Context: an optimization exercise on an open-source flow, tuned for small area, a short achievable clock period and few clock cycles. The choices shown serve that exercise and are no tape-out recipe.
RTL that was checked went through simulation tests only; none was proved equivalent to the original.
Some runs may be left out. An edit can pass the tests and still lose a function that they never use.
Function not checked in runs 2 to 10 and 13 to 15: the RTL went through the layout flow alone.

run_1/flops_by_reg.png
Other sequential cells in the stronger grey, the rest of the logic in the fainter grey.
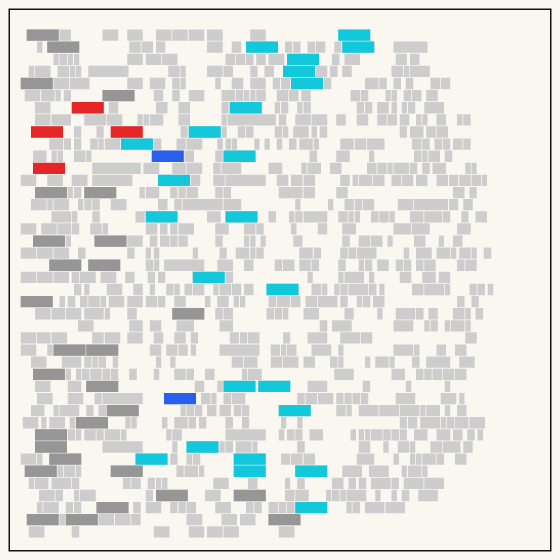
run_1/io_fan.png
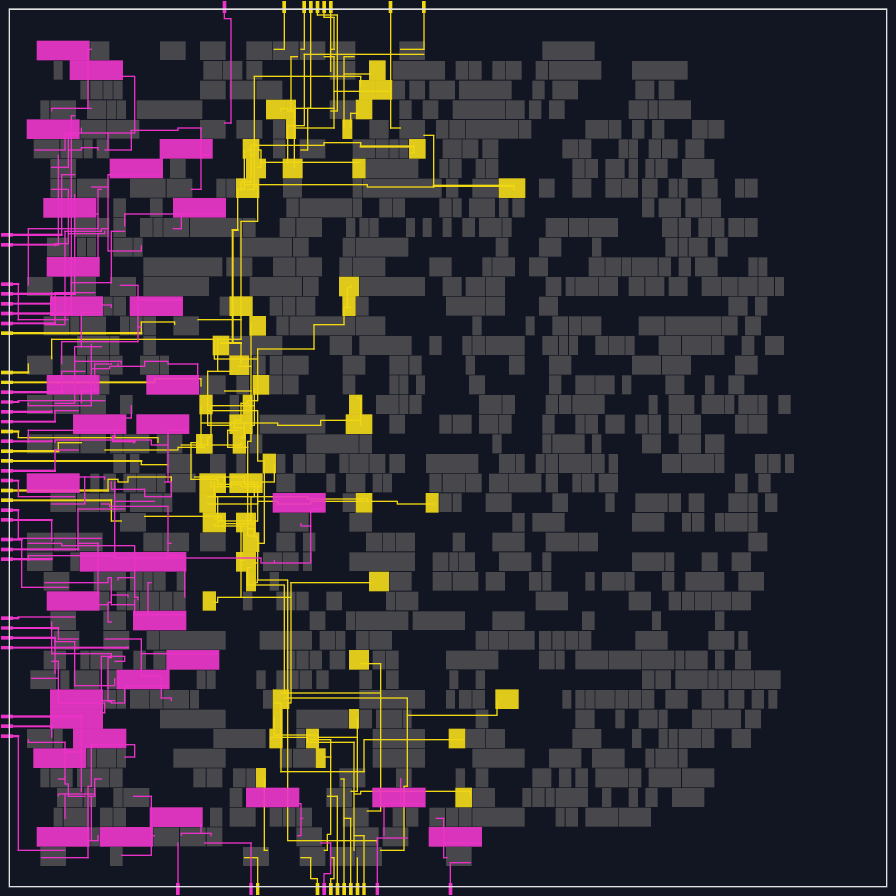
run_1/clock_tree.png
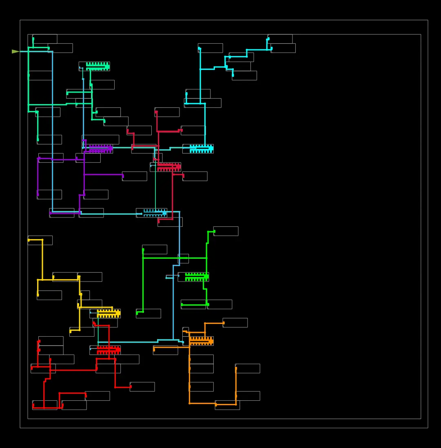
==> flow/design.v <==
`timescale 1ns / 1ps
module binary_to_bcd( input clk_in,
                      input [5:0] game_state,
                      input start,
                      input [23:0] binary_in,
                      output logic [31:0] bcd_out,
                      output logic busy
    );
    parameter RESET = 1;
    parameter IDLE = 0;
    parameter BUSY = 1;
    parameter DONE = 2;
    logic [1:0] state;
    logic [23:0] bin_in;
    logic [3:0] D_7, D_6, D_5, D_4, D_3, D_2, D_1, D_0;
    assign bcd_out = {D_7, D_6, D_5, D_4, D_3, D_2, D_1, D_0};
    always_ff @ (posedge clk_in) begin
        if (game_state == RESET) begin
            D_7 <= 0;
            D_6 <= 0;
            D_5 <= 0;
            D_4 <= 0;
            D_3 <= 0;
            D_2 <= 0;
            D_1 <= 0;
            D_0 <= 0;
            bin_in <= 0;
            state <= IDLE;
            busy <= 0;
        end else case(state)
            IDLE: begin
                if (start) begin
                    D_7 <= (binary_in >= 10_000_000) ? 0 : 4'hA;
                    D_6 <= (binary_in >= 1_000_000) ? 0 : 4'hA;
                    D_5 <= (binary_in >= 100_000) ? 0 : 4'hA;
                    D_4 <= (binary_in >= 10_000) ? 0 : 4'hA;
                    D_3 <= (binary_in >= 1_000) ? 0 : 4'hA;
                    D_2 <= (binary_in >= 100) ? 0 : 4'hA;
                    D_1 <= (binary_in >= 10) ? 0 : 4'hA;
                    D_0 <= 0;
                    bin_in <= binary_in;
                    state <= BUSY;
                    busy <= 1;
                end else state <= IDLE;
            end
            BUSY: begin
                if (bin_in >= 10_000_000) begin
                    bin_in <= bin_in - 10_000_000;
                    D_7 <= D_7 + 1;
                end else if (bin_in >= 1_000_000) begin
                    bin_in <= bin_in - 1_000_000;
                    D_6 <= D_6 + 1;
                end else if (bin_in >= 100_000) begin
                    bin_in <= bin_in - 100_000;
                    D_5 <= D_5 + 1;
                end else if (bin_in >= 10_000) begin
                    bin_in <= bin_in - 10_000;
                    D_4 <= D_4 + 1;
                end else if (bin_in >= 1_000) begin
                    bin_in <= bin_in - 1_000;
                    D_3 <= D_3 + 1;
                end else if (bin_in >= 100) begin
                    bin_in <= bin_in - 100;
                    D_2 <= D_2 + 1;
                end else if (bin_in >= 10) begin
                    bin_in <= bin_in - 10;
                    D_1 <= D_1 + 1;
                end else begin
                    D_0 <= bin_in;
                    state <= DONE;
                    busy <= 0;
                end
            end
            DONE: begin
                state <= IDLE;
            end
            default: state <= IDLE;
        endcase                           
    end
endmodule
==> flow/run.sh <==
#!/bin/bash
# synth_recipe.tcl (not shown) runs the flow's synth.tcl, then flattens the netlist and writes it again
# the make line also repeats each setting of config.mk as NAME=value (left out here)
make -C /OpenROAD-flow-scripts/flow DESIGN_CONFIG=/design/flow/config.mk WORK_HOME=/design/flow/orfs CLKGATE_MAP_FILE= SYNTH_SCRIPT=/design/flow/synth_recipe.tcl finish
==> flow/config.mk <==
export PLATFORM = sky130hd
export DESIGN_NAME = binary_to_bcd
export DESIGN_NICKNAME = binary_to_bcd
export VERILOG_FILES = /design/flow/design.v
export SDC_FILE = /design/flow/constraint.sdc
export NUM_CORES = 4
export LEC_CHECK = 0
export CAP_MARGIN = 20
export CORE_MARGIN = 2
export CORE_UTILIZATION = 40
export SLEW_MARGIN = 20
==> flow/constraint.sdc <==
create_clock -name core_clock -period 6.0 [get_ports {clk_in}]
set_input_delay 1.2000 -clock core_clock [delete_from_list [all_inputs] [get_ports {clk_in}]]
set_output_delay 1.2000 -clock core_clock [all_outputs]
set_load 0.01 [all_outputs]
==> flow_summary.ini, run 1 <==
[status]
outcome = no timing/DRC/antenna violations

[synthesis]
yosys_most_used_dff = dfxtp_1
synth_edf_count = 0
synth_top_area_cell = dfxtp_1
synth_top_area_share = 0.215
ys_types = 78

[worst_setup_path]
r2r_start = bin_in[10]
critical_path.max_stage_delay_ns = 0.94
worst-r2r-cell-count = 9
cp-startpoint = bin_in[10]
critPathLaunchType = flip-flop
cp.required_ns = 6.20
cp_cell_sequence = nor4_1, o21ai_0, a21o_1, a21oi_2, nand4_1, a21oi_1, nand2_1, xor2_1, nor2_1

[floorplan]
start_util = 0.412
rows = 42
fp.dieArea_mm2 = 0.0147
core_region_area_mm2 = 0.0133
die_h_um = 121

[global_route]
grt_start_max_net_pins = 50
grt_pass1_wl_um = 33200
grt_use_total = 0.288
grt_pass1_vias = 5971

[drt]
first_iter_violations = 695
first_pass_iters = 6
drc = 0

[clock_tree]
cts_hold_buffers = 0
ctsResizeCount = 0
cts_tree = built
postCtsSetupRepairBufs = 0

[worst_hold_path]
hold_path_depth = 2

[sta]
finalSetupViolations = 0
rsz0062_at_grt = no
finalCriticalPeriod_ns = 4.20
maxSlewHeadroom = 0.317
max_freq_mhz = 238

[job]
maxCapViolations = 0

[place]
dp_hpwl_um = 15500
gp_congestion = 1.01

[layout]
final_cell_mix = nor2_1, a21oi_1, nand2_1
nNetsFinal = 861
Testbench counts for the RTL of run 1, summed over its fixed seeds: cycles 48,349.
Notes on flops_by_reg.png above:
legend:
  `bin_in`:
    colour: cyan
    placed_flops: 24
  `state`:
    colour: blue
    placed_flops: 2
  `D_6`:
    colour: red
    placed_flops: 4
    where: top left
not coloured: 29

Notes on io_fan.png above:
legend:
  `binary_in`:
    colour: yellow
    bits: 24
    direction: input
    edge: 8 bottom, 8 left, 8 top
    end_cells: 55
    buffers: 24
    wire: 1,350 um
  `bcd_out`:
    colour: magenta
    bits: 32
    direction: output
    edge: 26 left, 5 bottom, 1 top
    end_cells: 32
    buffers: 32
    wire: 1,210 um
Port Buffers: 64
Top Ports: 65

Notes on clock_tree.png above:
clock buffer count from CTS: 9
H-tree levels: 3
Clock Tree Root: clkbuf_16
num sequential: 59
Sink Count: 59

==> run 1: worst max-delay path, delay by kind of cell, from the launching register on <==
family	cells	cell delay, ns
xor gates and xnor gates	1	0.15
AOI/OAI and AO/OA	4	2.06
and+or+nand+nor	4	1.34
DFF	1	0.51
==> run 1: cells by family (layout without fill, tap and decap cells) <==
group / Yosys count / after routing / synth area share
flops: 59 / 59 / 0.215
mux: 14 / 14 / 0.0260
buf+inv: 72 / 108 / 0.0537
simple gates: 314 / 314 / 0.291
fa+ha+maj: 34 / 34 / 0.0774
xor+xnor: 10 / 10 / 0.0159
compound gates: 261 / 261 / 0.321
==> run 1: state kept, by name (all words and copies together) (netlist names), 2 cells and up <==
signal,flops
D_1,4
D_4,4
D_6,4
bin_in,24
D_7,4
state,2
D_2,4
D_5,4
D_3,4
D_0,4
==> run 1: area by class of cell <==
| class | count | area share |
|---|---|---|
| Multi-Input combinational cell | 633 | 0.617 |
| Sequential cell | 59 | 0.181 |
| Timing Repair Buffer | 71 | 0.106 |
| Clock buffer | 10 | 0.0366 |
| Tap cell | 176 | 0.0337 |
| Clock inverter | 6 | 0.0136 |
| Inverter | 21 | 0.0121 |
==> run 1: worst max-delay path by stage <==
| stage | to | slack, ns |
|---|---|---|
| final | D_5[2] | 1.80 |
| after floorplan | bin_in[13] | 2.67 |
| after CTS | D_5[2] | 1.96 |
| after global placement | D_5[2] | 1.78 |
| after global routing | bin_in[9] | 1.64 |
| after detailed placement | D_2[1] | 1.99 |
==> run 1: Yosys cell counts (all sizes together) (3+ instances only) <==
library cell  count
a21oi            78
nor2             78
nand2            72
dfxtp            59
o21ai            48
clkbuf           41
nand3            36
ha               34
nor3             29
inv              21
a211oi           15
nor4             15
a31oi            14
and3             14
nand4            14
o31ai            14
mux2i            12
or4              12
buf              10
nand2b           10
a22oi             9
a21o              8
o211ai            7
o21a              7
xor2              7
a21bo             6
and2              6
a221oi            5
nand3b            5
or2               5
or3               5
a2111oi           4
a41oi             4
o211a             4
o22ai             4
nor3b             3
o221ai            3
o41ai             3
xnor2             3
==> run 1: stage by stage <==
stage | instances | setup slack, ns | instance area (um2)
3_5_place_dp | 960 | 1.99 | 6200
3_3_place_gp | 960 | 1.78 | 6200
4_1_cts | 976 | 1.96 | 6530
6_report | 976 | 1.80 | 6530
5_1_grt | 976 | 1.64 | 6530
2_1_floorplan | 764 | 2.67 | 5500
==> run 1: per-layer routing <==
layer	GRT usage	wire length, um	share of wire
met5	0	0	0
met1	0.393	9190	0.44
met3	0.0517	1720	0.081
met2	0.447	9500	0.45
met4	0.115	666	0.032
run_1/layer_met3.png
Scale bar: 20 um.
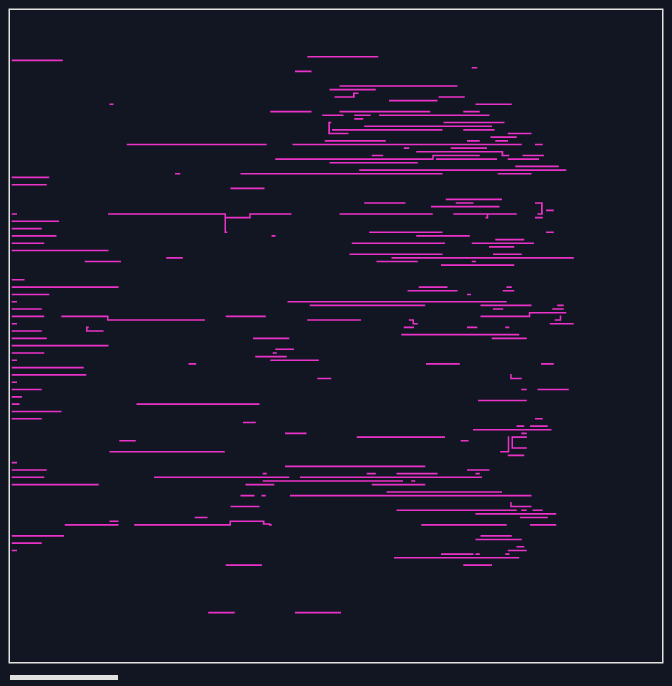

==> run 2, diff against run 1 <==
==> flow/design.v (replaced) <==
`timescale 1ns / 1ps
module binary_to_bcd( input clk_in,
                      input [5:0] game_state,
                      input start,
                      input [23:0] binary_in,
                      output logic [31:0] bcd_out,
                      output logic busy
    );
    localparam int K  = 4;           
    localparam int G  = 8;           
    localparam int NT = 24 / K;        
    localparam int TW = $clog2(NT + 1);
    logic [31:0]   R;
    logic [TW-1:0] t;                  
    wire rst = (game_state == 6'd1);
    logic [31:0]   ld;
    logic [TW-1:0] t0;
    always_comb begin
        ld = {binary_in, 8'h00};
        t0 = '0;
        for (int s = G; s < 24; s += G)
            if ((binary_in >> (24 - s)) == 24'd0) begin
                ld = {binary_in << s, 8'h00};
                t0 = TW'(s / K);
            end
    end
    function automatic [3:0] a3(input [3:0] d);
        case (d)
            4'd5: a3 = 4'd8;
            4'd6: a3 = 4'd9;
            4'd7: a3 = 4'd10;
            4'd8: a3 = 4'd11;
            4'd9: a3 = 4'd12;
            default: a3 = d;
        endcase
    endfunction
    logic [31:0] nxt, blk;
    always_comb begin
        logic lead;
        nxt = R;
        for (int l = 0; l < K; l++) begin
            for (int j = 0; j < 7; j++)
                if (j == 0 || int'(t) * K + l >= 4 * j - 4)
                    nxt[4*j +: 4] = a3(nxt[4*j +: 4]);
            nxt = {nxt[30:0], nxt[31]};
        end
        blk = nxt;
        lead = 1'b1;
        for (int j = 7; j >= 1; j--) begin
            if (lead && nxt[4*j +: 4] == 4'd0) blk[4*j +: 4] = 4'hA;
            else lead = 1'b0;
        end
    end
    wire last = (t == TW'(NT - 1));
    always_ff @(posedge clk_in) begin
        t <= busy ? t + 1'b1 : t0;
        if (rst) begin
            busy <= 1'b0;
            R    <= '0;
        end else if (busy) begin
            busy <= !last;
            R    <= last ? blk : nxt;
        end else if (start) begin
            busy <= 1'b1;
            R    <= ld;
        end
    end
    assign bcd_out = R;
endmodule
--- a/flow/config.mk
+++ b/flow/config.mk
@@ -7,2 +7,3 @@
 export LEC_CHECK = 0
+export ABC_AREA = 1
 export CAP_MARGIN = 20
run_2/layer_met3.png
Scale bar: 20 um.
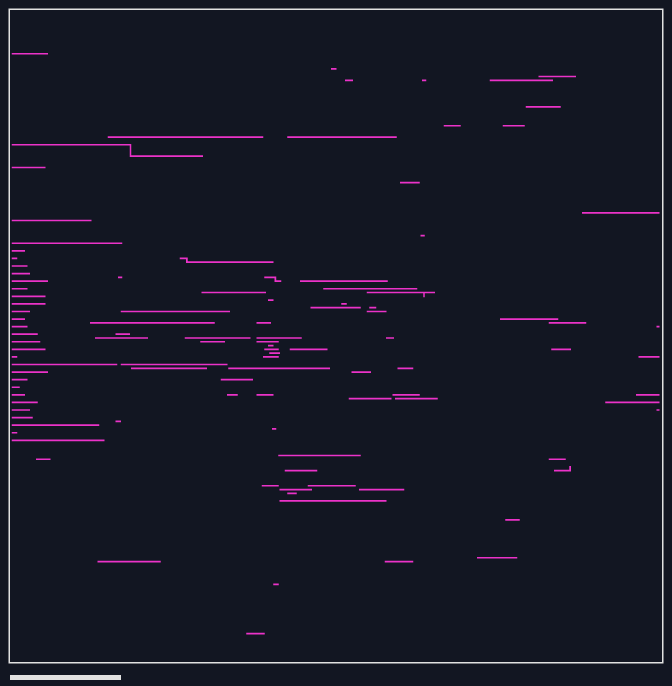
nets with wire on the layer: 89
main direction: horizontal
wire length on this layer: 716 um
longest straight run: 27.6 um
wirelength, routed: 15,600 um
met3 Usage GRT: 0.0319
routed vias: 6,246

run_2/layer_met2.png
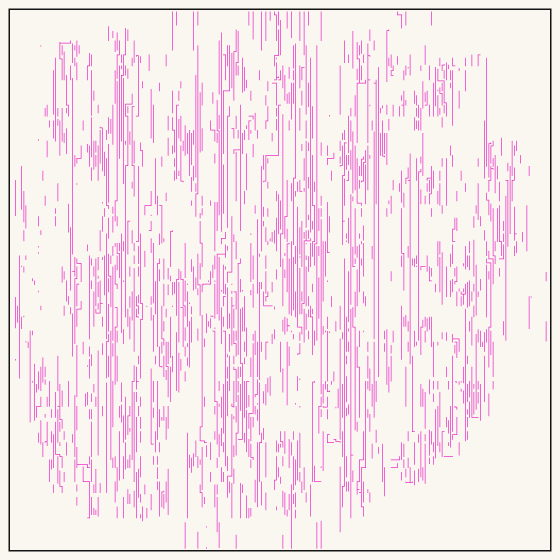
longest straight run: 67.0 um
nets with wire on the layer: 824
main direction: vertical

==> flow_summary.ini, run 2 <==
[sta]
finalCriticalPeriod_ns = 4.40
max_freq_mhz = 227
maxSlewHeadroom = 0.406
finalSetupViolations = 0
rsz0062_at_grt = no

[global_route]
grt_start_max_net_pins = 32
grt_use_total = 0.231
grt_pass1_wl_um = 25500
grt_pass1_vias = 5398

[floorplan]
fp.dieArea_mm2 = 0.0137
num_io_pins = 65
core_region_area_mm2 = 0.0125
die_h_um = 117

[worst_hold_path]
hold_path_depth = 2

[job]
maxCapViolations = 0

[layout]
largest_register_ffs = 32
largestRegisters = R x32, t x3, busy x1
instances_no_fill = 1220
nNetsFinal = 1085
regMostFlops = R
final_area_mm2 = 0.00603

[worst_setup_path]
critPathLaunchType = flip-flop
worst-r2r-cell-count = 25
cp.required_ns = 6.22
r2r_start = t[2]

[synthesis]
synth_top_area_share = 0.258
netlist_top_cells_count = nand2_1, nor2_1, inv_1
yosysMostFrequentCell = nand2_1
synth_edf_count = 0
ys_types = 45

[clock_tree]
cts_root_buffer = clkbuf_16
cts_buffers = 5
cts_hold_buffers = 0
postCtsSetupRepairBufs = 0

[place]
numPortBuffers = 64
place_inst = 1212
post_dp_cell_area_mm2 = 0.00587
gp_congestion = 0.906

[drt]
first_pass_iters = 6

[status]
outcome = no timing/DRC/antenna violations
run 2: routing by layer:
metal  routed length, um  up-vias  part of all wire  track usage
met2                6720      165              0.43        0.360
met4                 338        0             0.022       0.0635
li1                    -     3322                 -            -
met5                   0        -                 0            0
met1                7780     2733              0.50        0.334
met3                 716       26             0.046       0.0319
run 2: how the worst max path moves through the flow:
stage,slack [ns],end,from,cells past startpoint
floorplan,2.89,R[7],t[1],33
global placement,1.61,R[5],t[2],27
detailed placement,1.63,R[7],t[2],25
CTS,1.61,R[7],t[2],25
global route,1.11,R[5],t[2],27
finish,1.60,R[7],t[2],25
run 2: cells by family (layout without fill, tap and decap cells):
kind of cell / count (synthesis) / after routing / share of synthesized area
buf+inv: 150 / 207 / 0.121
flops: 36 / 36 / 0.141
compound gates: 156 / 156 / 0.181
simple gates: 643 / 643 / 0.542
fa+ha+maj: 6 / 6 / 0.0147
run 2: worst max-delay path: stages, from the launching register on:
cell,delay [ns]
dfxtp_1,0.90
inv_2,0.27
ha_1,0.31
nor2_4,0.12
nand2_4,0.09
a21oi_1,0.25
nand3_1,0.15
a31oi_1,0.19
nor2_1,0.13
nor2_2,0.14
nand2_1,0.06
nand2_1,0.08
nand2_1,0.09
nand2_1,0.12
nand2_2,0.10
nand3_1,0.15
nand2_2,0.08
a21oi_2,0.18
nand3_2,0.09
nor2_2,0.20
nand3_2,0.14
nor2_4,0.14
nand3_2,0.08
nand2_1,0.06
nand2_1,0.06
a21oi_2,0.13
run 2: cell type report:
class / count / area (um2)
flip-flops and latches: 36 / 721
clock inverters: 3 / 42.5
repair buffers: 67 / 663
fillers: 1439 / 6480
multi-input cells: 805 / 3770
inverters: 132 / 495
clock buffers: 5 / 125
well taps: 172 / 215
run 2: stage by stage:
| stage | hold WS (ns) | setup WS (ns) |
|---|---|---|
| floorplan | 0.465 | 2.89 |
| global placement | 0.493 | 1.61 |
| detailed placement | 0.491 | 1.63 |
| CTS | 0.507 | 1.61 |
| global route | 0.549 | 1.11 |
| finish | 0.508 | 1.60 |
==> run 3, diff against run 2 <==
--- a/flow/config.mk
+++ b/flow/config.mk
@@ -11,2 +11,3 @@
 export CORE_UTILIZATION = 40
+export SETUP_SLACK_MARGIN = 3.0
 export SLEW_MARGIN = 20
==> flow_summary.ini, run 3 <==
[global_route]
grt_pass1_wl_um = 27200
grt_use_total = 0.245
grt_start_max_net_pins = 27
grt_pass1_vias = 5756

[worst_setup_path]
cp-startpoint = t[0]
critical_path.max_stage_delay_ns = 0.37
cp.depth = 27
setup.worst_path.end = R[5]
cp_num_buf_inv = 4
r2r_start = t[0]
crit_slowest_cell = dfxtp_4
cp_top_family = simple AND/OR/NAND/NOR gates
worst-r2r-cell-count = 27
critPathLaunchType = flip-flop

[layout]
regMostFlops = R
largestRegisters = R x32, t x3, busy x1
largest_register_ffs = 32
instances_no_fill = 1285
drive_gt1_frac = 0.320
n_fill_cell = 1272

[synthesis]
synth_edf_count = 0
synth_top_area_share = 0.258
yosys_most_used_dff = dfxtp_1
yosysMostFrequentCell = nand2_1
netlist_top_cells_count = nand2_1, nor2_1, inv_1
synth_top_area_cell = nand2_1

[floorplan]
num_io_pins = 65
core_region_area_mm2 = 0.0125
die_h_um = 117
fp.dieArea_mm2 = 0.0137

[sta]
rsz0062_at_grt = yes
finalSetupViolations = 0
whs_ns = 0.503
maxSlewHeadroom = 0.262
finalCriticalPeriod_ns = 3.42
max_freq_mhz = 293

[drt]
routed-via-count = 6706
drt-total-wl_um = 17700

[clock_tree]
cts_hold_buffers = 0
cts_tree = built

[place]
gp_congestion = 0.864
numPortBuffers = 64
place_inst = 1211
dp_hpwl_um = 12600

[status]
outcome = no timing/DRC/antenna violations

[job]
maxCapViolations = 0
==> run 3: cell counts after synthesis <==
Identical to the previous run, type by type.
==> run 3: final cells by class <==
type	instances	area [um2]	share of cell area
clock buffers	7	153	0.0202
clock inverters	1	30.0	0.00397
inverters	132	519	0.0686
multi-input cells	805	4720	0.624
flip-flops and latches	36	756	0.0999
well taps	172	215	0.0284
repair buffers	132	1170	0.155
==> run 3: worst min path at each step <==
stage,from,endpoint,slack (ns),depth (start not counted)
after floorplan,t[0],t[0],0.47,1
after global placement,t[0],t[0],0.48,1
after detailed placement,t[0],t[0],0.48,1
after CTS,R[2],R[2],0.51,2
after global routing,R[1],R[1],0.54,2
final,R[2],R[2],0.50,2
==> run 3: stage by stage <==
| stage | worst slack [ns] | cell area (um2) |
|---|---|---|
| detailed placement | 1.85 | 5950 |
| floorplan | 2.99 | 5190 |
| global placement | 1.94 | 5950 |
| CTS | 2.63 | 6720 |
| finish | 2.58 | 7560 |
| global route | 2.26 | 7560 |
==> run 3: worst register-to-register path, delay by kind of cell (launching register included) <==
family / cells / cell delay [ns]
fa+ha+maj: 1 / 0.16
flops: 1 / 0.37
simple gates: 19 / 1.93
compound gates: 3 / 0.52
buf+inv: 4 / 0.35
==> run 3: cells by family after synthesis <==
logic type,Yosys count,share of synthesized area
adders and majority gates,6,0.0147
and+or+nand+nor,643,0.542
buffers and inverters,150,0.121
AOI/OAI and AO/OA,156,0.181
DFF,36,0.141
==> run 3: routing by layer <==
metal / part of all wire / up-vias / GRT usage
met4: 0.020 / 0 / 0.0549
met2: 0.46 / 193 / 0.398
li1: - / 3470 / -
met1: 0.47 / 3008 / 0.353
met3: 0.049 / 35 / 0.0232
met5: 0 / - / 0
==> run 3: what timing repair did <==
item,in CTS,in global routing
setup endpoints to repair,30,32
pin swaps,49,85
gates cloned,0,0
setup buffers,35,31
gates resized for setup,100,171
run_3/flops_by_reg.png
Other sequential cells in the stronger grey, the rest of the logic in the fainter grey.
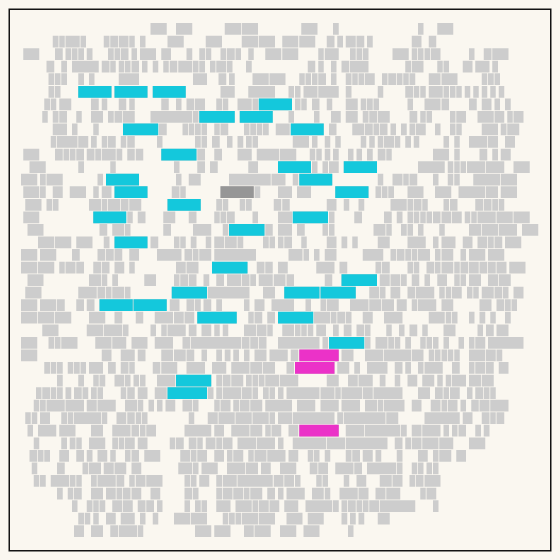
legend:
  `R`:
    colour: cyan
    placed_flops: 32
  `t`:
    colour: magenta
    placed_flops: 3
register share of the cell area: 0.0999
Util after Layout: 0.604

run_3/clock_tree.png
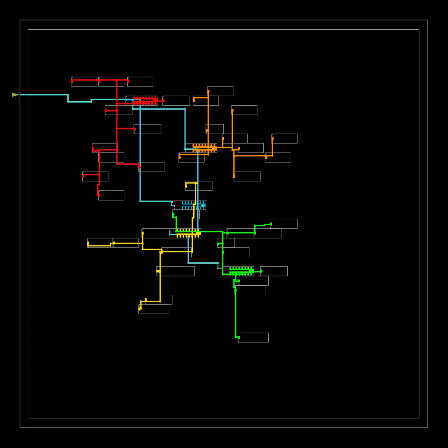
clock buffer count from CTS: 5
Sink Count: 36
H-tree levels: 2

run_3/io_fan.png
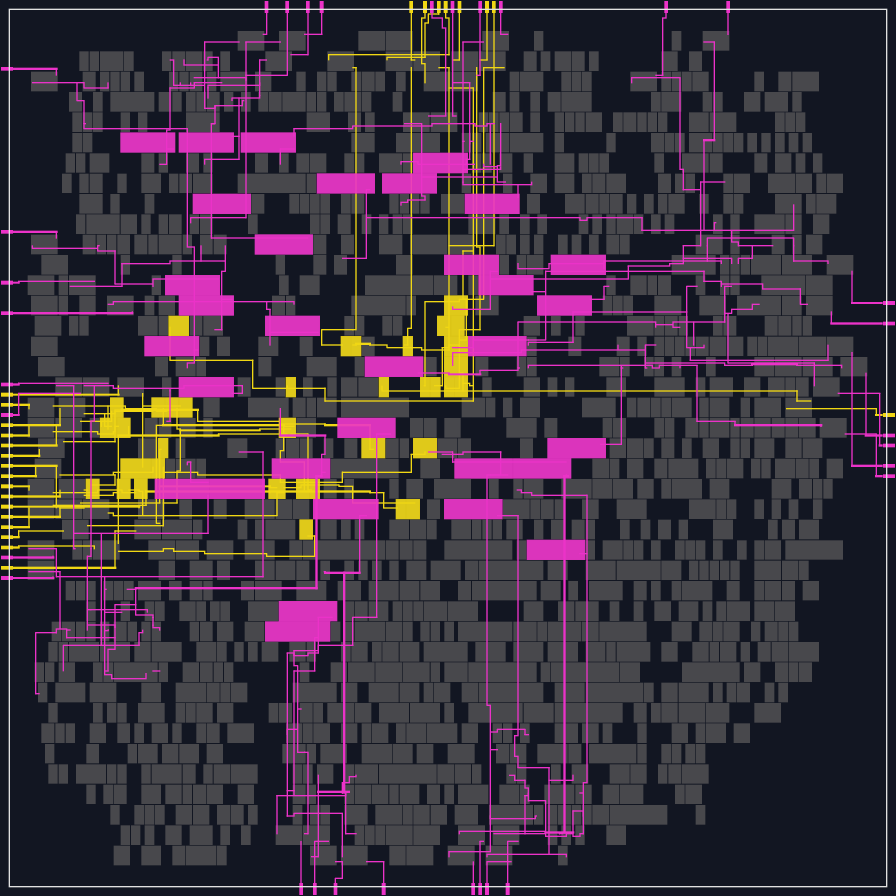

==> run 4, diff against run 3 <==
--- a/flow/design.v
+++ b/flow/design.v
@@ -8,3 +8,3 @@
     );
-    localparam int K  = 4;           
+    localparam int K  = 2;           
     localparam int G  = 8;           
--- a/flow/config.mk
+++ b/flow/config.mk
@@ -11,3 +11,2 @@
 export CORE_UTILIZATION = 40
-export SETUP_SLACK_MARGIN = 3.0
 export SLEW_MARGIN = 20
run_4/io_fan.png
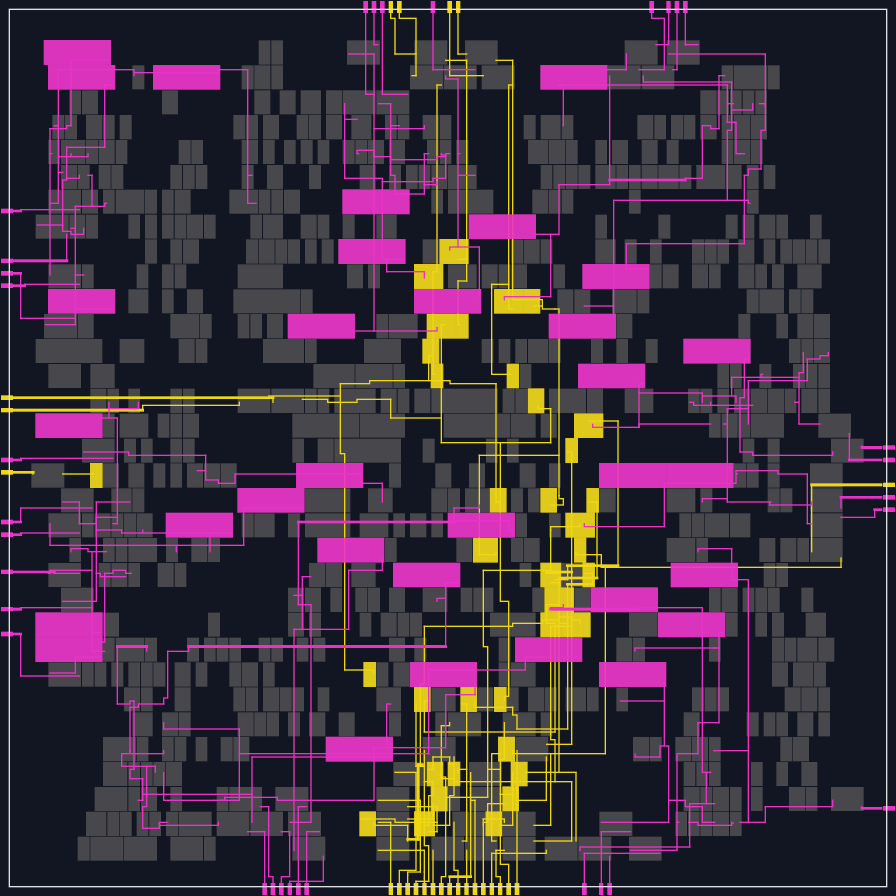
legend:
  `binary_in`:
    colour: yellow
    bits: 24
    direction: input
    edge: 16 bottom, 4 top, 3 left, 1 right
    end_cells: 38
    buffers: 24
    wire: 1,130 um
  `bcd_out`:
    colour: magenta
    bits: 32
    direction: output
    edge: 10 left, 9 bottom, 8 top, 5 right
    end_cells: 32
    buffers: 32
    wire: 1,690 um

==> flow_summary.ini, run 4 <==
[global_route]
grt_start_max_net_pins = 37
grt_pass1_wl_um = 18300
grt_pass1_vias = 3900

[layout]
largest_register_ffs = 32
n_fill_cell = 845
nNetsFinal = 702
final_cell_mix = nand2_1, nor2_1, clkdlybuf4s50_1
drive_gt1_frac = 0.0449
regMostFlops = R
final_area_mm2 = 0.00420
instances_no_fill = 773
largestRegisters = R x32, t x4, busy x1

[sta]
max_freq_mhz = 247
whs_ns = 0.451
finalSetupViolations = 0
finalCriticalPeriod_ns = 4.04
rsz0062_at_grt = no

[status]
outcome = no timing/DRC/antenna violations

[synthesis]
synth_top_area_share = 0.224
synth_xor_area_frac = 0.0104
yosysMostFrequentCell = nand2_1
yosys_most_used_dff = dfxtp_1
synthSimpleGateAreaFrac = 0.475
synthAdderAreaFrac = 0.0111
netlist_top_cells_count = nand2_1, nor2_1, nand3_1
synth_top_area_cell = nand2_1
synth-compound-area-share = 0.189
ys_types = 43
synth_edf_count = 0

[place]
place_inst = 765
numPortBuffers = 64
dp_hpwl_um = 8490
gp_congestion = 0.910

[job]
maxCapViolations = 0

[drt]
routed-via-count = 4167
drc = 0
first_iter_violations = 192
first_pass_iters = 5

[floorplan]
fp.dieArea_mm2 = 0.00917
start_util = 0.412
rows = 33
die_h_um = 95.8

[clock_tree]
cts_sinks = 37
cts_tree = built
postCtsSetupRepairBufs = 0
cts_hold_buffers = 0
htreeDepth = 2
cts_buffers = 5

[worst_setup_path]
worst-r2r-cell-count = 18
critPathLaunchType = primary input
cp.required_ns = 6.18
setup.worst_path.end = R[28]

[power]
run_4/layer_met2.png
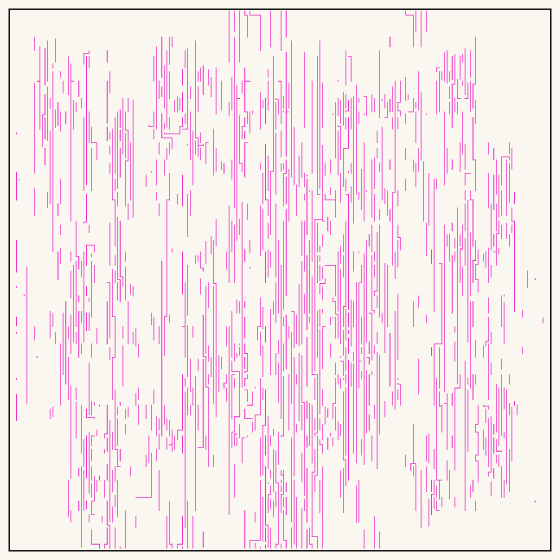
wire length on this layer: 5,230 um
share of all routed wire: 48%
longest straight run: 37.4 um

-- run 4: cell types whose count changed after synthesis, sizes merged, moves of 5 or more --
cell	change
a21oi	-17
a31oi	-7
clkbuf	+5
inv	-65
nand2	-166
nand3	-42
nand4	-5
nor2	-49
o21ai	-23
o22ai	-7
-- run 4: critical path, cell delays in order --
cell             delay [ns]
clkdlybuf4s50_1        0.43
nor4_1                 0.30
nand2_1                0.08
nor2_1                 0.59
clkinv_1               0.47
nor2_1                 0.43
inv_1                  0.28
o21a_1                 0.24
a22oi_1                0.14
a21oi_1                0.08
-- run 4: worst min path at each step --
| stage | startpoint | to | cells after the start |
|---|---|---|---|
| global placement | t[0] | t[0] | 1 |
| finish | t[0] | t[0] | 1 |
| global route | t[0] | t[0] | 1 |
| detailed placement | t[0] | t[0] | 1 |
| CTS | t[0] | t[0] | 1 |
| floorplan | t[0] | t[0] | 1 |
-- run 4: final cells by class --
class	instances	area [um2]	share of cell area
Clock buffer	6	82.6	0.0197
Clock inverter	2	13.8	0.00328
Inverter	67	254	0.0605
Multi-Input combinational cell	489	2310	0.551
Sequential cell	37	741	0.176
Tap cell	105	131	0.0313
Timing Repair Buffer	67	663	0.158
-- run 4: logic make-up (layout without fill, tap and decap cells) --
family                   Yosys count  after routing
AND/OR/NAND/NOR                  375            375
AO/OA/AOI/OAI                    107            107
buffers and inverters             83            142
flip-flops                        37             37
XOR/XNOR                           4              4
adder cells (fa/ha/maj)            3              3
-- run 4: stage by stage --
step / setup slack [ns] / utilization
after detailed placement: 1.72 / 0.502
after floorplan: 3.14 / -
final: 1.96 / 0.514
after global placement: 1.93 / 0.502
after global routing: 1.49 / 0.514
after CTS: 2.05 / 0.514
-- run 4: metal layers --
metal  vias up  track usage  routed length [um]
met3        17       0.0329                 462
li1       2122            -                   -
met2       105        0.433                5220
met5         -            0                   0
met1      1923        0.328                5100
met4         0       0.0619                 144
==> run 5, diff against run 4 <==
--- a/flow/config.mk
+++ b/flow/config.mk
@@ -11,2 +11,3 @@
 export CORE_UTILIZATION = 40
+export SETUP_SLACK_MARGIN = 3.0
 export SLEW_MARGIN = 20
run_5/io_fan.png
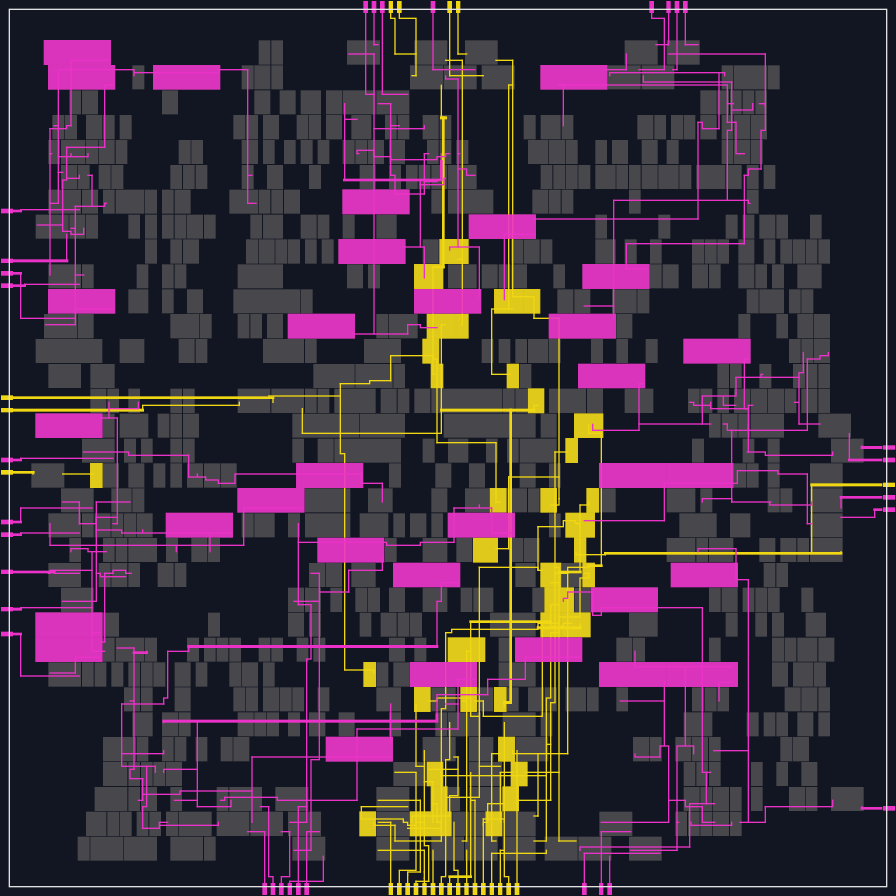
legend:
  `binary_in`:
    colour: yellow
    bits: 24
    direction: input
    edge: 16 bottom, 4 top, 3 left, 1 right
    end_cells: 38
    buffers: 24
    wire: 1,080 um
  `bcd_out`:
    colour: magenta
    bits: 32
    direction: output
    edge: 10 left, 9 bottom, 8 top, 5 right
    end_cells: 32
    buffers: 32
    wire: 1,680 um

run_5/flops_by_reg.png
Other sequential cells in the stronger grey, the rest of the logic in the fainter grey.
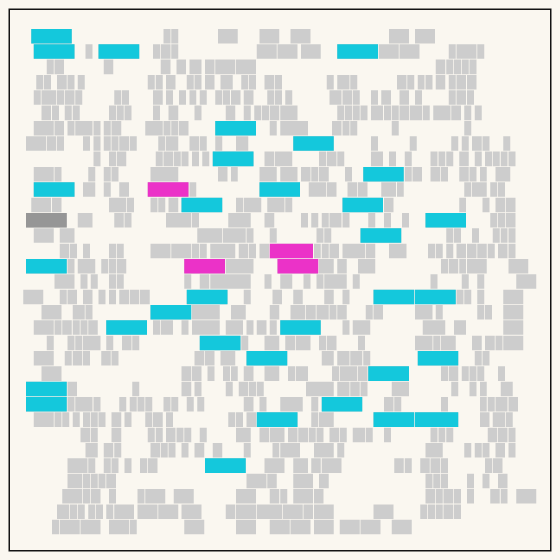
legend:
  `t`:
    colour: magenta
    placed_flops: 4
    where: middle
  `R`:
    colour: cyan
    placed_flops: 32
    where: widely spread

==> flow_summary.ini, run 5 <==
[worst_setup_path]
worst-r2r-cell-count = 20
crit_slowest_cell = clkdlybuf4s50_1
critPathLaunchType = primary input
cp_num_buf_inv = 3
cp_top_family = simple AND/OR/NAND/NOR gates
r2r_start = R[21]

[layout]
final_core_utilization = 0.521
largest_register_ffs = 32
regMostFlops = R
regArea_um2 = 743
multi_input_comb_area_mm2 = 0.00235
final_cell_mix = nand2_1, nor2_1, clkdlybuf4s50_1
drive_gt1_frac = 0.0642

[sta]
rsz0062_at_grt = no
maxSlewHeadroom = 0.671
finalCriticalPeriod_ns = 2.82
max_freq_mhz = 355

[global_route]
grt_start_max_net_pins = 37
grt_use_total = 0.251
grt_pass1_vias = 3924

[floorplan]
core_region_area_mm2 = 0.00818
start_util = 0.412

[drt]
drt-total-wl_um = 11000
first_iter_violations = 182
first_pass_iters = 5
routed-via-count = 4171

[place]
numPortBuffers = 64
pre_cts_ws_ns = 1.72

[worst_hold_path]
hp-start = t[0]
hold_path_depth = 1
min_to = t[0]

[synthesis]
synth_top_area_share = 0.224
yosys_most_used_dff = dfxtp_1
synth_edf_count = 0
synth_top_area_cell = nand2_1
ys_types = 43
yosysMostFrequentCell = nand2_1

[clock_tree]
cts_root_buffer = clkbuf_8
cts_tree = built

[job]
maxCapViolations = 0

[status]
outcome = no timing/DRC/antenna violations
[run 5: cell counts after synthesis]
No cell type changed its count.
[run 5: worst max path at each step]
stage                       start     to  slack (ns)  depth (start not counted)
floorplan           binary_in[23]  R[26]        3.14                         11
global placement    binary_in[23]  R[28]        1.93                         10
detailed placement  binary_in[23]  R[28]        1.72                         10
CTS                 binary_in[23]  R[28]        3.00                         10
global route        binary_in[23]  R[24]        2.98                         11
finish              binary_in[23]  R[28]        3.18                         10
[run 5: timing repair]
| item | 4_1_cts | 5_1_grt |
|---|---|---|
| setup buffers | 1 | 1 |
| setup endpoints to repair | 25 | 23 |
| pin swaps | 1 | 1 |
| resized for setup | 7 | 8 |
[run 5: logic make-up (layout without fill, tap and decap cells)]
group,Yosys count,in the layout,share of synthesized area
adder cells (fa/ha/maj),3,3,0.0111
buffers and inverters,83,144,0.0940
flip-flops,37,37,0.220
AO/OA/AOI/OAI,107,107,0.189
AND/OR/NAND/NOR,375,375,0.475
XOR/XNOR,4,4,0.0104
[run 5: per-stage QoR]
step | instance area [um2] | std cells | hold WS [ns]
3_5_place_dp | 4100 | 765 | 0.432
2_1_floorplan | 3370 | 609 | 0.417
5_1_grt | 4260 | 775 | 0.469
6_report | 4260 | 775 | 0.450
3_3_place_gp | 4100 | 765 | 0.430
4_1_cts | 4220 | 774 | 0.449
[run 5: layer usage]
| layer | wire [um] | global-route usage | part of all wire |
|---|---|---|---|
| met1 | 5070 | 0.327 | 0.46 |
| met2 | 5210 | 0.435 | 0.48 |
| met3 | 472 | 0.0345 | 0.043 |
| met4 | 206 | 0.0679 | 0.019 |
| met5 | 0 | 0 | 0 |
[run 5: cell type report]
class | count | share of cell area
Multi-Input combinational cell | 489 | 0.552
Inverter | 67 | 0.0603
Clock inverter | 2 | 0.00323
Clock buffer | 6 | 0.0194
Sequential cell | 37 | 0.175
Timing Repair Buffer | 69 | 0.159
Tap cell | 105 | 0.0309
==> run 6, diff against run 5 <==
--- a/flow/design.v
+++ b/flow/design.v
@@ -26,11 +26,9 @@
     end
-    function automatic [3:0] a3(input [3:0] d);
-        case (d)
-            4'd5: a3 = 4'd8;
-            4'd6: a3 = 4'd9;
-            4'd7: a3 = 4'd10;
-            4'd8: a3 = 4'd11;
-            4'd9: a3 = 4'd12;
-            default: a3 = d;
-        endcase
+    function automatic [4:0] dd(input [3:0] d, input c);
+        logic [3:0] a;
+        a[3] = d[3] | d[2] & (d[1] | d[0]);
+        a[2] = d[2] & !d[1] & !d[0] | d[3] & d[0];
+        a[1] = d[1] & !d[2] | d[1] & d[0] | d[3] & !d[0];
+        a[0] = !d[0] & (d[3] | d[2] & d[1]) | d[0] & !d[3] & !d[2];
+        dd = {a, c};
     endfunction
@@ -38,15 +36,20 @@
     always_comb begin
-        logic lead;
+        logic [32:0] r;
+        logic z;
         nxt = R;
         for (int l = 0; l < K; l++) begin
-            for (int j = 0; j < 7; j++)
-                if (j == 0 || int'(t) * K + l >= 4 * j - 4)
-                    nxt[4*j +: 4] = a3(nxt[4*j +: 4]);
-            nxt = {nxt[30:0], nxt[31]};
+            r[0] = nxt[31];
+            for (int j = 0; j < 8; j++)
+                if (j < 7 && (j == 0 || int'(t) * K + l >= 4 * j - 4))
+                    r[4*j +: 5] = dd(nxt[4*j +: 4], r[4*j]);
+                else
+                    r[4*j +: 5] = {nxt[4*j +: 4], r[4*j]};
+            nxt = r[31:0];
         end
         blk = nxt;
-        lead = 1'b1;
+        z = 1'b1;
         for (int j = 7; j >= 1; j--) begin
-            if (lead && nxt[4*j +: 4] == 4'd0) blk[4*j +: 4] = 4'hA;
-            else lead = 1'b0;
+            z = z & (nxt[4*j +: 4] == 4'd0);
+            blk[4*j+3] = nxt[4*j+3] | z;
+            blk[4*j+1] = nxt[4*j+1] | z;
         end
--- a/flow/config.mk
+++ b/flow/config.mk
@@ -11,3 +11,3 @@
 export CORE_UTILIZATION = 40
-export SETUP_SLACK_MARGIN = 3.0
+export SETUP_SLACK_MARGIN = 3.6
 export SLEW_MARGIN = 20
==> flow_summary.ini, run 6 <==
[place]
numPortBuffers = 64
dp_hpwl_um = 8340
post_dp_cell_area_mm2 = 0.00396
gp_congestion = 0.890
pre_cts_ws_ns = 2.67

[clock_tree]
cts_tree = built
cts_sinks = 37
cts_root_buffer = clkbuf_8
cts_hold_buffers = 0

[worst_setup_path]
cp_top_family = buffers and inverters
worst-r2r-cell-count = 17
cp_num_buf_inv = 12
critPathLaunchType = primary input
crit_top_cell = buf_6
crit_slowest_cell = a21oi_1
cp.depth = 15

[floorplan]
die_h_um = 93.8
start_util = 0.415
fp.dieArea_mm2 = 0.00879

[status]
outcome = no timing/DRC/antenna violations

[drt]
first_iter_violations = 295
drc = 0
first_pass_iters = 5
routed-via-count = 4099

[global_route]
grt_busiest_layer = met2
met1_usage = 0.397
grt_use_total = 0.266
use_met3 = 0.0409

[sta]
max_freq_mhz = 419
setup_slack_ns = 3.61

[layout]
nNetsFinal = 705
drive_gt1_frac = 0.243
final_area_mm2 = 0.00462

[synthesis]
synth_edf_count = 0
ys_types = 40
yosysMostFrequentCell = nand2_1
==> run 6: logic make-up after synthesis <==
group,share of synthesized area
buffers and inverters,0.121
DFF,0.230
and+or+nand+nor,0.429
xor gates and xnor gates,0.00272
adders and majority gates,0.0116
AOI/OAI and AO/OA,0.205
==> run 6: area by class of cell <==
type                            count  area (um2)
Tap cell                          102         128
Timing Repair inverter              1        8.76
Multi-Input combinational cell    445        2360
Clock inverter                      2        10.0
Clock buffer                        6        72.6
Timing Repair Buffer              101         923
Fill cell                         783        3140
Sequential cell                    37         792
Inverter                           79         334
==> run 6: timing repair <==
action | CTS | global route
pin swaps | 22 | 25
setup endpoints to repair | 59 | 25
gates cloned | 1 | 2
resized for setup | 130 | 77
setup buffers | 20 | 13
==> run 6: worst paths after layout <==
kind / start / endpoint / slack, ns
setup / recovery: binary_in[23] / R[31] / 3.61
hold / removal: t[0] / t[0] / 0.42
setup reg to reg: t[0] / R[7] / 3.75
hold reg to reg: t[0] / t[0] / 0.42
==> run 6: metal layers <==
| layer | up-vias | share of wire |
|---|---|---|
| li1 | 2085 | - |
| met3 | 9 | 0.060 |
| met1 | 1860 | 0.49 |
| met4 | 0 | 0.0073 |
| met2 | 145 | 0.45 |
| met5 | - | 0 |
==> run 6: metrics by stage <==
stage / util / std cells / hold slack, ns
2_1_floorplan: - / 577 / 0.417
3_3_place_gp: 0.510 / 729 / 0.426
3_5_place_dp: 0.510 / 729 / 0.446
4_1_cts: 0.557 / 758 / 0.420
5_1_grt: 0.595 / 773 / 0.433
6_report: 0.595 / 773 / 0.421
run_6/layer_met2.png
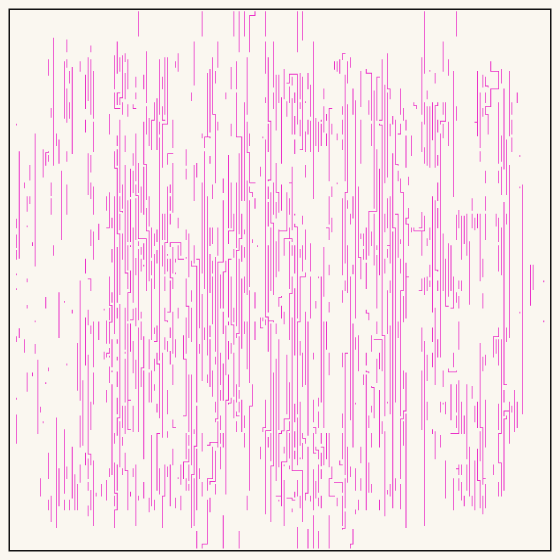
nets with wire on the layer: 573
share of all routed wire: 45%
main direction: vertical
longest straight run: 47.9 um

run_6/flops_by_reg.png
Other sequential cells in the stronger grey, the rest of the logic in the fainter grey.
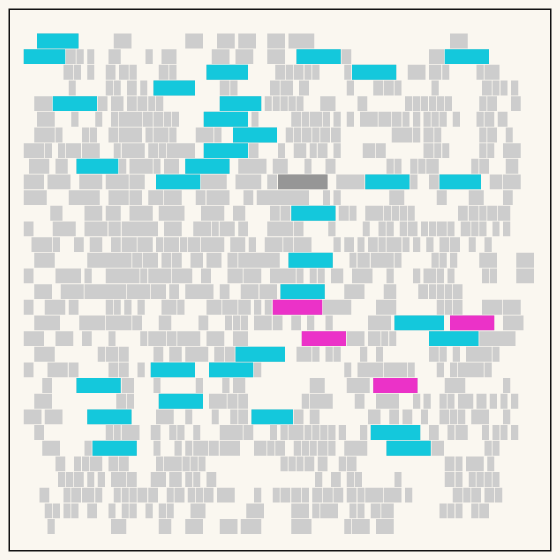
legend:
  `R`:
    colour: cyan
    placed_flops: 32
  `t`:
    colour: magenta
    placed_flops: 4
register share of the cell area: 0.171
Sequential cell area: 792 um2
Util after Layout: 0.595

run_6/layer_met3.png
Scale bar: 20 um.
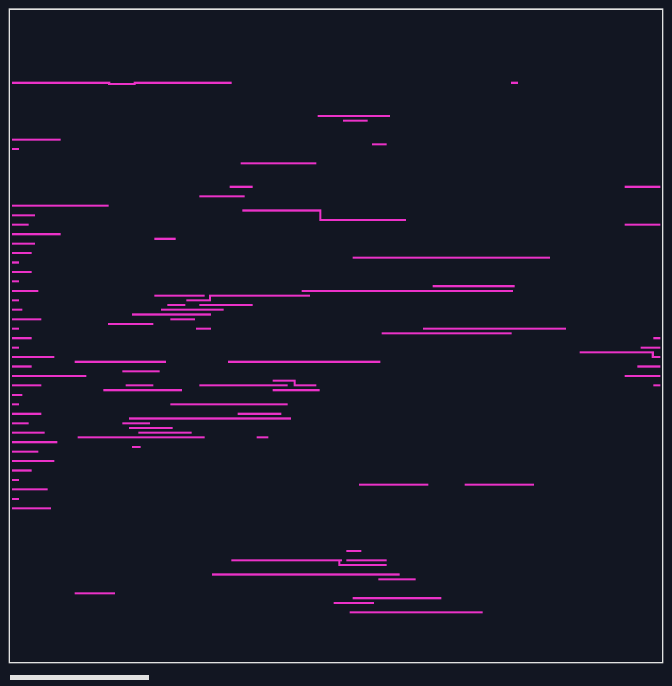

==> run 7, diff against run 6 <==
--- a/flow/config.mk
+++ b/flow/config.mk
@@ -11,3 +11,3 @@
 export CORE_UTILIZATION = 40
-export SETUP_SLACK_MARGIN = 3.6
+export SETUP_SLACK_MARGIN = 4.2
 export SLEW_MARGIN = 20
run_7/layer_met3.png
Scale bar: 20 um.
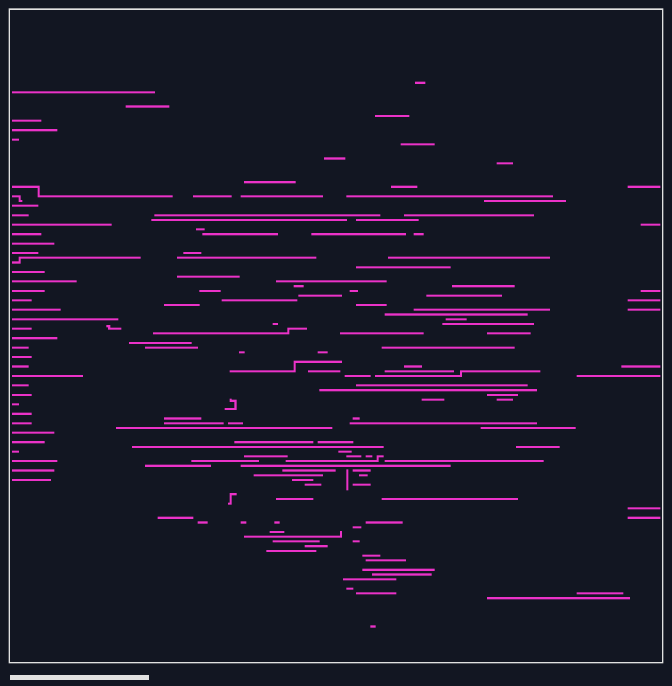
longest straight run: 35.9 um
nets with wire on the layer: 120
main direction: horizontal
wire length on this layer: 1,270 um
met3 Usage GRT: 0.0506
routed vias: 4,638
wirelength, routed: 14,100 um

==> flow_summary.ini, run 7 <==
[clock_tree]
cts_tree = built
cts_sinks = 37
htreeDepth = 2
cts_buffers = 5

[worst_setup_path]
cp.required_ns = 6.24
crit_top_cell = buf_6

[layout]
drive_gt1_frac = 0.447
final_cell_mix = nand2_1, buf_4, inv_1
largestRegisters = R x32, t x4, busy x1
final_area_mm2 = 0.00566
nNetsFinal = 766
largest_register_ffs = 32

[synthesis]
synth_top_area_cell = dfxtp_1
yosysMostFrequentCell = nand2_1
ys_types = 40
synth_top_family_by_area = simple AND/OR/NAND/NOR gates
synth-compound-area-share = 0.205
yosys_most_used_dff = dfxtp_1

[sta]
whs_ns = 0.490
finalSetupViolations = 0
max_freq_mhz = 423
finalCriticalPeriod_ns = 2.36

[place]
gp_congestion = 0.913
post_dp_cell_area_mm2 = 0.00402

[global_route]
grt_start_max_net_pins = 29
grt_use_total = 0.306
grt_pass1_vias = 4159

[floorplan]
die_h_um = 93.8
fp.dieArea_mm2 = 0.00879

[status]
outcome = no timing/DRC/antenna violations

[job]
maxCapViolations = 0

[drt]
drc = 0
run_7/io_fan.png
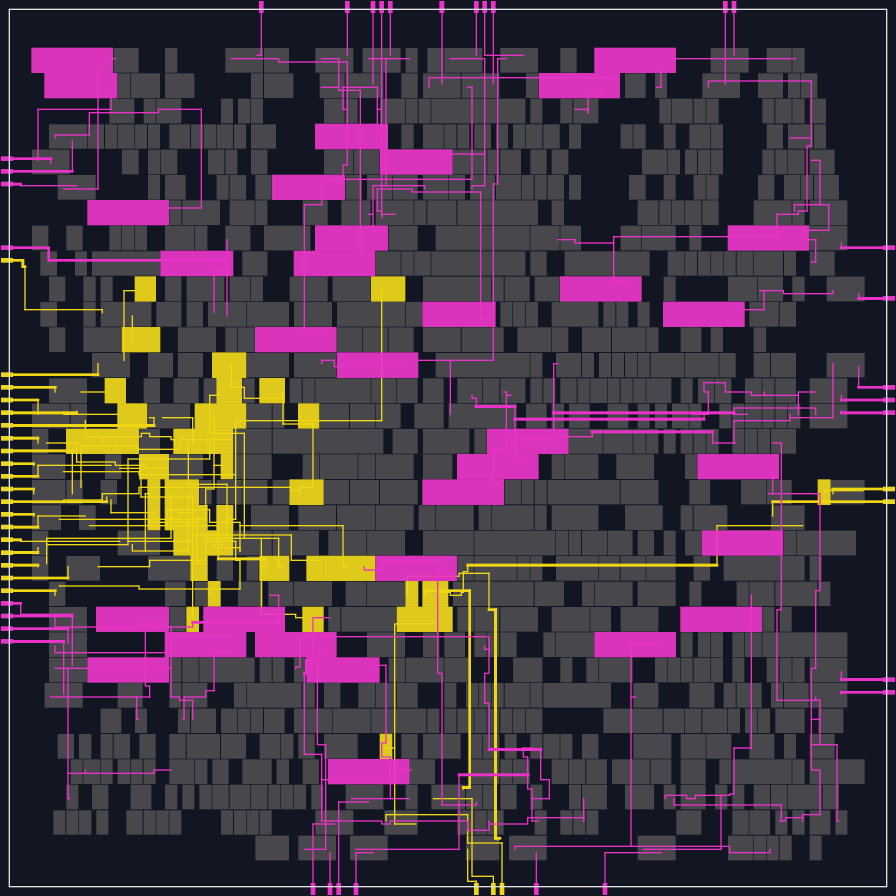
legend:
  `bcd_out`:
    colour: magenta
    bits: 32
    direction: output
    edge: 11 top, 8 left, 7 right, 6 bottom
    end_cells: 32
    buffers: 32
    wire: 1,460 um
  `binary_in`:
    colour: yellow
    bits: 24
    direction: input
    edge: 19 left, 3 bottom, 2 right
    end_cells: 39
    buffers: 24
    wire: 861 um

-- run 7: tightest hold or removal path: stages, from the launching register on --
cell and delay (ns):
dfxtp_2 0.33, nand2_1 0.08, a21oi_2 0.05
-- run 7: metrics by stage --
| stage | utilization | instances | setup slack (ns) |
|---|---|---|---|
| after floorplan | - | 577 | 3.57 |
| after global placement | 0.518 | 729 | 2.77 |
| after detailed placement | 0.518 | 729 | 2.67 |
| after CTS | 0.679 | 821 | 3.51 |
| after global routing | 0.728 | 834 | 3.52 |
| final | 0.728 | 834 | 3.64 |
-- run 7: kinds of logic (layout without fill, tap and decap cells) --
kind of cell	count (synthesis)	count (layout)
xor gates and xnor gates	1	1
adders and majority gates	3	3
and+or+nand+nor	326	327
buffers and inverters	96	250
AOI/OAI and AO/OA	114	114
DFF	37	37
-- run 7: path summary, 6_finish.rpt --
kind / slack (ns) / startpoint / to / cells after the start
hold / removal: 0.49 / R[7] / R[7] / 2
setup / recovery: 3.64 / binary_in[19] / R[27] / 11
hold reg to reg: 0.49 / R[7] / R[7] / 2
setup reg to reg: 3.67 / t[1] / R[7] / 14
-- run 7: area by class of cell --
cell class	instances	area [um2]
clock inverter	2	10.0
fill	601	2110
tap	102	128
timing repair buffer	162	1590
timing repair inverter	1	11.3
clock buffer	6	72.6
multi-input combinational	445	2650
inverter	79	342
sequential	37	855
-- run 7: what timing repair did --
item,4_1_cts,5_1_grt
gates cloned,7,1
buffers inserted,77,12
hold buffers,0,0
pin swaps,49,45
gates resized for setup,365,99
endpoints found under the setup margin,68,67
-- run 7: metal layers --
layer,track usage,share of wire,up-vias,routed length [um]
li1,-,-,2216,-
met1,0.424,0.43,2138,6020
met2,0.500,0.45,247,6420
met3,0.0506,0.090,37,1270
met4,0.0640,0.030,0,419
met5,0,0,-,0
==> run 8, diff against run 7 <==
==> flow/flow/run.sh (new file) <==
#!/bin/bash
# Standard ORFS layout, with plain buf_1 cells as the port buffers.
set -euo pipefail
export BUFFER_PORTS_ARGS="-buffer_cell sky130_fd_sc_hd__buf_1"
bash standard.sh > standard_flow.log 2>&1
==> flow/standard.sh (new file) <==
#!/bin/bash
# synth_recipe.tcl (not shown) runs the flow's synth.tcl, then flattens the netlist and writes it again
# the make line also repeats each setting of config.mk as NAME=value (left out here)
make -C /OpenROAD-flow-scripts/flow DESIGN_CONFIG=/design/flow/config.mk WORK_HOME=/design/flow/orfs CLKGATE_MAP_FILE= SYNTH_SCRIPT=/design/flow/synth_recipe.tcl "${@:-finish}"
--- a/flow/config.mk
+++ b/flow/config.mk
@@ -11,3 +11,3 @@
 export CORE_UTILIZATION = 40
-export SETUP_SLACK_MARGIN = 4.2
+export SETUP_SLACK_MARGIN = 3.6
 export SLEW_MARGIN = 20
removed: flow/run.sh
==> flow_summary.ini, run 8 <==
[floorplan]
num_io_pins = 65
core_region_area_mm2 = 0.00777
fp.dieArea_mm2 = 0.00879
rows = 32

[place]
gp_congestion = 0.932
dp_hpwl_um = 8010
numPortBuffers = 64

[synthesis]
synth_top_area_share = 0.230
yosysMostFrequentCell = nand2_1
ys_types = 40
netlist_top_cells_count = nand2_1, inv_1, nand3_1

[drt]
drc = 0
first_iter_violations = 326

[worst_setup_path]
critPathLaunchType = primary input
cp_cell_sequence = buf_8, clkinv_8, nand4_1, nor4_4, nand2_2, nor2_4, clkinv_4, buf_6, o211ai_1, a31oi_1
critical_path.max_stage_delay_ns = 0.28
crit_slowest_cell = nor4_4
cp.required_ns = 6.17
cp_num_buf_inv = 4

[clock_tree]
cts_buffers = 5
htreeDepth = 2
cts_hold_buffers = 0
cts_root_buffer = clkbuf_8

[layout]
final_cell_mix = nand2_1, inv_1, buf_1
nNetsFinal = 689
final_core_utilization = 0.523
largest_register_ffs = 32

[sta]
maxSlewHeadroom = 0.719
finalSetupViolations = 0
whs_ns = 0.483

[status]
outcome = no timing/DRC/antenna violations

[global_route]
grt_start_max_net_pins = 34
grt_pass1_vias = 3619
-- run 8: cell counts after synthesis --
Identical to the previous run, type by type.
-- run 8: path summary, 6_finish.rpt --
check | startpoint | end | slack [ns] | depth (start not counted)
max reg2reg | busy | R[27] | 3.71 | 8
max | binary_in[17] | R[30] | 3.56 | 10
min reg2reg | R[3] | R[3] | 0.48 | 2
min | R[3] | R[3] | 0.48 | 2
-- run 8: repair_timing --
action / 4_1_cts / 5_1_grt
pin swaps: 5 / 23
endpoints found under the setup margin: 23 / 21
buffers inserted: 6 / 14
gates resized for setup: 15 / 70
cloned: 0 / 0
-- run 8: kinds of logic after synthesis --
family                     after synthesis  synth area share
and+or+nand+nor                        326             0.429
AOI/OAI and AO/OA                      114             0.205
buffers and inverters                   96             0.121
DFF                                     37             0.230
adders and majority gates                3            0.0116
xor gates and xnor gates                 1           0.00272
-- run 8: worst min-delay path, stage by stage, from the launching register on --
cell,delay (ns)
dfxtp_1,0.32
nand2_1,0.06
a21oi_1,0.05
-- run 8: per-layer routing --
layer / track usage / share of wire / up-vias
li1: - / - / 2046
met1: 0.348 / 0.47 / 1822
met2: 0.371 / 0.43 / 171
met3: 0.0401 / 0.073 / 22
met4: 0.0845 / 0.023 / 0
met5: 0 / 0 / -
-- run 8: area by class of cell --
class	instances	area (um2)	share of cell area
inverter	79	334	0.0823
timing repair buffer	87	462	0.114
clock inverter	2	10.0	0.00247
sequential	37	761	0.187
clock buffer	6	72.6	0.0179
multi-input combinational	444	2290	0.565
tap	102	128	0.0314
-- run 8: per-stage QoR --
stage                     instances  area, um2
after floorplan                 577       3260
after global placement          729       3560
after detailed placement        729       3560
after CTS                       743       3740
after global routing            757       4060
final                           757       4060
run_8/io_fan.png
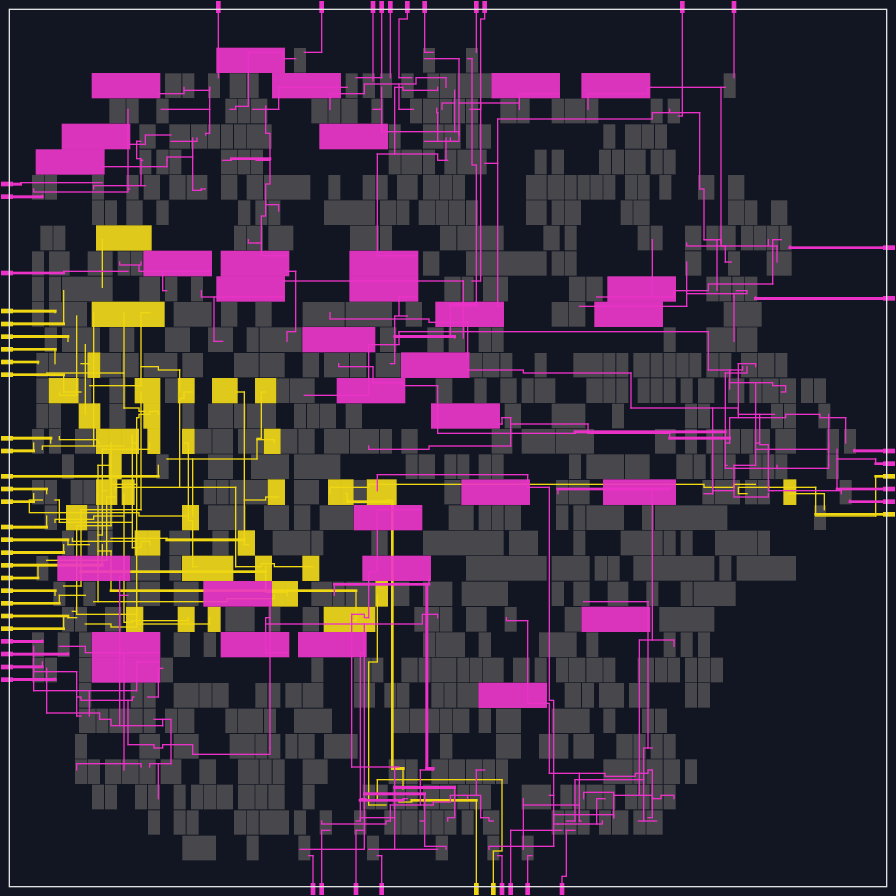
legend:
  `bcd_out`:
    colour: magenta
    bits: 32
    direction: output
    edge: 11 top, 8 bottom, 7 left, 6 right
    end_cells: 32
    buffers: 32
    wire: 1,760 um
  `binary_in`:
    colour: yellow
    bits: 24
    direction: input
    edge: 20 left, 2 right, 2 bottom
    end_cells: 39
    buffers: 24
    wire: 848 um

run_8/layer_met2.png
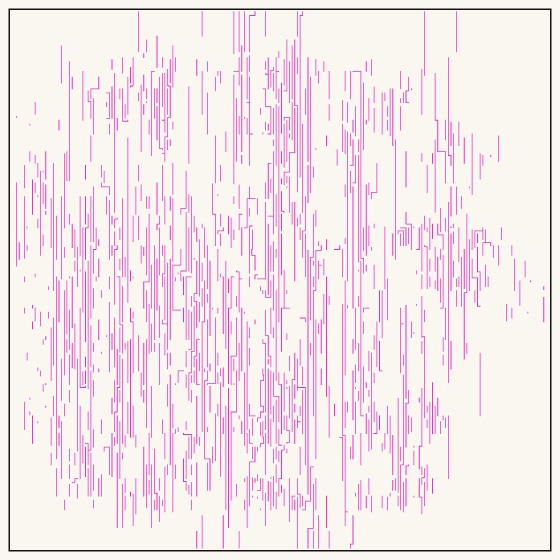
wire length on this layer: 4,720 um
main direction: vertical
longest straight run: 42.3 um
wirelength, routed: 10,900 um
routed vias: 4,061
GR Layer Usage met2: 0.371

run_8/flops_by_reg.png
Other sequential cells in the stronger grey, the rest of the logic in the fainter grey.
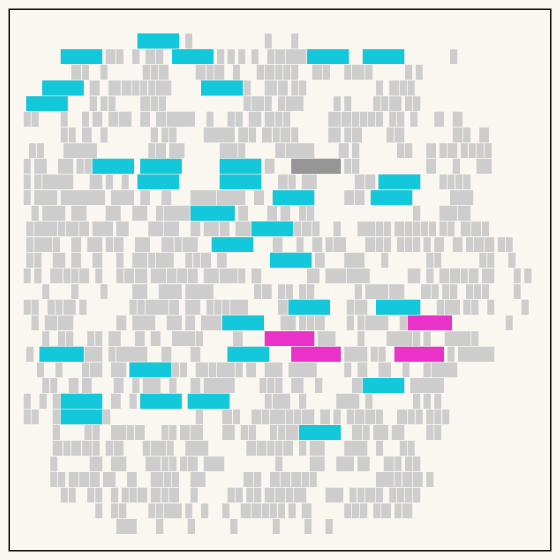

==> run 9, diff against run 8 <==
--- a/flow/design.v
+++ b/flow/design.v
@@ -8,4 +8,3 @@
     );
-    localparam int K  = 2;           
-    localparam int G  = 8;           
+    localparam int K  = 4;           
     localparam int NT = 24 / K;        
@@ -19,8 +18,11 @@
         ld = {binary_in, 8'h00};
-        t0 = '0;
-        for (int s = G; s < 24; s += G)
-            if ((binary_in >> (24 - s)) == 24'd0) begin
-                ld = {binary_in << s, 8'h00};
-                t0 = TW'(s / K);
-            end
+        t0 = TW'(0);
+        if (binary_in[23:19] == '0) begin
+            ld = {binary_in[15:0], 8'h00, binary_in[23:16]};
+            t0 = TW'(2);
+        end
+        if (binary_in[23:7] == '0) begin
+            ld = {binary_in[3:0], 8'h00, binary_in[23:4]};
+            t0 = TW'(5);
+        end
     end
--- a/flow/config.mk
+++ b/flow/config.mk
@@ -11,3 +11,3 @@
 export CORE_UTILIZATION = 40
-export SETUP_SLACK_MARGIN = 3.6
+export SETUP_SLACK_MARGIN = 3.2
 export SLEW_MARGIN = 20
run_9/flops_by_reg.png
Other sequential cells in the stronger grey, the rest of the logic in the fainter grey.
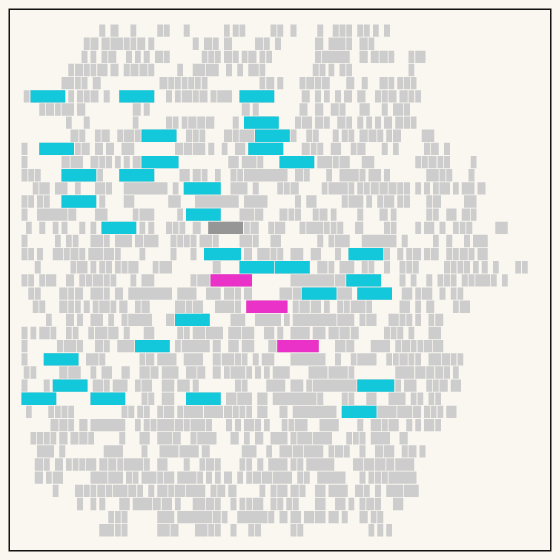
legend:
  `R`:
    colour: cyan
    placed_flops: 32
  `t`:
    colour: magenta
    placed_flops: 3
Sequential cell area: 737 um2
Util after Layout: 0.530
register share of the cell area: 0.122

run_9/clock_tree.png
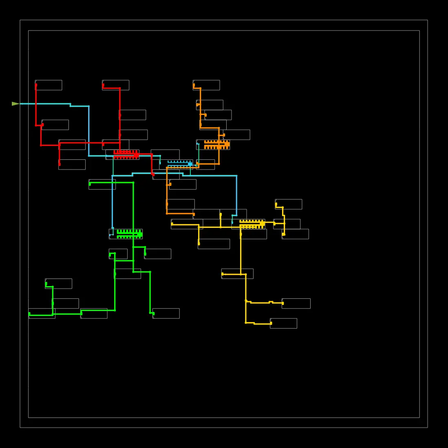
num sequential: 36

==> flow_summary.ini, run 9 <==
[layout]
nNetsFinal = 1032
drive_gt1_frac = 0.215
regMostFlops = R
instances_no_fill = 1138
largest_register_ffs = 32
final_cell_mix = nand2_1, inv_1, nand3_1
largestRegisters = R x32, t x3, busy x1

[clock_tree]
cts_root_buffer = clkbuf_16
cts_tree = built
cts_hold_buffers = 0
cts_buffers = 5
clock_path_buffers = 2
cts_sinks = 36
htreeDepth = 2

[floorplan]
fp.dieArea_mm2 = 0.0125
num_io_pins = 65
die_h_um = 112

[synthesis]
ys_types = 42
yosys_most_used_dff = dfxtp_1
netlist_top_cells_count = nand2_1, inv_1, nor2_1
synth_top_area_cell = nand2_1
synth-compound-area-share = 0.193
synth_top_area_share = 0.260
synth_xor_area_frac = 0
synthMuxAreaShare = 0.00216
yosysMostFrequentCell = nand2_1
synthSimpleGateAreaFrac = 0.505
synth_top_family_by_area = simple AND/OR/NAND/NOR gates
synth_edf_count = 0

[drt]
drt-total-wl_um = 14700
first_pass_iters = 5
first_iter_violations = 336
routed-via-count = 5993

[worst_setup_path]
r2r_end = R[7]
critPathLaunchType = flip-flop
worst-r2r-cell-count = 25
r2r_start = t[1]
cp.required_ns = 6.21
r2r_slack_ns = 2.97

[place]
numPortBuffers = 64
pre_cts_ws_ns = 1.99
gp_congestion = 0.979
dp_hpwl_um = 10800

[job]
maxCapViolations = 0

[sta]
finalCriticalPeriod_ns = 3.03
whs_ns = 0.503
rsz0062_at_grt = yes
setup_slack_ns = 2.97
max_freq_mhz = 330
finalSetupViolations = 0

[worst_hold_path]
hold_path_depth = 2

[global_route]
grt_use_total = 0.223
grt_start_max_net_pins = 34
grt_pass1_wl_um = 23800

[status]
outcome = no timing/DRC/antenna violations
[run 9: worst max path at each step]
| stage | start | to | slack [ns] |
|---|---|---|---|
| final | t[1] | R[7] | 2.97 |
| after global routing | t[2] | R[7] | 2.75 |
| after CTS | t[1] | R[13] | 3.01 |
| after detailed placement | t[2] | R[13] | 1.99 |
| after global placement | t[2] | R[7] | 2.03 |
| after floorplan | t[0] | R[7] | 3.20 |
[run 9: timing repair]
item / in CTS / in global routing
resized for setup: 47 / 137
pin swaps: 23 / 64
setup buffers: 12 / 18
endpoints found under the setup margin: 30 / 22
gates cloned: 1 / 1
[run 9: layout make-up]
cell class	instances	area, um2
clock buffer	7	153
fill	1175	5350
inverter	140	543
multi-input combinational	715	3900
sequential	36	737
tap	143	179
timing repair buffer	97	512
[run 9: critical path, cell delays in order (launching register included)]
cell	delay [ns]
dfxtp_4	0.37
ha_4	0.17
ha_4	0.16
nor2_4	0.14
nand2_4	0.11
nand2_2	0.07
nand2_2	0.06
nand2_4	0.10
inv_4	0.04
nor2_4	0.13
nand2_2	0.08
nand2_4	0.09
nor2_1	0.06
nand2_1	0.08
nand3_2	0.08
nand2_2	0.11
nand2_2	0.06
a21oi_2	0.17
nand3_2	0.10
nor2_4	0.14
nand3_2	0.10
nor2_4	0.20
nand3_2	0.11
nand2_1	0.07
nand2_1	0.06
a21oi_2	0.13
[run 9: layer usage]
layer  share of wire  up-vias  wire (um)  global-route usage
li1                -     3088          -                   -
met1            0.47     2698       6910               0.315
met2            0.47      190       6860               0.370
met3           0.051       17        744              0.0256
met4           0.010        0        149              0.0379
met5               0        -          0                   0
[run 9: per-stage QoR]
step                cell area, um2   util
floorplan                     4660      -
global placement              5010  0.441
detailed placement            5010  0.441
CTS                           5420  0.477
global route                  6020  0.530
finish                        6020  0.530
[run 9: logic make-up after synthesis]
logic type               Yosys count
AND/OR/NAND/NOR                  555
buffers and inverters            157
AO/OA/AOI/OAI                    152
flip-flops                        36
adder cells (fa/ha/maj)            5
multiplexers                       1
==> run 10, diff against run 9 <==
--- a/flow/design.v
+++ b/flow/design.v
@@ -8,3 +8,3 @@
     );
-    localparam int K  = 4;           
+    localparam int K  = 2;           
     localparam int NT = 24 / K;        
@@ -17,11 +17,15 @@
     always_comb begin
-        ld = {binary_in, 8'h00};
-        t0 = TW'(0);
+        ld = {binary_in[21:0], 8'h00, binary_in[23:22]};
+        t0 = TW'(1);
         if (binary_in[23:19] == '0) begin
             ld = {binary_in[15:0], 8'h00, binary_in[23:16]};
-            t0 = TW'(2);
+            t0 = TW'(4);
         end
-        if (binary_in[23:7] == '0) begin
-            ld = {binary_in[3:0], 8'h00, binary_in[23:4]};
-            t0 = TW'(5);
+        if (binary_in[23:13] == '0) begin
+            ld = {binary_in[9:0], 8'h00, binary_in[23:10]};
+            t0 = TW'(7);
+        end
+        if (binary_in[23:5] == '0) begin
+            ld = {binary_in[1:0], 8'h00, binary_in[23:2]};
+            t0 = TW'(11);
         end
--- a/flow/config.mk
+++ b/flow/config.mk
@@ -11,3 +11,3 @@
 export CORE_UTILIZATION = 40
-export SETUP_SLACK_MARGIN = 3.2
+export SETUP_SLACK_MARGIN = 3.5
 export SLEW_MARGIN = 20
==> flow_summary.ini, run 10 <==
[place]
dp_hpwl_um = 8490
place_inst = 761
numPortBuffers = 64

[worst_setup_path]
cp-startpoint = binary_in[17]
critPathLaunchType = primary input
r2r_start = t[3]

[clock_tree]
cts_hold_buffers = 0
cts_buffers = 5
cts_tree = built
clock_path_buffers = 2

[global_route]
grt_pass1_vias = 3747
grt_use_total = 0.236

[synthesis]
synth_top_area_cell = dfxtp_1
netlist_top_cells_count = nand2_1, inv_1, nor2_1
synth_edf_count = 0
yosys_most_used_dff = dfxtp_1

[drt]
first_pass_iters = 5
drt-total-wl_um = 11300
routed-via-count = 4249

[sta]
finalCriticalPeriod_ns = 2.48
rsz0062_at_grt = yes
max_freq_mhz = 403

[floorplan]
fp.dieArea_mm2 = 0.00930
core_region_area_mm2 = 0.00826
start_util = 0.414
die_h_um = 96.4

[layout]
instances_no_fill = 788
final_cell_mix = nand2_1, inv_1, buf_1
regMostFlops = R
largestRegisters = R x32, t x4, busy x1

[status]
outcome = no timing/DRC/antenna violations
-- run 10: cell count changes after synthesis, moves of 6 or more --
cell / previous run / this run
a21oi_1: 56 / 37
inv_1: 131 / 85
nand2_1: 321 / 182
nand3_1: 91 / 52
nor2_1: 98 / 58
o21ai_0: 38 / 29
o22ai_1: 13 / 19
-- run 10: cell type report --
class | count | area (um2) | share of cell area
multi-input combinational | 463 | 2390 | 0.578
sequential | 37 | 752 | 0.182
timing repair buffer | 86 | 423 | 0.102
inverter | 90 | 354 | 0.0857
tap | 105 | 131 | 0.0318
clock buffer | 5 | 68.8 | 0.0167
timing repair inverter | 1 | 7.51 | 0.00182
clock inverter | 1 | 5.00 | 0.00121
-- run 10: cell families after synthesis --
kind of cell / count (synthesis) / synth area share
AND/OR/NAND/NOR: 333 / 0.430
AO/OA/AOI/OAI: 126 / 0.219
buffers and inverters: 106 / 0.124
flip-flops: 37 / 0.217
adder cells (fa/ha/maj): 3 / 0.0110
-- run 10: worst paths after layout --
kind / to / slack [ns] / cells after the start
max: R[27] / 3.52 / 12
min: R[7] / 0.51 / 2
max reg2reg: R[11] / 3.71 / 15
min reg2reg: R[7] / 0.51 / 2
-- run 10: routing by layer --
metal	part of all wire	global-route usage
met5	0	0
met4	0.021	0.0681
met3	0.061	0.0310
met2	0.47	0.411
met1	0.45	0.304
-- run 10: timing repair --
item,4_1_cts,5_1_grt
pin swaps,1,14
buffers inserted,4,15
cloned,0,2
endpoints found under the setup margin,21,19
resized for setup,7,24
-- run 10: worst max-delay path: stages --
cell,delay (ns)
clkbuf_2,0.14
nor4_4,0.27
nand3_2,0.13
nor2_4,0.20
buf_12,0.13
nor2_4,0.05
inv_4,0.08
o22ai_2,0.07
a21oi_2,0.12
nor2_1,0.06
a21oi_1,0.11
a21oi_1,0.08
-- run 10: stage by stage --
stage / area [um2] / utilization / hold slack [ns]
floorplan: 3470 / - / 0.511
global placement: 3780 / 0.458 / 0.499
detailed placement: 3780 / 0.458 / 0.504
CTS: 3910 / 0.474 / 0.521
global route: 4130 / 0.500 / 0.553
finish: 4130 / 0.500 / 0.513
run_10/io_fan.png
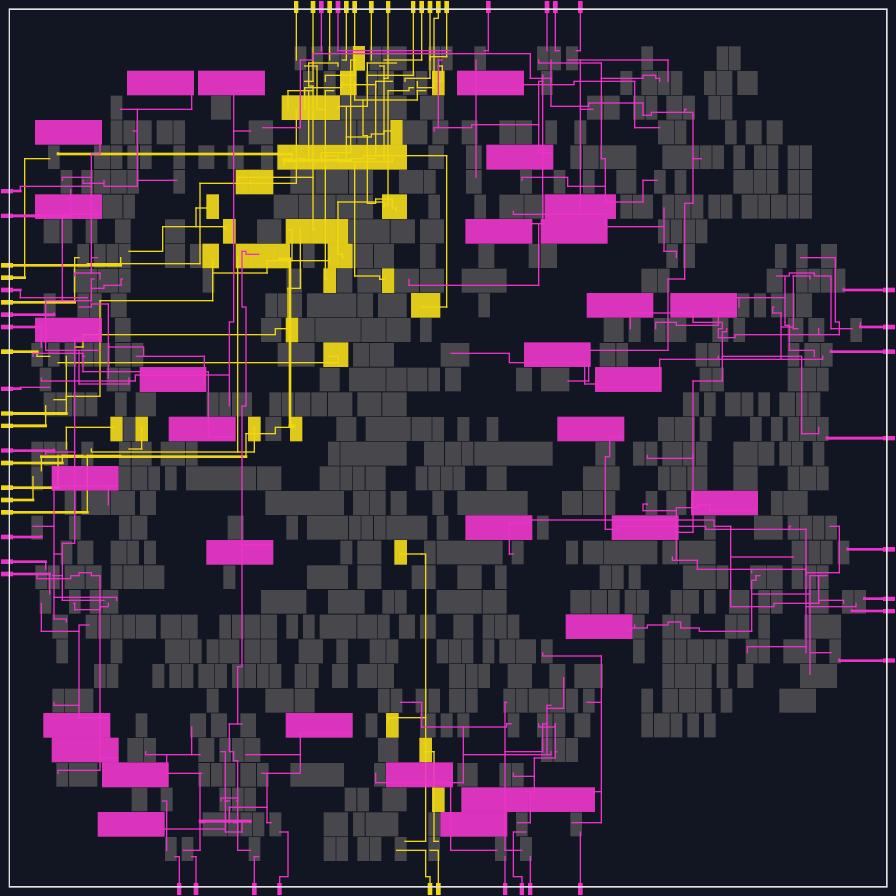
legend:
  `bcd_out`:
    colour: magenta
    bits: 32
    direction: output
    edge: 10 left, 8 bottom, 8 right, 6 top
    end_cells: 32
    buffers: 32
    wire: 1,590 um
  `binary_in`:
    colour: yellow
    bits: 24
    direction: input
    edge: 12 top, 10 left, 2 bottom
    end_cells: 41
    buffers: 24
    wire: 850 um

run_10/flops_by_reg.png
Other sequential cells in the stronger grey, the rest of the logic in the fainter grey.
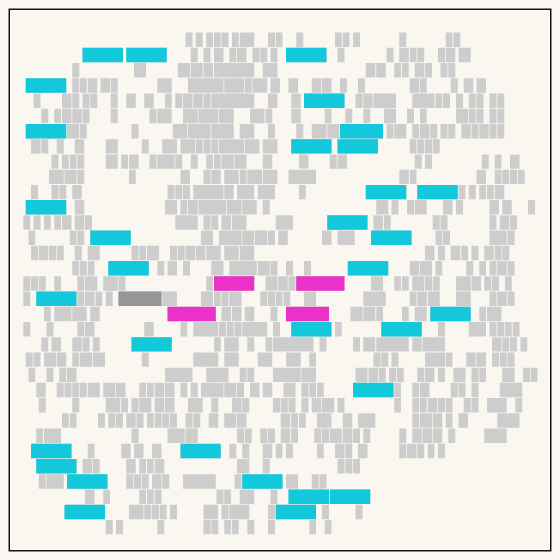
legend:
  `t`:
    colour: magenta
    placed_flops: 4
    where: middle
  `R`:
    colour: cyan
    placed_flops: 32
    where: widely spread
not coloured: 1
Util after Layout: 0.500
Sequential cell area: 752 um2
register share of the cell area: 0.182

==> run 11, diff against run 10 <==
--- a/flow/design.v
+++ b/flow/design.v
@@ -10,3 +10,3 @@
     localparam int NT = 24 / K;        
-    localparam int TW = $clog2(NT + 1);
+    localparam int TW = 4;
     logic [31:0]   R;
run_11/clock_tree.png
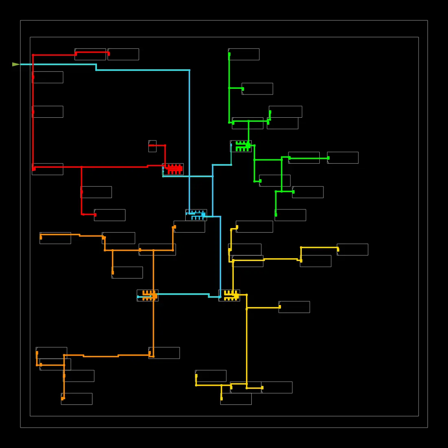
num sequential: 37
Sink Count: 37

==> flow_summary.ini, run 11 <==
[status]
outcome = no timing/DRC/antenna violations

[clock_tree]
clock_path_buffers = 2
cts_buffers = 5
cts_tree = built

[global_route]
grt_start_max_net_pins = 34
grt_pass1_wl_um = 17200
grt_use_total = 0.236
grt_pass1_vias = 3747

[floorplan]
core_region_area_mm2 = 0.00826
die_h_um = 96.4
start_util = 0.414
num_io_pins = 65

[drt]
wl_met2_um = 5260
first_iter_violations = 273
highest_layer = met4
wl_met3_um = 687
first_pass_iters = 5
drc = 0
wl_met1_um = 5090

[synthesis]
synth_edf_count = 0
synth_xor_area_frac = 0
netlist_top_cells_count = nand2_1, inv_1, nor2_1
synth_top_area_share = 0.217
yosysMostFrequentCell = nand2_1

[layout]
final_cell_mix = nand2_1, inv_1, buf_1
instances_no_fill = 788
largestRegisters = R x32, t x4, busy x1
n_fill_cell = 912
largest_register_ffs = 32
regMostFlops = R

[worst_setup_path]
cp_num_buf_inv = 3
cp_cell_sequence = clkbuf_2, nor4_4, nand3_2, nor2_4, buf_12, nor2_4, inv_4, o22ai_2, a21oi_2, nor2_1, a21oi_1, a21oi_1
critPathLaunchType = primary input
cp_top_family = simple AND/OR/NAND/NOR gates
cp.required_ns = 6.16

[sta]
rsz0062_at_grt = yes
maxSlewHeadroom = 0.725
finalCriticalPeriod_ns = 2.48
max_freq_mhz = 403
finalSetupViolations = 0

[job]
maxCapViolations = 0

[place]
place_inst = 761
gp_congestion = 0.931
Testbench counts for the RTL of run 11, summed over its fixed seeds: cycles 25,282.
run_11/layer_met3.png
Scale bar: 20 um.
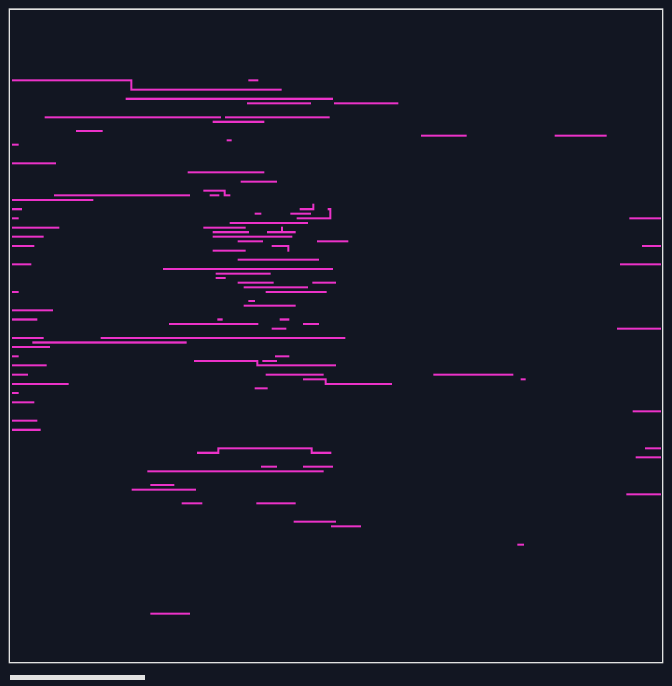
wire length on this layer: 687 um
longest straight run: 35.9 um
nets with wire on the layer: 80
main direction: horizontal
share of all routed wire: 6.1%

==> run 11: cell counts after synthesis <==
Identical to the previous run, type by type.
==> run 11: cell families after synthesis <==
kind of cell             count (synthesis)
AO/OA/AOI/OAI                          126
adder cells (fa/ha/maj)                  3
buffers and inverters                  106
flip-flops                              37
AND/OR/NAND/NOR                        333
==> run 11: final cells by class <==
cell class / count / area [um2] / share of cell area
inverters: 90 / 354 / 0.0857
clock buffers: 5 / 68.8 / 0.0167
repair buffers: 86 / 423 / 0.102
well taps: 105 / 131 / 0.0318
repair inverters: 1 / 7.51 / 0.00182
clock inverters: 1 / 5.00 / 0.00121
flip-flops and latches: 37 / 752 / 0.182
multi-input cells: 463 / 2390 / 0.578
==> run 11: through the flow <==
stage                     setup slack [ns]   util  hold WS, ns  cell area (um2)
final                                 3.52  0.500        0.513             4130
after global routing                  3.47  0.500        0.553             4130
after CTS                             3.52  0.474        0.521             3910
after detailed placement              2.98  0.458        0.504             3780
after global placement                3.04  0.458        0.499             3780
after floorplan                       3.45      -        0.511             3470
==> run 11: worst reg2reg max path, delay by kind of cell, from the launching register on <==
kind	cells	cell delay, ns
compound gates	2	0.33
simple gates	12	1.38
flops	1	0.37
buf+inv	1	0.14
==> run 11: worst paths after layout <==
| check | slack, ns | startpoint | endpoint | cells past startpoint |
|---|---|---|---|---|
| worst max-delay path | 3.52 | binary_in[17] | R[27] | 12 |
| worst min-delay path | 0.51 | R[7] | R[7] | 2 |
| worst max register to register | 3.71 | t[3] | R[11] | 15 |
| worst min register to register | 0.51 | R[7] | R[7] | 2 |
==> run 11: per-layer routing <==
metal  up-vias  global-route usage
met2       150               0.411
met5         -                   0
met4         0              0.0681
met3        22              0.0310
met1      1938               0.304
li1       2139                   -
==> run 11: repair_timing <==
item	4_1_cts	5_1_grt
setup buffers	4	15
gates resized for setup	7	24
gates cloned	0	2
hold buffers	0	0
setup endpoints to repair	21	19
pin swaps	1	14
==> run 12, diff against run 11 <==
--- a/flow/config.mk
+++ b/flow/config.mk
@@ -11,3 +11,3 @@
 export CORE_UTILIZATION = 40
-export SETUP_SLACK_MARGIN = 3.5
+export SETUP_SLACK_MARGIN = 3.8
 export SLEW_MARGIN = 20
run_12/layer_met2.png
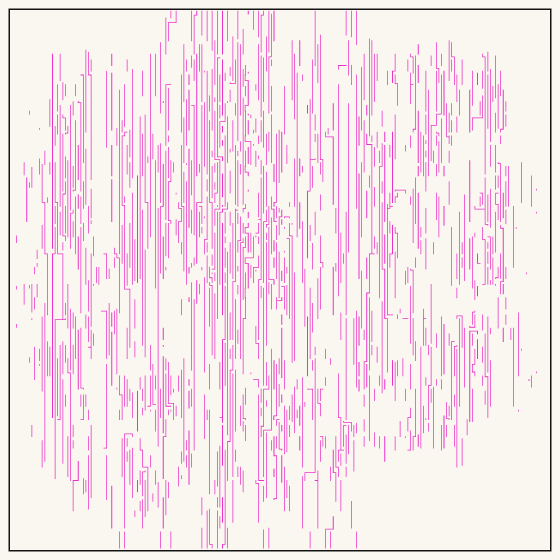
wire length on this layer: 5,860 um
main direction: vertical
share of all routed wire: 50%
nets with wire on the layer: 600

run_12/io_fan.png
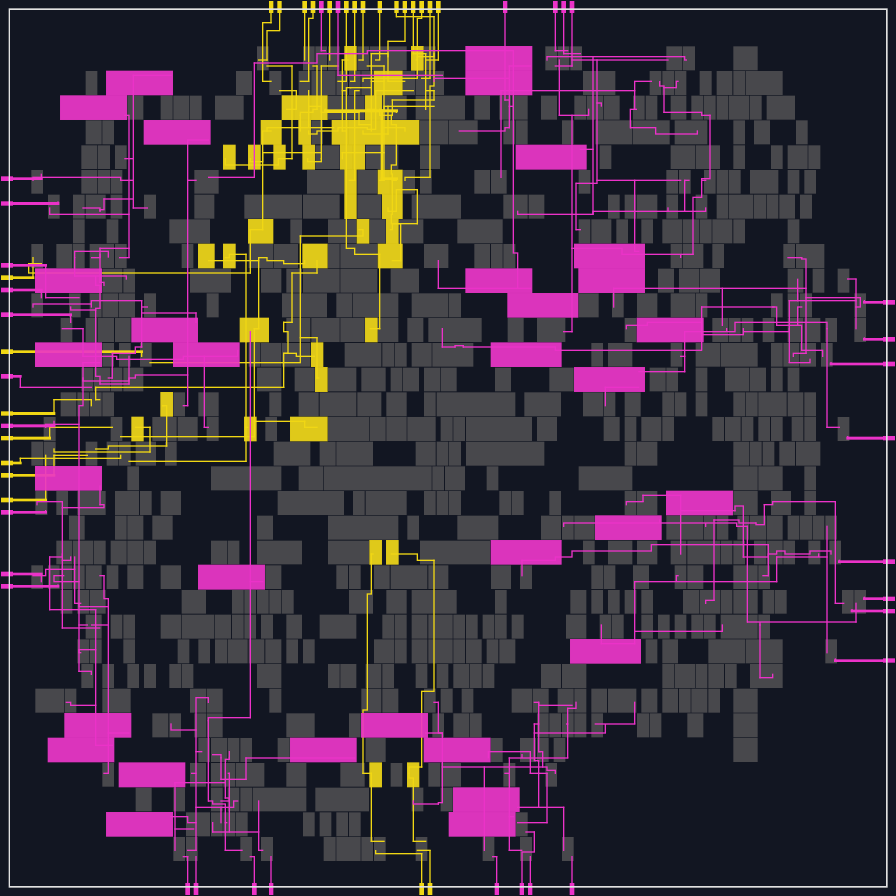
legend:
  `binary_in`:
    colour: yellow
    bits: 24
    direction: input
    edge: 15 top, 7 left, 2 bottom
    end_cells: 41
    buffers: 25
    wire: 824 um
  `bcd_out`:
    colour: magenta
    bits: 32
    direction: output
    edge: 10 left, 8 bottom, 8 right, 6 top
    end_cells: 32
    buffers: 32
    wire: 1,610 um

==> flow_summary.ini, run 12 <==
[status]
outcome = no timing/DRC/antenna violations

[worst_setup_path]
cp_num_buf_inv = 3
cp-startpoint = binary_in[15]
critical_path.max_stage_delay_ns = 0.27
r2r_start = t[3]
r2r_end = R[7]
cp_top_family = simple AND/OR/NAND/NOR gates
critPathLaunchType = primary input
cp_cell_sequence = buf_8, nor4_4, nand3_2, nor2_4, inv_4, nor2_4, inv_2, o211ai_1, nand2_1, a31oi_1
r2r_slack_ns = 3.71
worst-r2r-cell-count = 16
setup.worst_path.end = R[0]

[layout]
final_area_mm2 = 0.00447
nNetsFinal = 735
largest_register_ffs = 32
regMostFlops = R
largestRegisters = R x32, t x4, busy x1

[drt]
drt-total-wl_um = 11700
first_pass_iters = 5
drc = 0

[global_route]
grt_start_max_net_pins = 34
grt_use_total = 0.251
grt_pass1_wl_um = 18500

[synthesis]
yosys_most_used_dff = dfxtp_1
netlist_top_cells_count = nand2_1, inv_1, nor2_1
ys_types = 35
synth_top_area_cell = dfxtp_1
synth_top_area_share = 0.217

[floorplan]
start_util = 0.414
rows = 33
fp.dieArea_mm2 = 0.00930
die_h_um = 96.4
core_region_area_mm2 = 0.00826

[clock_tree]
cts_tree = built
clock_path_buffers = 2
htreeDepth = 2
cts_sinks = 37
cts_root_buffer = clkbuf_8
cts_hold_buffers = 0

[place]
gp_congestion = 0.944
numPortBuffers = 64
post_dp_cell_area_mm2 = 0.00379

[job]
maxCapViolations = 0

[sta]
maxSlewHeadroom = 0.734
finalSetupViolations = 0
max_freq_mhz = 414
[run 12: cells by family after synthesis]
logic type      count (synthesis)  synth area share
fa+ha+maj                       3            0.0110
simple gates                  333             0.430
flops                          37             0.217
compound gates                126             0.219
buf+inv                       106             0.124
[run 12: stage by stage]
step | instances | utilization | hold WS, ns | setup WS [ns]
floorplan | 605 | - | 0.511 | 3.45
global route | 806 | 0.541 | 0.562 | 3.53
global placement | 761 | 0.460 | 0.497 | 3.04
CTS | 790 | 0.506 | 0.529 | 3.67
finish | 806 | 0.541 | 0.530 | 3.58
detailed placement | 761 | 0.460 | 0.518 | 2.95
[run 12: final cells by class]
cell class | instances | area, um2 | area share
multi-input combinational | 462 | 2510 | 0.561
timing repair buffer | 104 | 626 | 0.140
tap | 105 | 131 | 0.0294
inverter | 90 | 359 | 0.0804
clock inverter | 2 | 10.0 | 0.00224
sequential | 37 | 761 | 0.170
clock buffer | 6 | 72.6 | 0.0163
[run 12: per-layer routing]
layer / GRT usage / vias to the layer above / part of all wire
li1: - / 2178 / -
met1: 0.321 / 2019 / 0.44
met2: 0.454 / 117 / 0.50
met3: 0.0303 / 23 / 0.040
met4: 0.0528 / 0 / 0.017
met5: 0 / - / 0
[run 12: worst reg2reg max path: stages, from the launching register on]
cell,delay [ns]
dfxtp_4,0.39
inv_8,0.07
nor2_4,0.22
inv_4,0.09
nand2_4,0.09
nand2_4,0.08
nor2_4,0.13
nor2_1,0.05
nand2_1,0.09
nand3_2,0.10
nor2_2,0.10
nand2_2,0.10
nor3_4,0.29
nand4_1,0.16
nand2_1,0.10
nand2_1,0.06
a21oi_2,0.11
[run 12: repair_timing]
item                                    CTS  global route
cloned                                    1             0
buffers inserted                         20            16
gates resized for setup                  37            54
endpoints found under the setup margin   32            35
pin swaps                                18            25
[run 12: worst min path at each step]
stage,to,slack [ns],cells after the start
2_1_floorplan,t[0],0.51,3
3_3_place_gp,R[7],0.50,2
3_5_place_dp,R[7],0.52,2
4_1_cts,R[7],0.53,2
5_1_grt,R[7],0.56,2
6_report,R[7],0.53,2
==> run 13, diff against run 12 <==
--- a/flow/design.v
+++ b/flow/design.v
@@ -32,9 +32,23 @@
     end
-    function automatic [4:0] dd(input [3:0] d, input c);
+    function automatic [4:0] dd(input [3:0] d, input c, input g);
+        logic adj;
         logic [3:0] a;
-        a[3] = d[3] | d[2] & (d[1] | d[0]);
-        a[2] = d[2] & !d[1] & !d[0] | d[3] & d[0];
-        a[1] = d[1] & !d[2] | d[1] & d[0] | d[3] & !d[0];
-        a[0] = !d[0] & (d[3] | d[2] & d[1]) | d[0] & !d[3] & !d[2];
+        adj = g & (d[3] | d[2] & (d[1] | d[0]));
+        a[0] = d[0] ^ adj;
+        a[1] = d[1] ^ (adj & !d[0]);
+        a[2] = d[2] ^ (adj & (d[1] | d[0]));
+        a[3] = d[3] ^ (adj & d[2] & (d[1] | d[0]));
         dd = {a, c};
+    endfunction
+    function automatic int thr(input int j);
+        case (j)
+            0: thr = 0;
+            1: thr = 0;
+            2: thr = 8;
+            3: thr = 8;
+            4: thr = 16;
+            5: thr = 16;
+            6: thr = 20;
+            default: thr = 0;
+        endcase
     endfunction
@@ -48,6 +62,3 @@
             for (int j = 0; j < 8; j++)
-                if (j < 7 && (j == 0 || int'(t) * K + l >= 4 * j - 4))
-                    r[4*j +: 5] = dd(nxt[4*j +: 4], r[4*j]);
-                else
-                    r[4*j +: 5] = {nxt[4*j +: 4], r[4*j]};
+                r[4*j +: 5] = dd(nxt[4*j +: 4], r[4*j], j < 7 && int'(t) * K + l >= thr(j));
             nxt = r[31:0];
--- a/flow/config.mk
+++ b/flow/config.mk
@@ -11,3 +11,3 @@
 export CORE_UTILIZATION = 40
-export SETUP_SLACK_MARGIN = 3.8
+export SETUP_SLACK_MARGIN = 3.5
 export SLEW_MARGIN = 20
run_13/flops_by_reg.png
Other sequential cells in the stronger grey, the rest of the logic in the fainter grey.
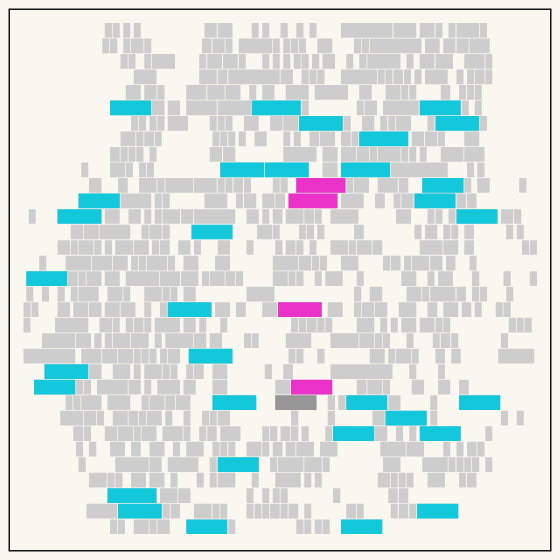
legend:
  `t`:
    colour: magenta
    placed_flops: 4
    where: middle
  `R`:
    colour: cyan
    placed_flops: 32
    where: widely spread
not coloured: 1
Util after Layout: 0.559
register share of the cell area: 0.172
Sequential cell area: 777 um2

==> flow_summary.ini, run 13 <==
[sta]
max_freq_mhz = 377
rsz0062_at_grt = yes
maxSlewHeadroom = 0.671

[worst_setup_path]
cp-startpoint = t[3]
worst-r2r-cell-count = 20
critPathLaunchType = flip-flop
r2r_end = R[11]
r2r_start = t[3]
r2r_slack_ns = 3.35
cp.required_ns = 6.24

[place]
numPortBuffers = 64
gp_congestion = 0.890

[status]
outcome = no timing/DRC/antenna violations

[global_route]
grt_start_max_net_pins = 28

[synthesis]
synth_xor_area_frac = 0.0426
synthMuxAreaShare = 0
synth_top_family_by_area = simple AND/OR/NAND/NOR gates
synth-compound-area-share = 0.190
netlist_top_cells_count = nand2_1, inv_1, nor2_1
synthSimpleGateAreaFrac = 0.368
synth_edf_count = 0

[floorplan]
rows = 33
num_io_pins = 65
start_util = 0.406

[worst_hold_path]
min_to = R[8]
hp-start = R[8]
hold_path_depth = 2

[job]
maxCapViolations = 0

[drt]
first_iter_violations = 224
drc = 0

[clock_tree]
cts_hold_buffers = 0
cts_sinks = 37
cts_tree = built
cts_buffers = 5
htreeDepth = 2

[layout]
n_fill_cell = 818
run_13/layer_met2.png
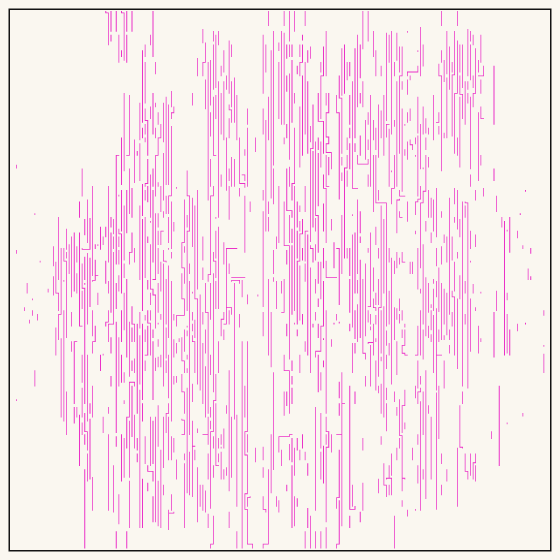
main direction: vertical
nets with wire on the layer: 589
routed vias: 3,997
GR Layer Usage met2: 0.407

run 13: cell types whose count changed in the layout (fill, tap and decap cells not counted), sizes merged, moves of 6 or more:
cell | previous run | this run
nand2 | 194 | 166
nor2 | 67 | 46
o21ai | 32 | 23
nor3 | 6 | 0
nand3 | 54 | 35
buf | 102 | 118
ha | 3 | 16
xnor2 | 0 | 15
a21oi | 42 | 33
o22ai | 19 | 9
inv | 88 | 78
run 13: worst max-delay path by stage:
| stage | slack, ns | cells after the start | to |
|---|---|---|---|
| finish | 3.35 | 20 | R[11] |
| global route | 3.22 | 20 | R[11] |
| detailed placement | 2.18 | 11 | R[23] |
| CTS | 3.42 | 19 | R[15] |
| floorplan | 3.52 | 10 | R[23] |
| global placement | 2.34 | 11 | R[23] |
run 13: routing by layer:
layer / routed length, um / GRT usage
met5: 0 / 0
met4: 263 / 0.0700
met3: 666 / 0.0319
met2: 5240 / 0.407
met1: 4980 / 0.340
run 13: through the flow:
| stage | utilization | setup slack [ns] | hold slack [ns] | cells | area [um2] |
|---|---|---|---|---|---|
| finish | 0.559 | 3.35 | 0.486 | 745 | 4520 |
| global route | 0.559 | 3.22 | 0.547 | 745 | 4520 |
| CTS | 0.533 | 3.42 | 0.487 | 737 | 4310 |
| detailed placement | 0.447 | 2.18 | 0.480 | 686 | 3620 |
| global placement | 0.447 | 2.34 | 0.478 | 686 | 3620 |
| floorplan | - | 3.52 | 0.456 | 528 | 3300 |
run 13: area by class of cell:
type	count	share of cell area
sequential	37	0.172
inverter	79	0.0708
clock buffer	5	0.0152
multi-input combinational	398	0.558
timing repair buffer	118	0.145
clock inverter	3	0.0102
tap	105	0.0290
run 13: cell families (layout without fill, tap and decap cells):
| family | count (synthesis) | in the layout |
|---|---|---|
| simple gates | 264 | 264 |
| xor+xnor | 16 | 16 |
| compound gates | 102 | 102 |
| flops | 37 | 37 |
| buf+inv | 93 | 205 |
| fa+ha+maj | 16 | 16 |
run 13: what timing repair did:
| action | in CTS | in global routing |
|---|---|---|
| pin swaps | 41 | 39 |
| resized for setup | 79 | 38 |
| setup endpoints to repair | 28 | 19 |
| buffers inserted | 43 | 8 |
run 13: critical path, stage by stage (launching register included):
cell     delay [ns]
dfxtp_4        0.40
inv_8          0.08
nand2_8        0.06
inv_8          0.07
a21oi_4        0.03
ha_4           0.17
xnor2_2        0.21
nor2_2         0.09
nand2_2        0.07
o21ai_2        0.06
ha_2           0.32
inv_1          0.04
nor2_1         0.11
nand3_1        0.10
a21oi_2        0.17
nand2_1        0.11
nor2_4         0.13
nand2_2        0.08
nand3_2        0.07
a21oi_1        0.07
nor2_1         0.15
==> run 14, diff against run 13 <==
--- a/flow/design.v
+++ b/flow/design.v
@@ -19,5 +19,9 @@
         t0 = TW'(1);
-        if (binary_in[23:19] == '0) begin
-            ld = {binary_in[15:0], 8'h00, binary_in[23:16]};
-            t0 = TW'(4);
+        if (binary_in[23:21] == '0) begin
+            ld = {binary_in[17:0], 8'h00, binary_in[23:18]};
+            t0 = TW'(3);
+        end
+        if (binary_in[23:17] == '0) begin
+            ld = {binary_in[13:0], 8'h00, binary_in[23:14]};
+            t0 = TW'(5);
         end
@@ -26,2 +30,6 @@
             t0 = TW'(7);
+        end
+        if (binary_in[23:9] == '0) begin
+            ld = {binary_in[5:0], 8'h00, binary_in[23:6]};
+            t0 = TW'(9);
         end
run_14/clock_tree.png
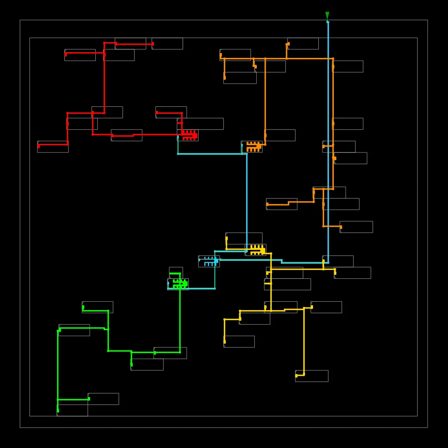
Clock Tree Root: clkbuf_8

==> flow_summary.ini, run 14 <==
[synthesis]
synth_top_area_cell = dfxtp_1
netlist_top_cells_count = nand2_1, inv_1, nor2_1
synth_edf_count = 0
yosysMostFrequentCell = nand2_1

[worst_setup_path]
r2r_end = R[11]
worst-r2r-cell-count = 20
cp.required_ns = 6.24
critPathLaunchType = flip-flop

[clock_tree]
cts_buffers = 5
htreeDepth = 2
cts_sinks = 37

[sta]
finalCriticalPeriod_ns = 2.67
finalSetupViolations = 0
maxSlewHeadroom = 0.616

[drt]
drc = 0
first_iter_violations = 342
drt-total-wl_um = 13200

[floorplan]
die_h_um = 96.7
start_util = 0.416
fp.dieArea_mm2 = 0.00935
rows = 33

[global_route]
grt_pass1_vias = 4055
grt_use_total = 0.262
grt_start_max_net_pins = 34

[layout]
n_fill_cell = 788
multi_input_comb_area_mm2 = 0.00287
largest_register_ffs = 32

[place]
dp_hpwl_um = 8610
gp_congestion = 0.968

[worst_hold_path]
hp-start = t[0]

[status]
outcome = no timing/DRC/antenna violations
run_14/io_fan.png
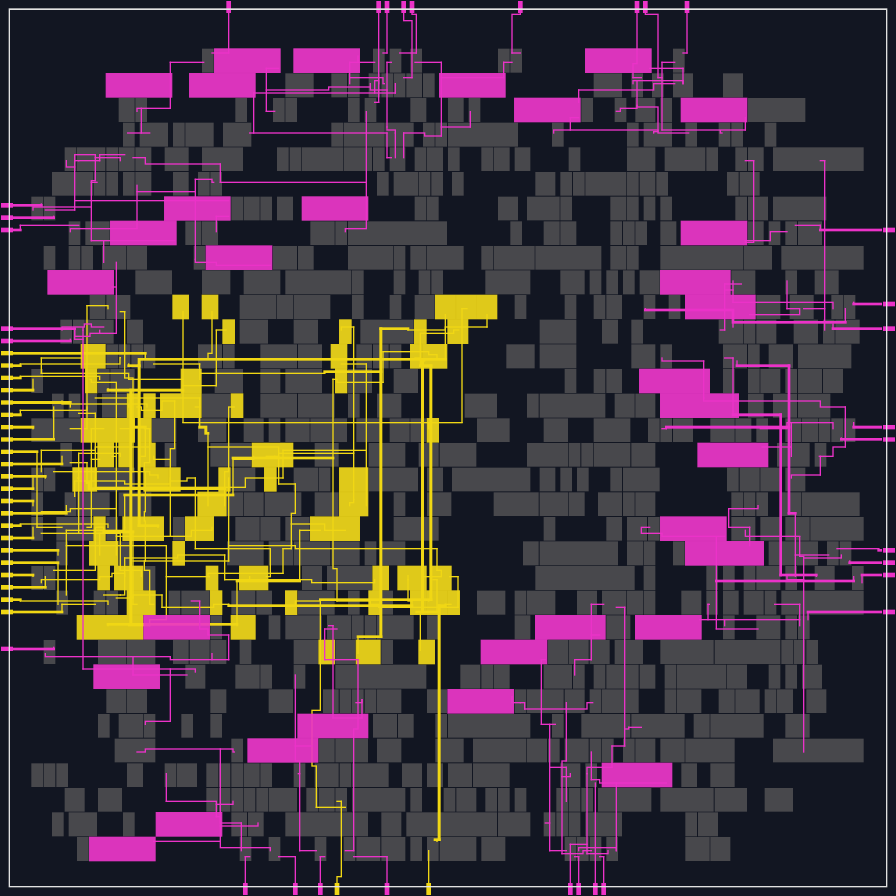
legend:
  `bcd_out`:
    colour: magenta
    bits: 32
    direction: output
    edge: 9 top, 9 right, 8 bottom, 6 left
    end_cells: 32
    buffers: 39
    wire: 1,280 um
  `binary_in`:
    colour: yellow
    bits: 24
    direction: input
    edge: 22 left, 2 bottom
    end_cells: 61
    buffers: 25
    wire: 1,360 um

==> run 14: cell types whose count changed after synthesis, moves of 6 or more <==
cell	change
nand3_1	+7
a21oi_1	+10
o21ai_0	+6
nand3_2	-8
nand2_1	-15
nor2_1	+10
==> run 14: repair_timing <==
item	CTS	global route
setup endpoints to repair	29	27
hold endpoints to repair	0	0
pin swaps	54	65
setup buffers	43	20
gates resized for setup	106	83
gates cloned	4	0
==> run 14: area by class of cell <==
class	instances	share of cell area
well taps	105	0.0257
repair buffers	132	0.161
flip-flops and latches	37	0.150
clock buffers	5	0.0135
repair inverters	3	0.00441
inverters	85	0.0695
multi-input cells	422	0.562
clock inverters	3	0.0135
==> run 14: metrics by stage <==
| step | util | cells | hold slack [ns] | setup WS [ns] |
|---|---|---|---|---|
| after floorplan | - | 564 | 0.396 | 3.50 |
| after global placement | 0.456 | 717 | 0.425 | 2.69 |
| after detailed placement | 0.456 | 717 | 0.426 | 2.64 |
| after CTS | 0.557 | 772 | 0.449 | 3.28 |
| after global routing | 0.619 | 792 | 0.459 | 3.15 |
| final | 0.619 | 792 | 0.451 | 3.33 |
==> run 14: worst max-delay path: stages (launching register included) <==
cell	delay [ns]
dfxtp_4	0.41
buf_12	0.13
buf_8	0.10
o21ai_4	0.06
a21oi_2	0.15
ha_4	0.18
xnor2_4	0.08
nor2_4	0.13
nand2_4	0.08
a21oi_4	0.15
ha_4	0.18
xnor2_4	0.07
nor2_4	0.08
nand2_2	0.07
nor2_4	0.21
buf_6	0.13
buf_6	0.09
nand3_2	0.07
nand2_1	0.07
a21oi_1	0.06
nor2_1	0.13
==> run 14: kinds of logic after synthesis <==
family,count (synthesis),synth area share
AND/OR/NAND/NOR,258,0.327
XOR/XNOR,17,0.0455
flip-flops,37,0.215
buffers and inverters,105,0.119
AO/OA/AOI/OAI,131,0.235
adder cells (fa/ha/maj),16,0.0582
==> run 14: worst max-delay path by stage <==
stage / startpoint / endpoint / cells after the start
after floorplan: binary_in[21] / R[24] / 11
after CTS: R[12] / R[5] / 20
final: t[3] / R[11] / 20
after global placement: binary_in[21] / R[15] / 12
after global routing: R[12] / R[5] / 20
after detailed placement: binary_in[21] / R[15] / 12
==> run 14: layer usage <==
metal / vias to the layer above / track usage / part of all wire
met2: 202 / 0.382 / 0.44
met4: 0 / 0.116 / 0.047
met5: - / 0 / 0
li1: 2119 / - / -
met1: 2026 / 0.381 / 0.44
met3: 49 / 0.0376 / 0.074
==> run 15, diff against run 14 <==
==> flow/design.v (replaced) <==
`timescale 1ns / 1ps
module binary_to_bcd( input clk_in,
                      input [5:0] game_state,
                      input start,
                      input [23:0] binary_in,
                      output logic [31:0] bcd_out,
                      output logic busy
    );
    logic [31:0] R;
    logic [3:0]  t;                   
    wire rst = (game_state == 6'd1);
    logic [31:0] ld;
    logic [3:0]  t0;
    always_comb begin
        ld = {binary_in[21:0], 8'h0, binary_in[23:22]};
        t0 = 4'd1;
        if (binary_in[23:19] == '0) begin
            ld = {binary_in[15:0], 8'h0, binary_in[23:16]};
            t0 = 4'd4;
        end
        if (binary_in[23:13] == '0) begin
            ld = {binary_in[9:0], 8'h0, binary_in[23:10]};
            t0 = 4'd7;
        end
        if (binary_in[23:5] == '0) begin
            ld = {binary_in[1:0], 8'h0, binary_in[23:2]};
            t0 = 4'd11;
        end
    end
    function automatic [4:0] dd(input [3:0] d, input c);
        logic [3:0] s;
        s[3] = d[3] | d[2] & (d[1] | d[0]);
        s[2] = d[2] & !d[1] & !d[0] | d[3] & d[0];
        s[1] = d[1] & !d[2] | d[1] & d[0] | d[3] & !d[0];
        s[0] = !d[0] & (d[3] | d[2] & d[1]) | d[0] & !d[3] & !d[2];
        dd = {s, c};
    endfunction
    function automatic int thr(input int j);
        case (j)
            0: thr = 0;
            1: thr = 0;
            2: thr = 8;
            3: thr = 8;
            4: thr = 16;
            5: thr = 16;
            6: thr = 20;
            default: thr = 0;
        endcase
    endfunction
    logic [31:0] nxt, blk;
    always_comb begin
        logic [32:0] r;
        logic z;
        nxt = R;
        for (int l = 0; l < 2; l++) begin
            r[0] = nxt[31];
            for (int j = 0; j < 7; j++)
                if (2 * int'(t) + l >= thr(j))
                    r[4*j +: 5] = dd(nxt[4*j +: 4], r[4*j]);
                else
                    r[4*j +: 5] = {nxt[4*j +: 4], r[4*j]};
            r[32:29] = nxt[31:28];
            nxt = r[31:0];
        end
        blk = nxt;
        z = (nxt[31:28] == 4'd0);
        blk[31] = z;
        blk[29] = z;
        for (int j = 6; j >= 1; j--) begin
            z = z & (nxt[4*j +: 4] == 4'd0);
            blk[4*j+3] = nxt[4*j+3] | z;
            blk[4*j+1] = nxt[4*j+1] | z;
        end
    end
    wire last = (t == 4'd11);
    always_ff @(posedge clk_in) begin
        t <= busy ? t + 1'b1 : t0;
        if (rst) begin
            busy <= 1'b0;
            R    <= '0;
        end else if (busy) begin
            busy <= !last;
            R    <= last ? blk : nxt;
        end else if (start) begin
            busy <= 1'b1;
            R    <= ld;
        end
    end
    assign bcd_out = R;
endmodule
==> flow_summary.ini, run 15 <==
[place]
numPortBuffers = 64
post_dp_cell_area_mm2 = 0.00366
place_inst = 749
pre_cts_ws_ns = 2.90
dp_hpwl_um = 8260
gp_congestion = 0.958

[drt]
drc = 0
routed-via-count = 4115
drt-total-wl_um = 10900

[worst_hold_path]
hp-start = R[30]
hold_path_depth = 2
min_to = R[30]

[layout]
final_cell_mix = nand2_1, inv_1, buf_1
multi_input_gates = 457
n_fill_cell = 895
clock_buffers = 7
nonClockInverterCount = 83
largest_cell_class = multi-input gates
instances_no_fill = 769
final_area_mm2 = 0.00392
drive_gt1_frac = 0.0919

[worst_setup_path]
r2r_end = R[19]
worst-r2r-cell-count = 13
r2r_slack_ns = 3.74
r2r_start = t[2]

[sta]
whs_ns = 0.512
rsz0062_at_grt = yes
setup_slack_ns = 3.58
finalSetupViolations = 0
finalCriticalPeriod_ns = 2.42
max_freq_mhz = 413

[clock_tree]
clock_path_buffers = 2

[floorplan]
core_region_area_mm2 = 0.00818
start_util = 0.409

[synthesis]
ys_types = 39
synth_edf_count = 0
synth_top_area_share = 0.221
synth_top_area_cell = dfxtp_1
yosys_most_used_dff = dfxtp_1

[status]
outcome = no timing/DRC/antenna violations

[job]
maxCapViolations = 0
[run 15: cell count changes after synthesis, moves of 5 or more]
| cell | change |
|---|---|
| o221ai_1 | -7 |
| a21oi_1 | +8 |
| ha_1 | -14 |
| a22oi_1 | +7 |
| nand2_1 | +52 |
| nand3_1 | +24 |
| nor3_1 | +5 |
| xnor2_1 | -13 |
[run 15: logic make-up (layout without fill, tap and decap cells)]
kind of cell	after synthesis	in the layout	synth area share
fa+ha+maj	2	2	0.00748
compound gates	126	126	0.225
buf+inv	101	170	0.123
xor+xnor	1	1	0.00262
simple gates	328	328	0.420
flops	37	37	0.221
[run 15: routing by layer]
| metal | vias up | wire (um) | GRT usage |
|---|---|---|---|
| met4 | 0 | 104 | 0.0524 |
| li1 | 2104 | - | - |
| met3 | 9 | 624 | 0.0292 |
| met5 | - | 0 | 0 |
| met2 | 133 | 4800 | 0.364 |
| met1 | 1869 | 5330 | 0.357 |
[run 15: worst max-delay path, stage by stage]
cell and delay [ns]:
buf_8 0.10, nor4_4 0.27, nand3_2 0.13, nor2_4 0.19
clkinv_4 0.11, nor2_4 0.16, inv_2 0.06, o211ai_1 0.19
nand2_1 0.08, a31oi_1 0.15
[run 15: how the worst max path moves through the flow]
| stage | endpoint | slack (ns) | cells past startpoint |
|---|---|---|---|
| 6_report | R[30] | 3.58 | 10 |
| 5_1_grt | R[30] | 3.46 | 10 |
| 4_1_cts | R[30] | 3.51 | 10 |
| 3_5_place_dp | R[23] | 2.90 | 7 |
| 3_3_place_gp | R[23] | 2.96 | 7 |
| 2_1_floorplan | R[24] | 3.51 | 8 |
[run 15: timing repair]
action                                  4_1_cts  5_1_grt
setup buffers                                 4        8
pin swaps                                     2        6
gates resized for setup                       5       21
endpoints found under the setup margin       24       27
run_15/flops_by_reg.png
Other sequential cells in the stronger grey, the rest of the logic in the fainter grey.
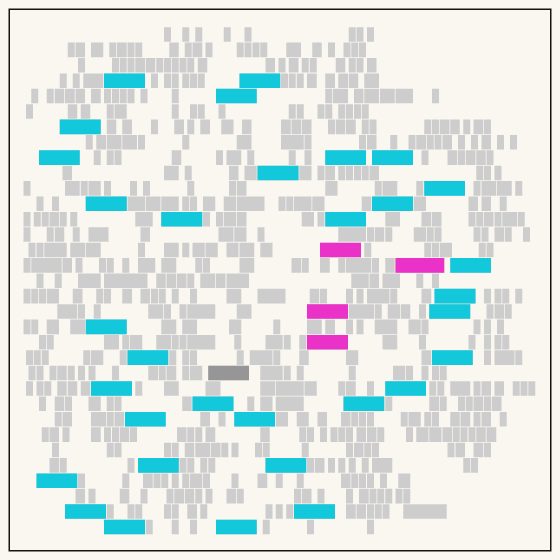
legend:
  `t`:
    colour: magenta
    placed_flops: 4
    where: middle
  `R`:
    colour: cyan
    placed_flops: 32
    where: widely spread
Sequential cell area: 744 um2
Util after Layout: 0.480
register share of the cell area: 0.190

run_15/io_fan.png
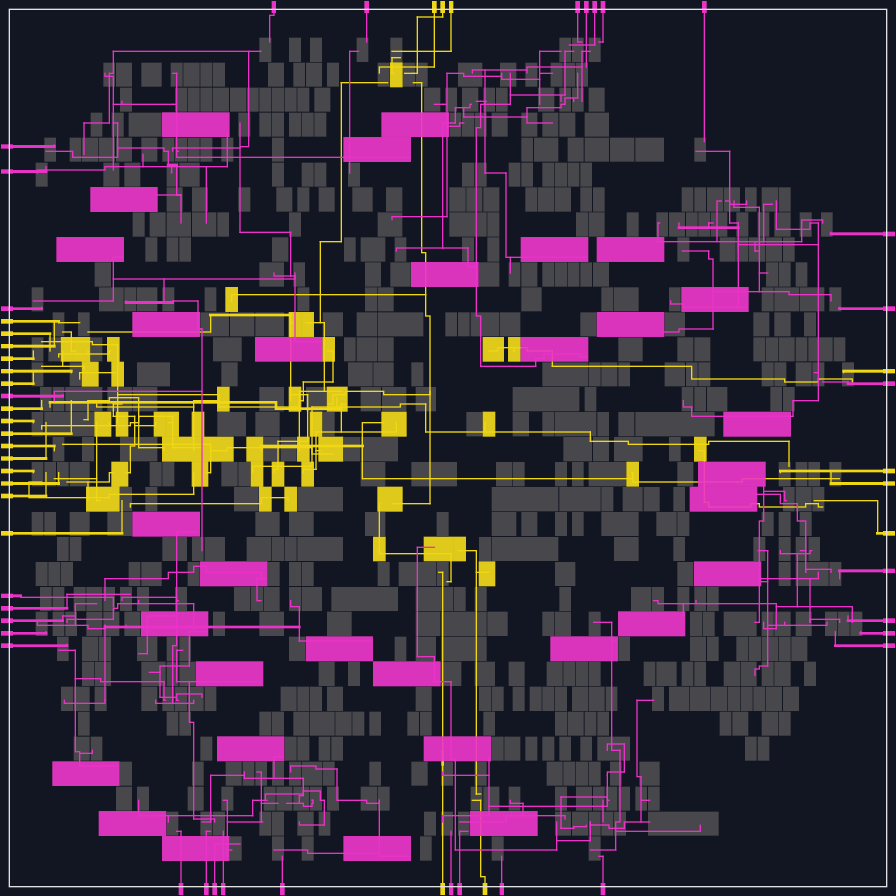
legend:
  `bcd_out`:
    colour: magenta
    bits: 32
    direction: output
    edge: 9 bottom, 9 left, 7 right, 7 top
    end_cells: 32
    buffers: 32
    wire: 1,540 um
  `binary_in`:
    colour: yellow
    bits: 24
    direction: input
    edge: 15 left, 4 right, 3 top, 2 bottom
    end_cells: 42
    buffers: 25
    wire: 950 um


## Gallery

Clock tree after CTS.
(a)
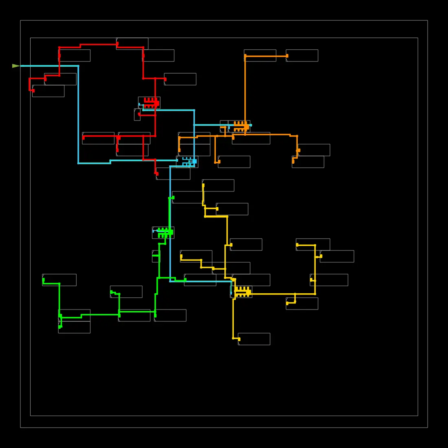
(b)
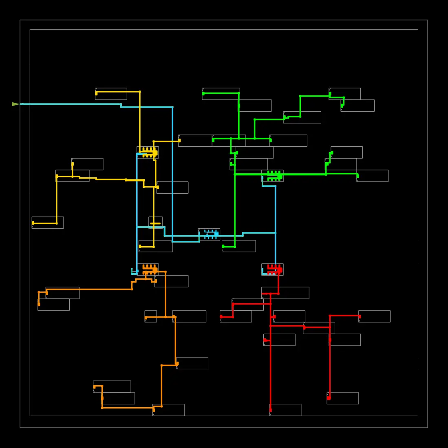
(c)
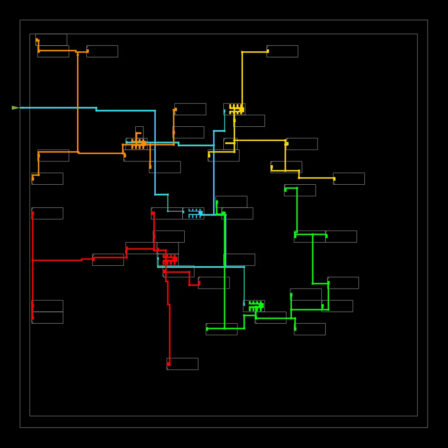
(d)
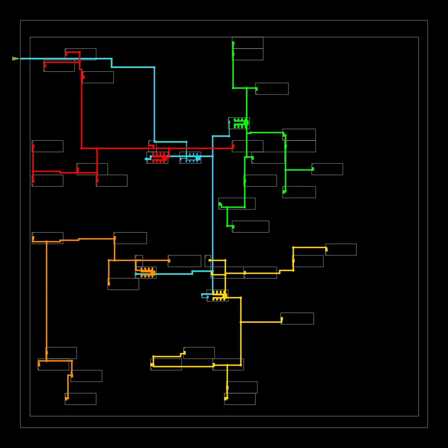
(e)
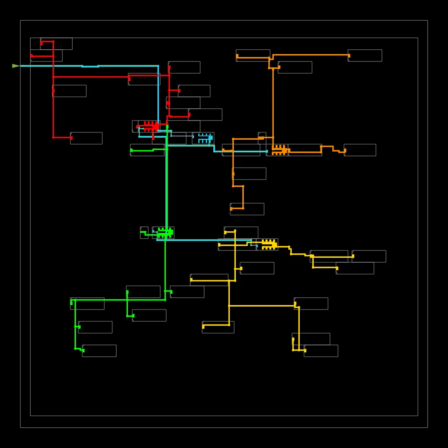
(f)
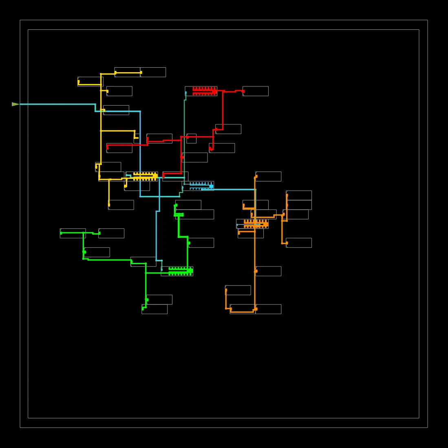
For run 6, see (e).
For run 12, see (d).
For run 13, see (b).
For run 2, see (f).
For run 8, see (a).
For run 4, see (c).

separate check: timing with driven ports:
The results above use ideal ports. As a check the final layouts listed here were re-extracted and re-timed, cells and wires unchanged. Step 1 sets driving cells, clkbuf_16 on the clock port and buf_2 on the other inputs (assumed; they add their load-dependent delay and slew). Step 2 also shifts input and output timing later by t, the mid clock arrival at the registers, as if the neighbouring blocks saw the same clock. a / b / c = ideal / step 1 / step 2; a / b = the first two.
run	t (ns)	slack for setup (ns)	hold slack, ns	cell pins on the clock port's net
run 1	0.365	1.800 / 1.800 / 1.800	0.467 / 0.467 / 0.467	1
run 2	0.318	1.599 / 1.599 / 1.599	0.508 / 0.508 / 0.508	1
run 3	0.314	2.582 / 2.582 / 2.518	0.503 / 0.503 / 0.503	1
run 4	0.327	1.955 / 1.954 / 1.628	0.451 / 0.451 / 0.451	1
run 5	0.328	3.181 / 3.180 / 2.853	0.450 / 0.450 / 0.450	1
run 6	0.321	3.612 / 3.598 / 3.278	0.421 / 0.421 / 0.421	1
run 7	0.336	3.637 / 3.639 / 3.304	0.490 / 0.490 / 0.490	1
run 8	0.322	3.562 / 3.547 / 3.225	0.483 / 0.483 / 0.483	1
run 9	0.308	2.966 / 2.966 / 2.966	0.503 / 0.503 / 0.503	1
run 10	0.320	3.517 / 3.526 / 3.206	0.513 / 0.513 / 0.513	1
run 11	0.320	3.517 / 3.526 / 3.206	0.513 / 0.513 / 0.513	1
run 12	0.324	3.584 / 3.570 / 3.246	0.530 / 0.530 / 0.530	1
run 13	0.337	3.350 / 3.350 / 3.268	0.486 / 0.486 / 0.486	1
run 14	0.328	3.333 / 3.333 / 3.073	0.451 / 0.451 / 0.451	1
run 15	0.320	3.579 / 3.568 / 3.248	0.512 / 0.512 / 0.512	1
After both steps every run listed still meets setup and hold. The setup slack of run 12, which loses most, moves by -0.014 ns with the drivers and by -0.338 ns with both steps.
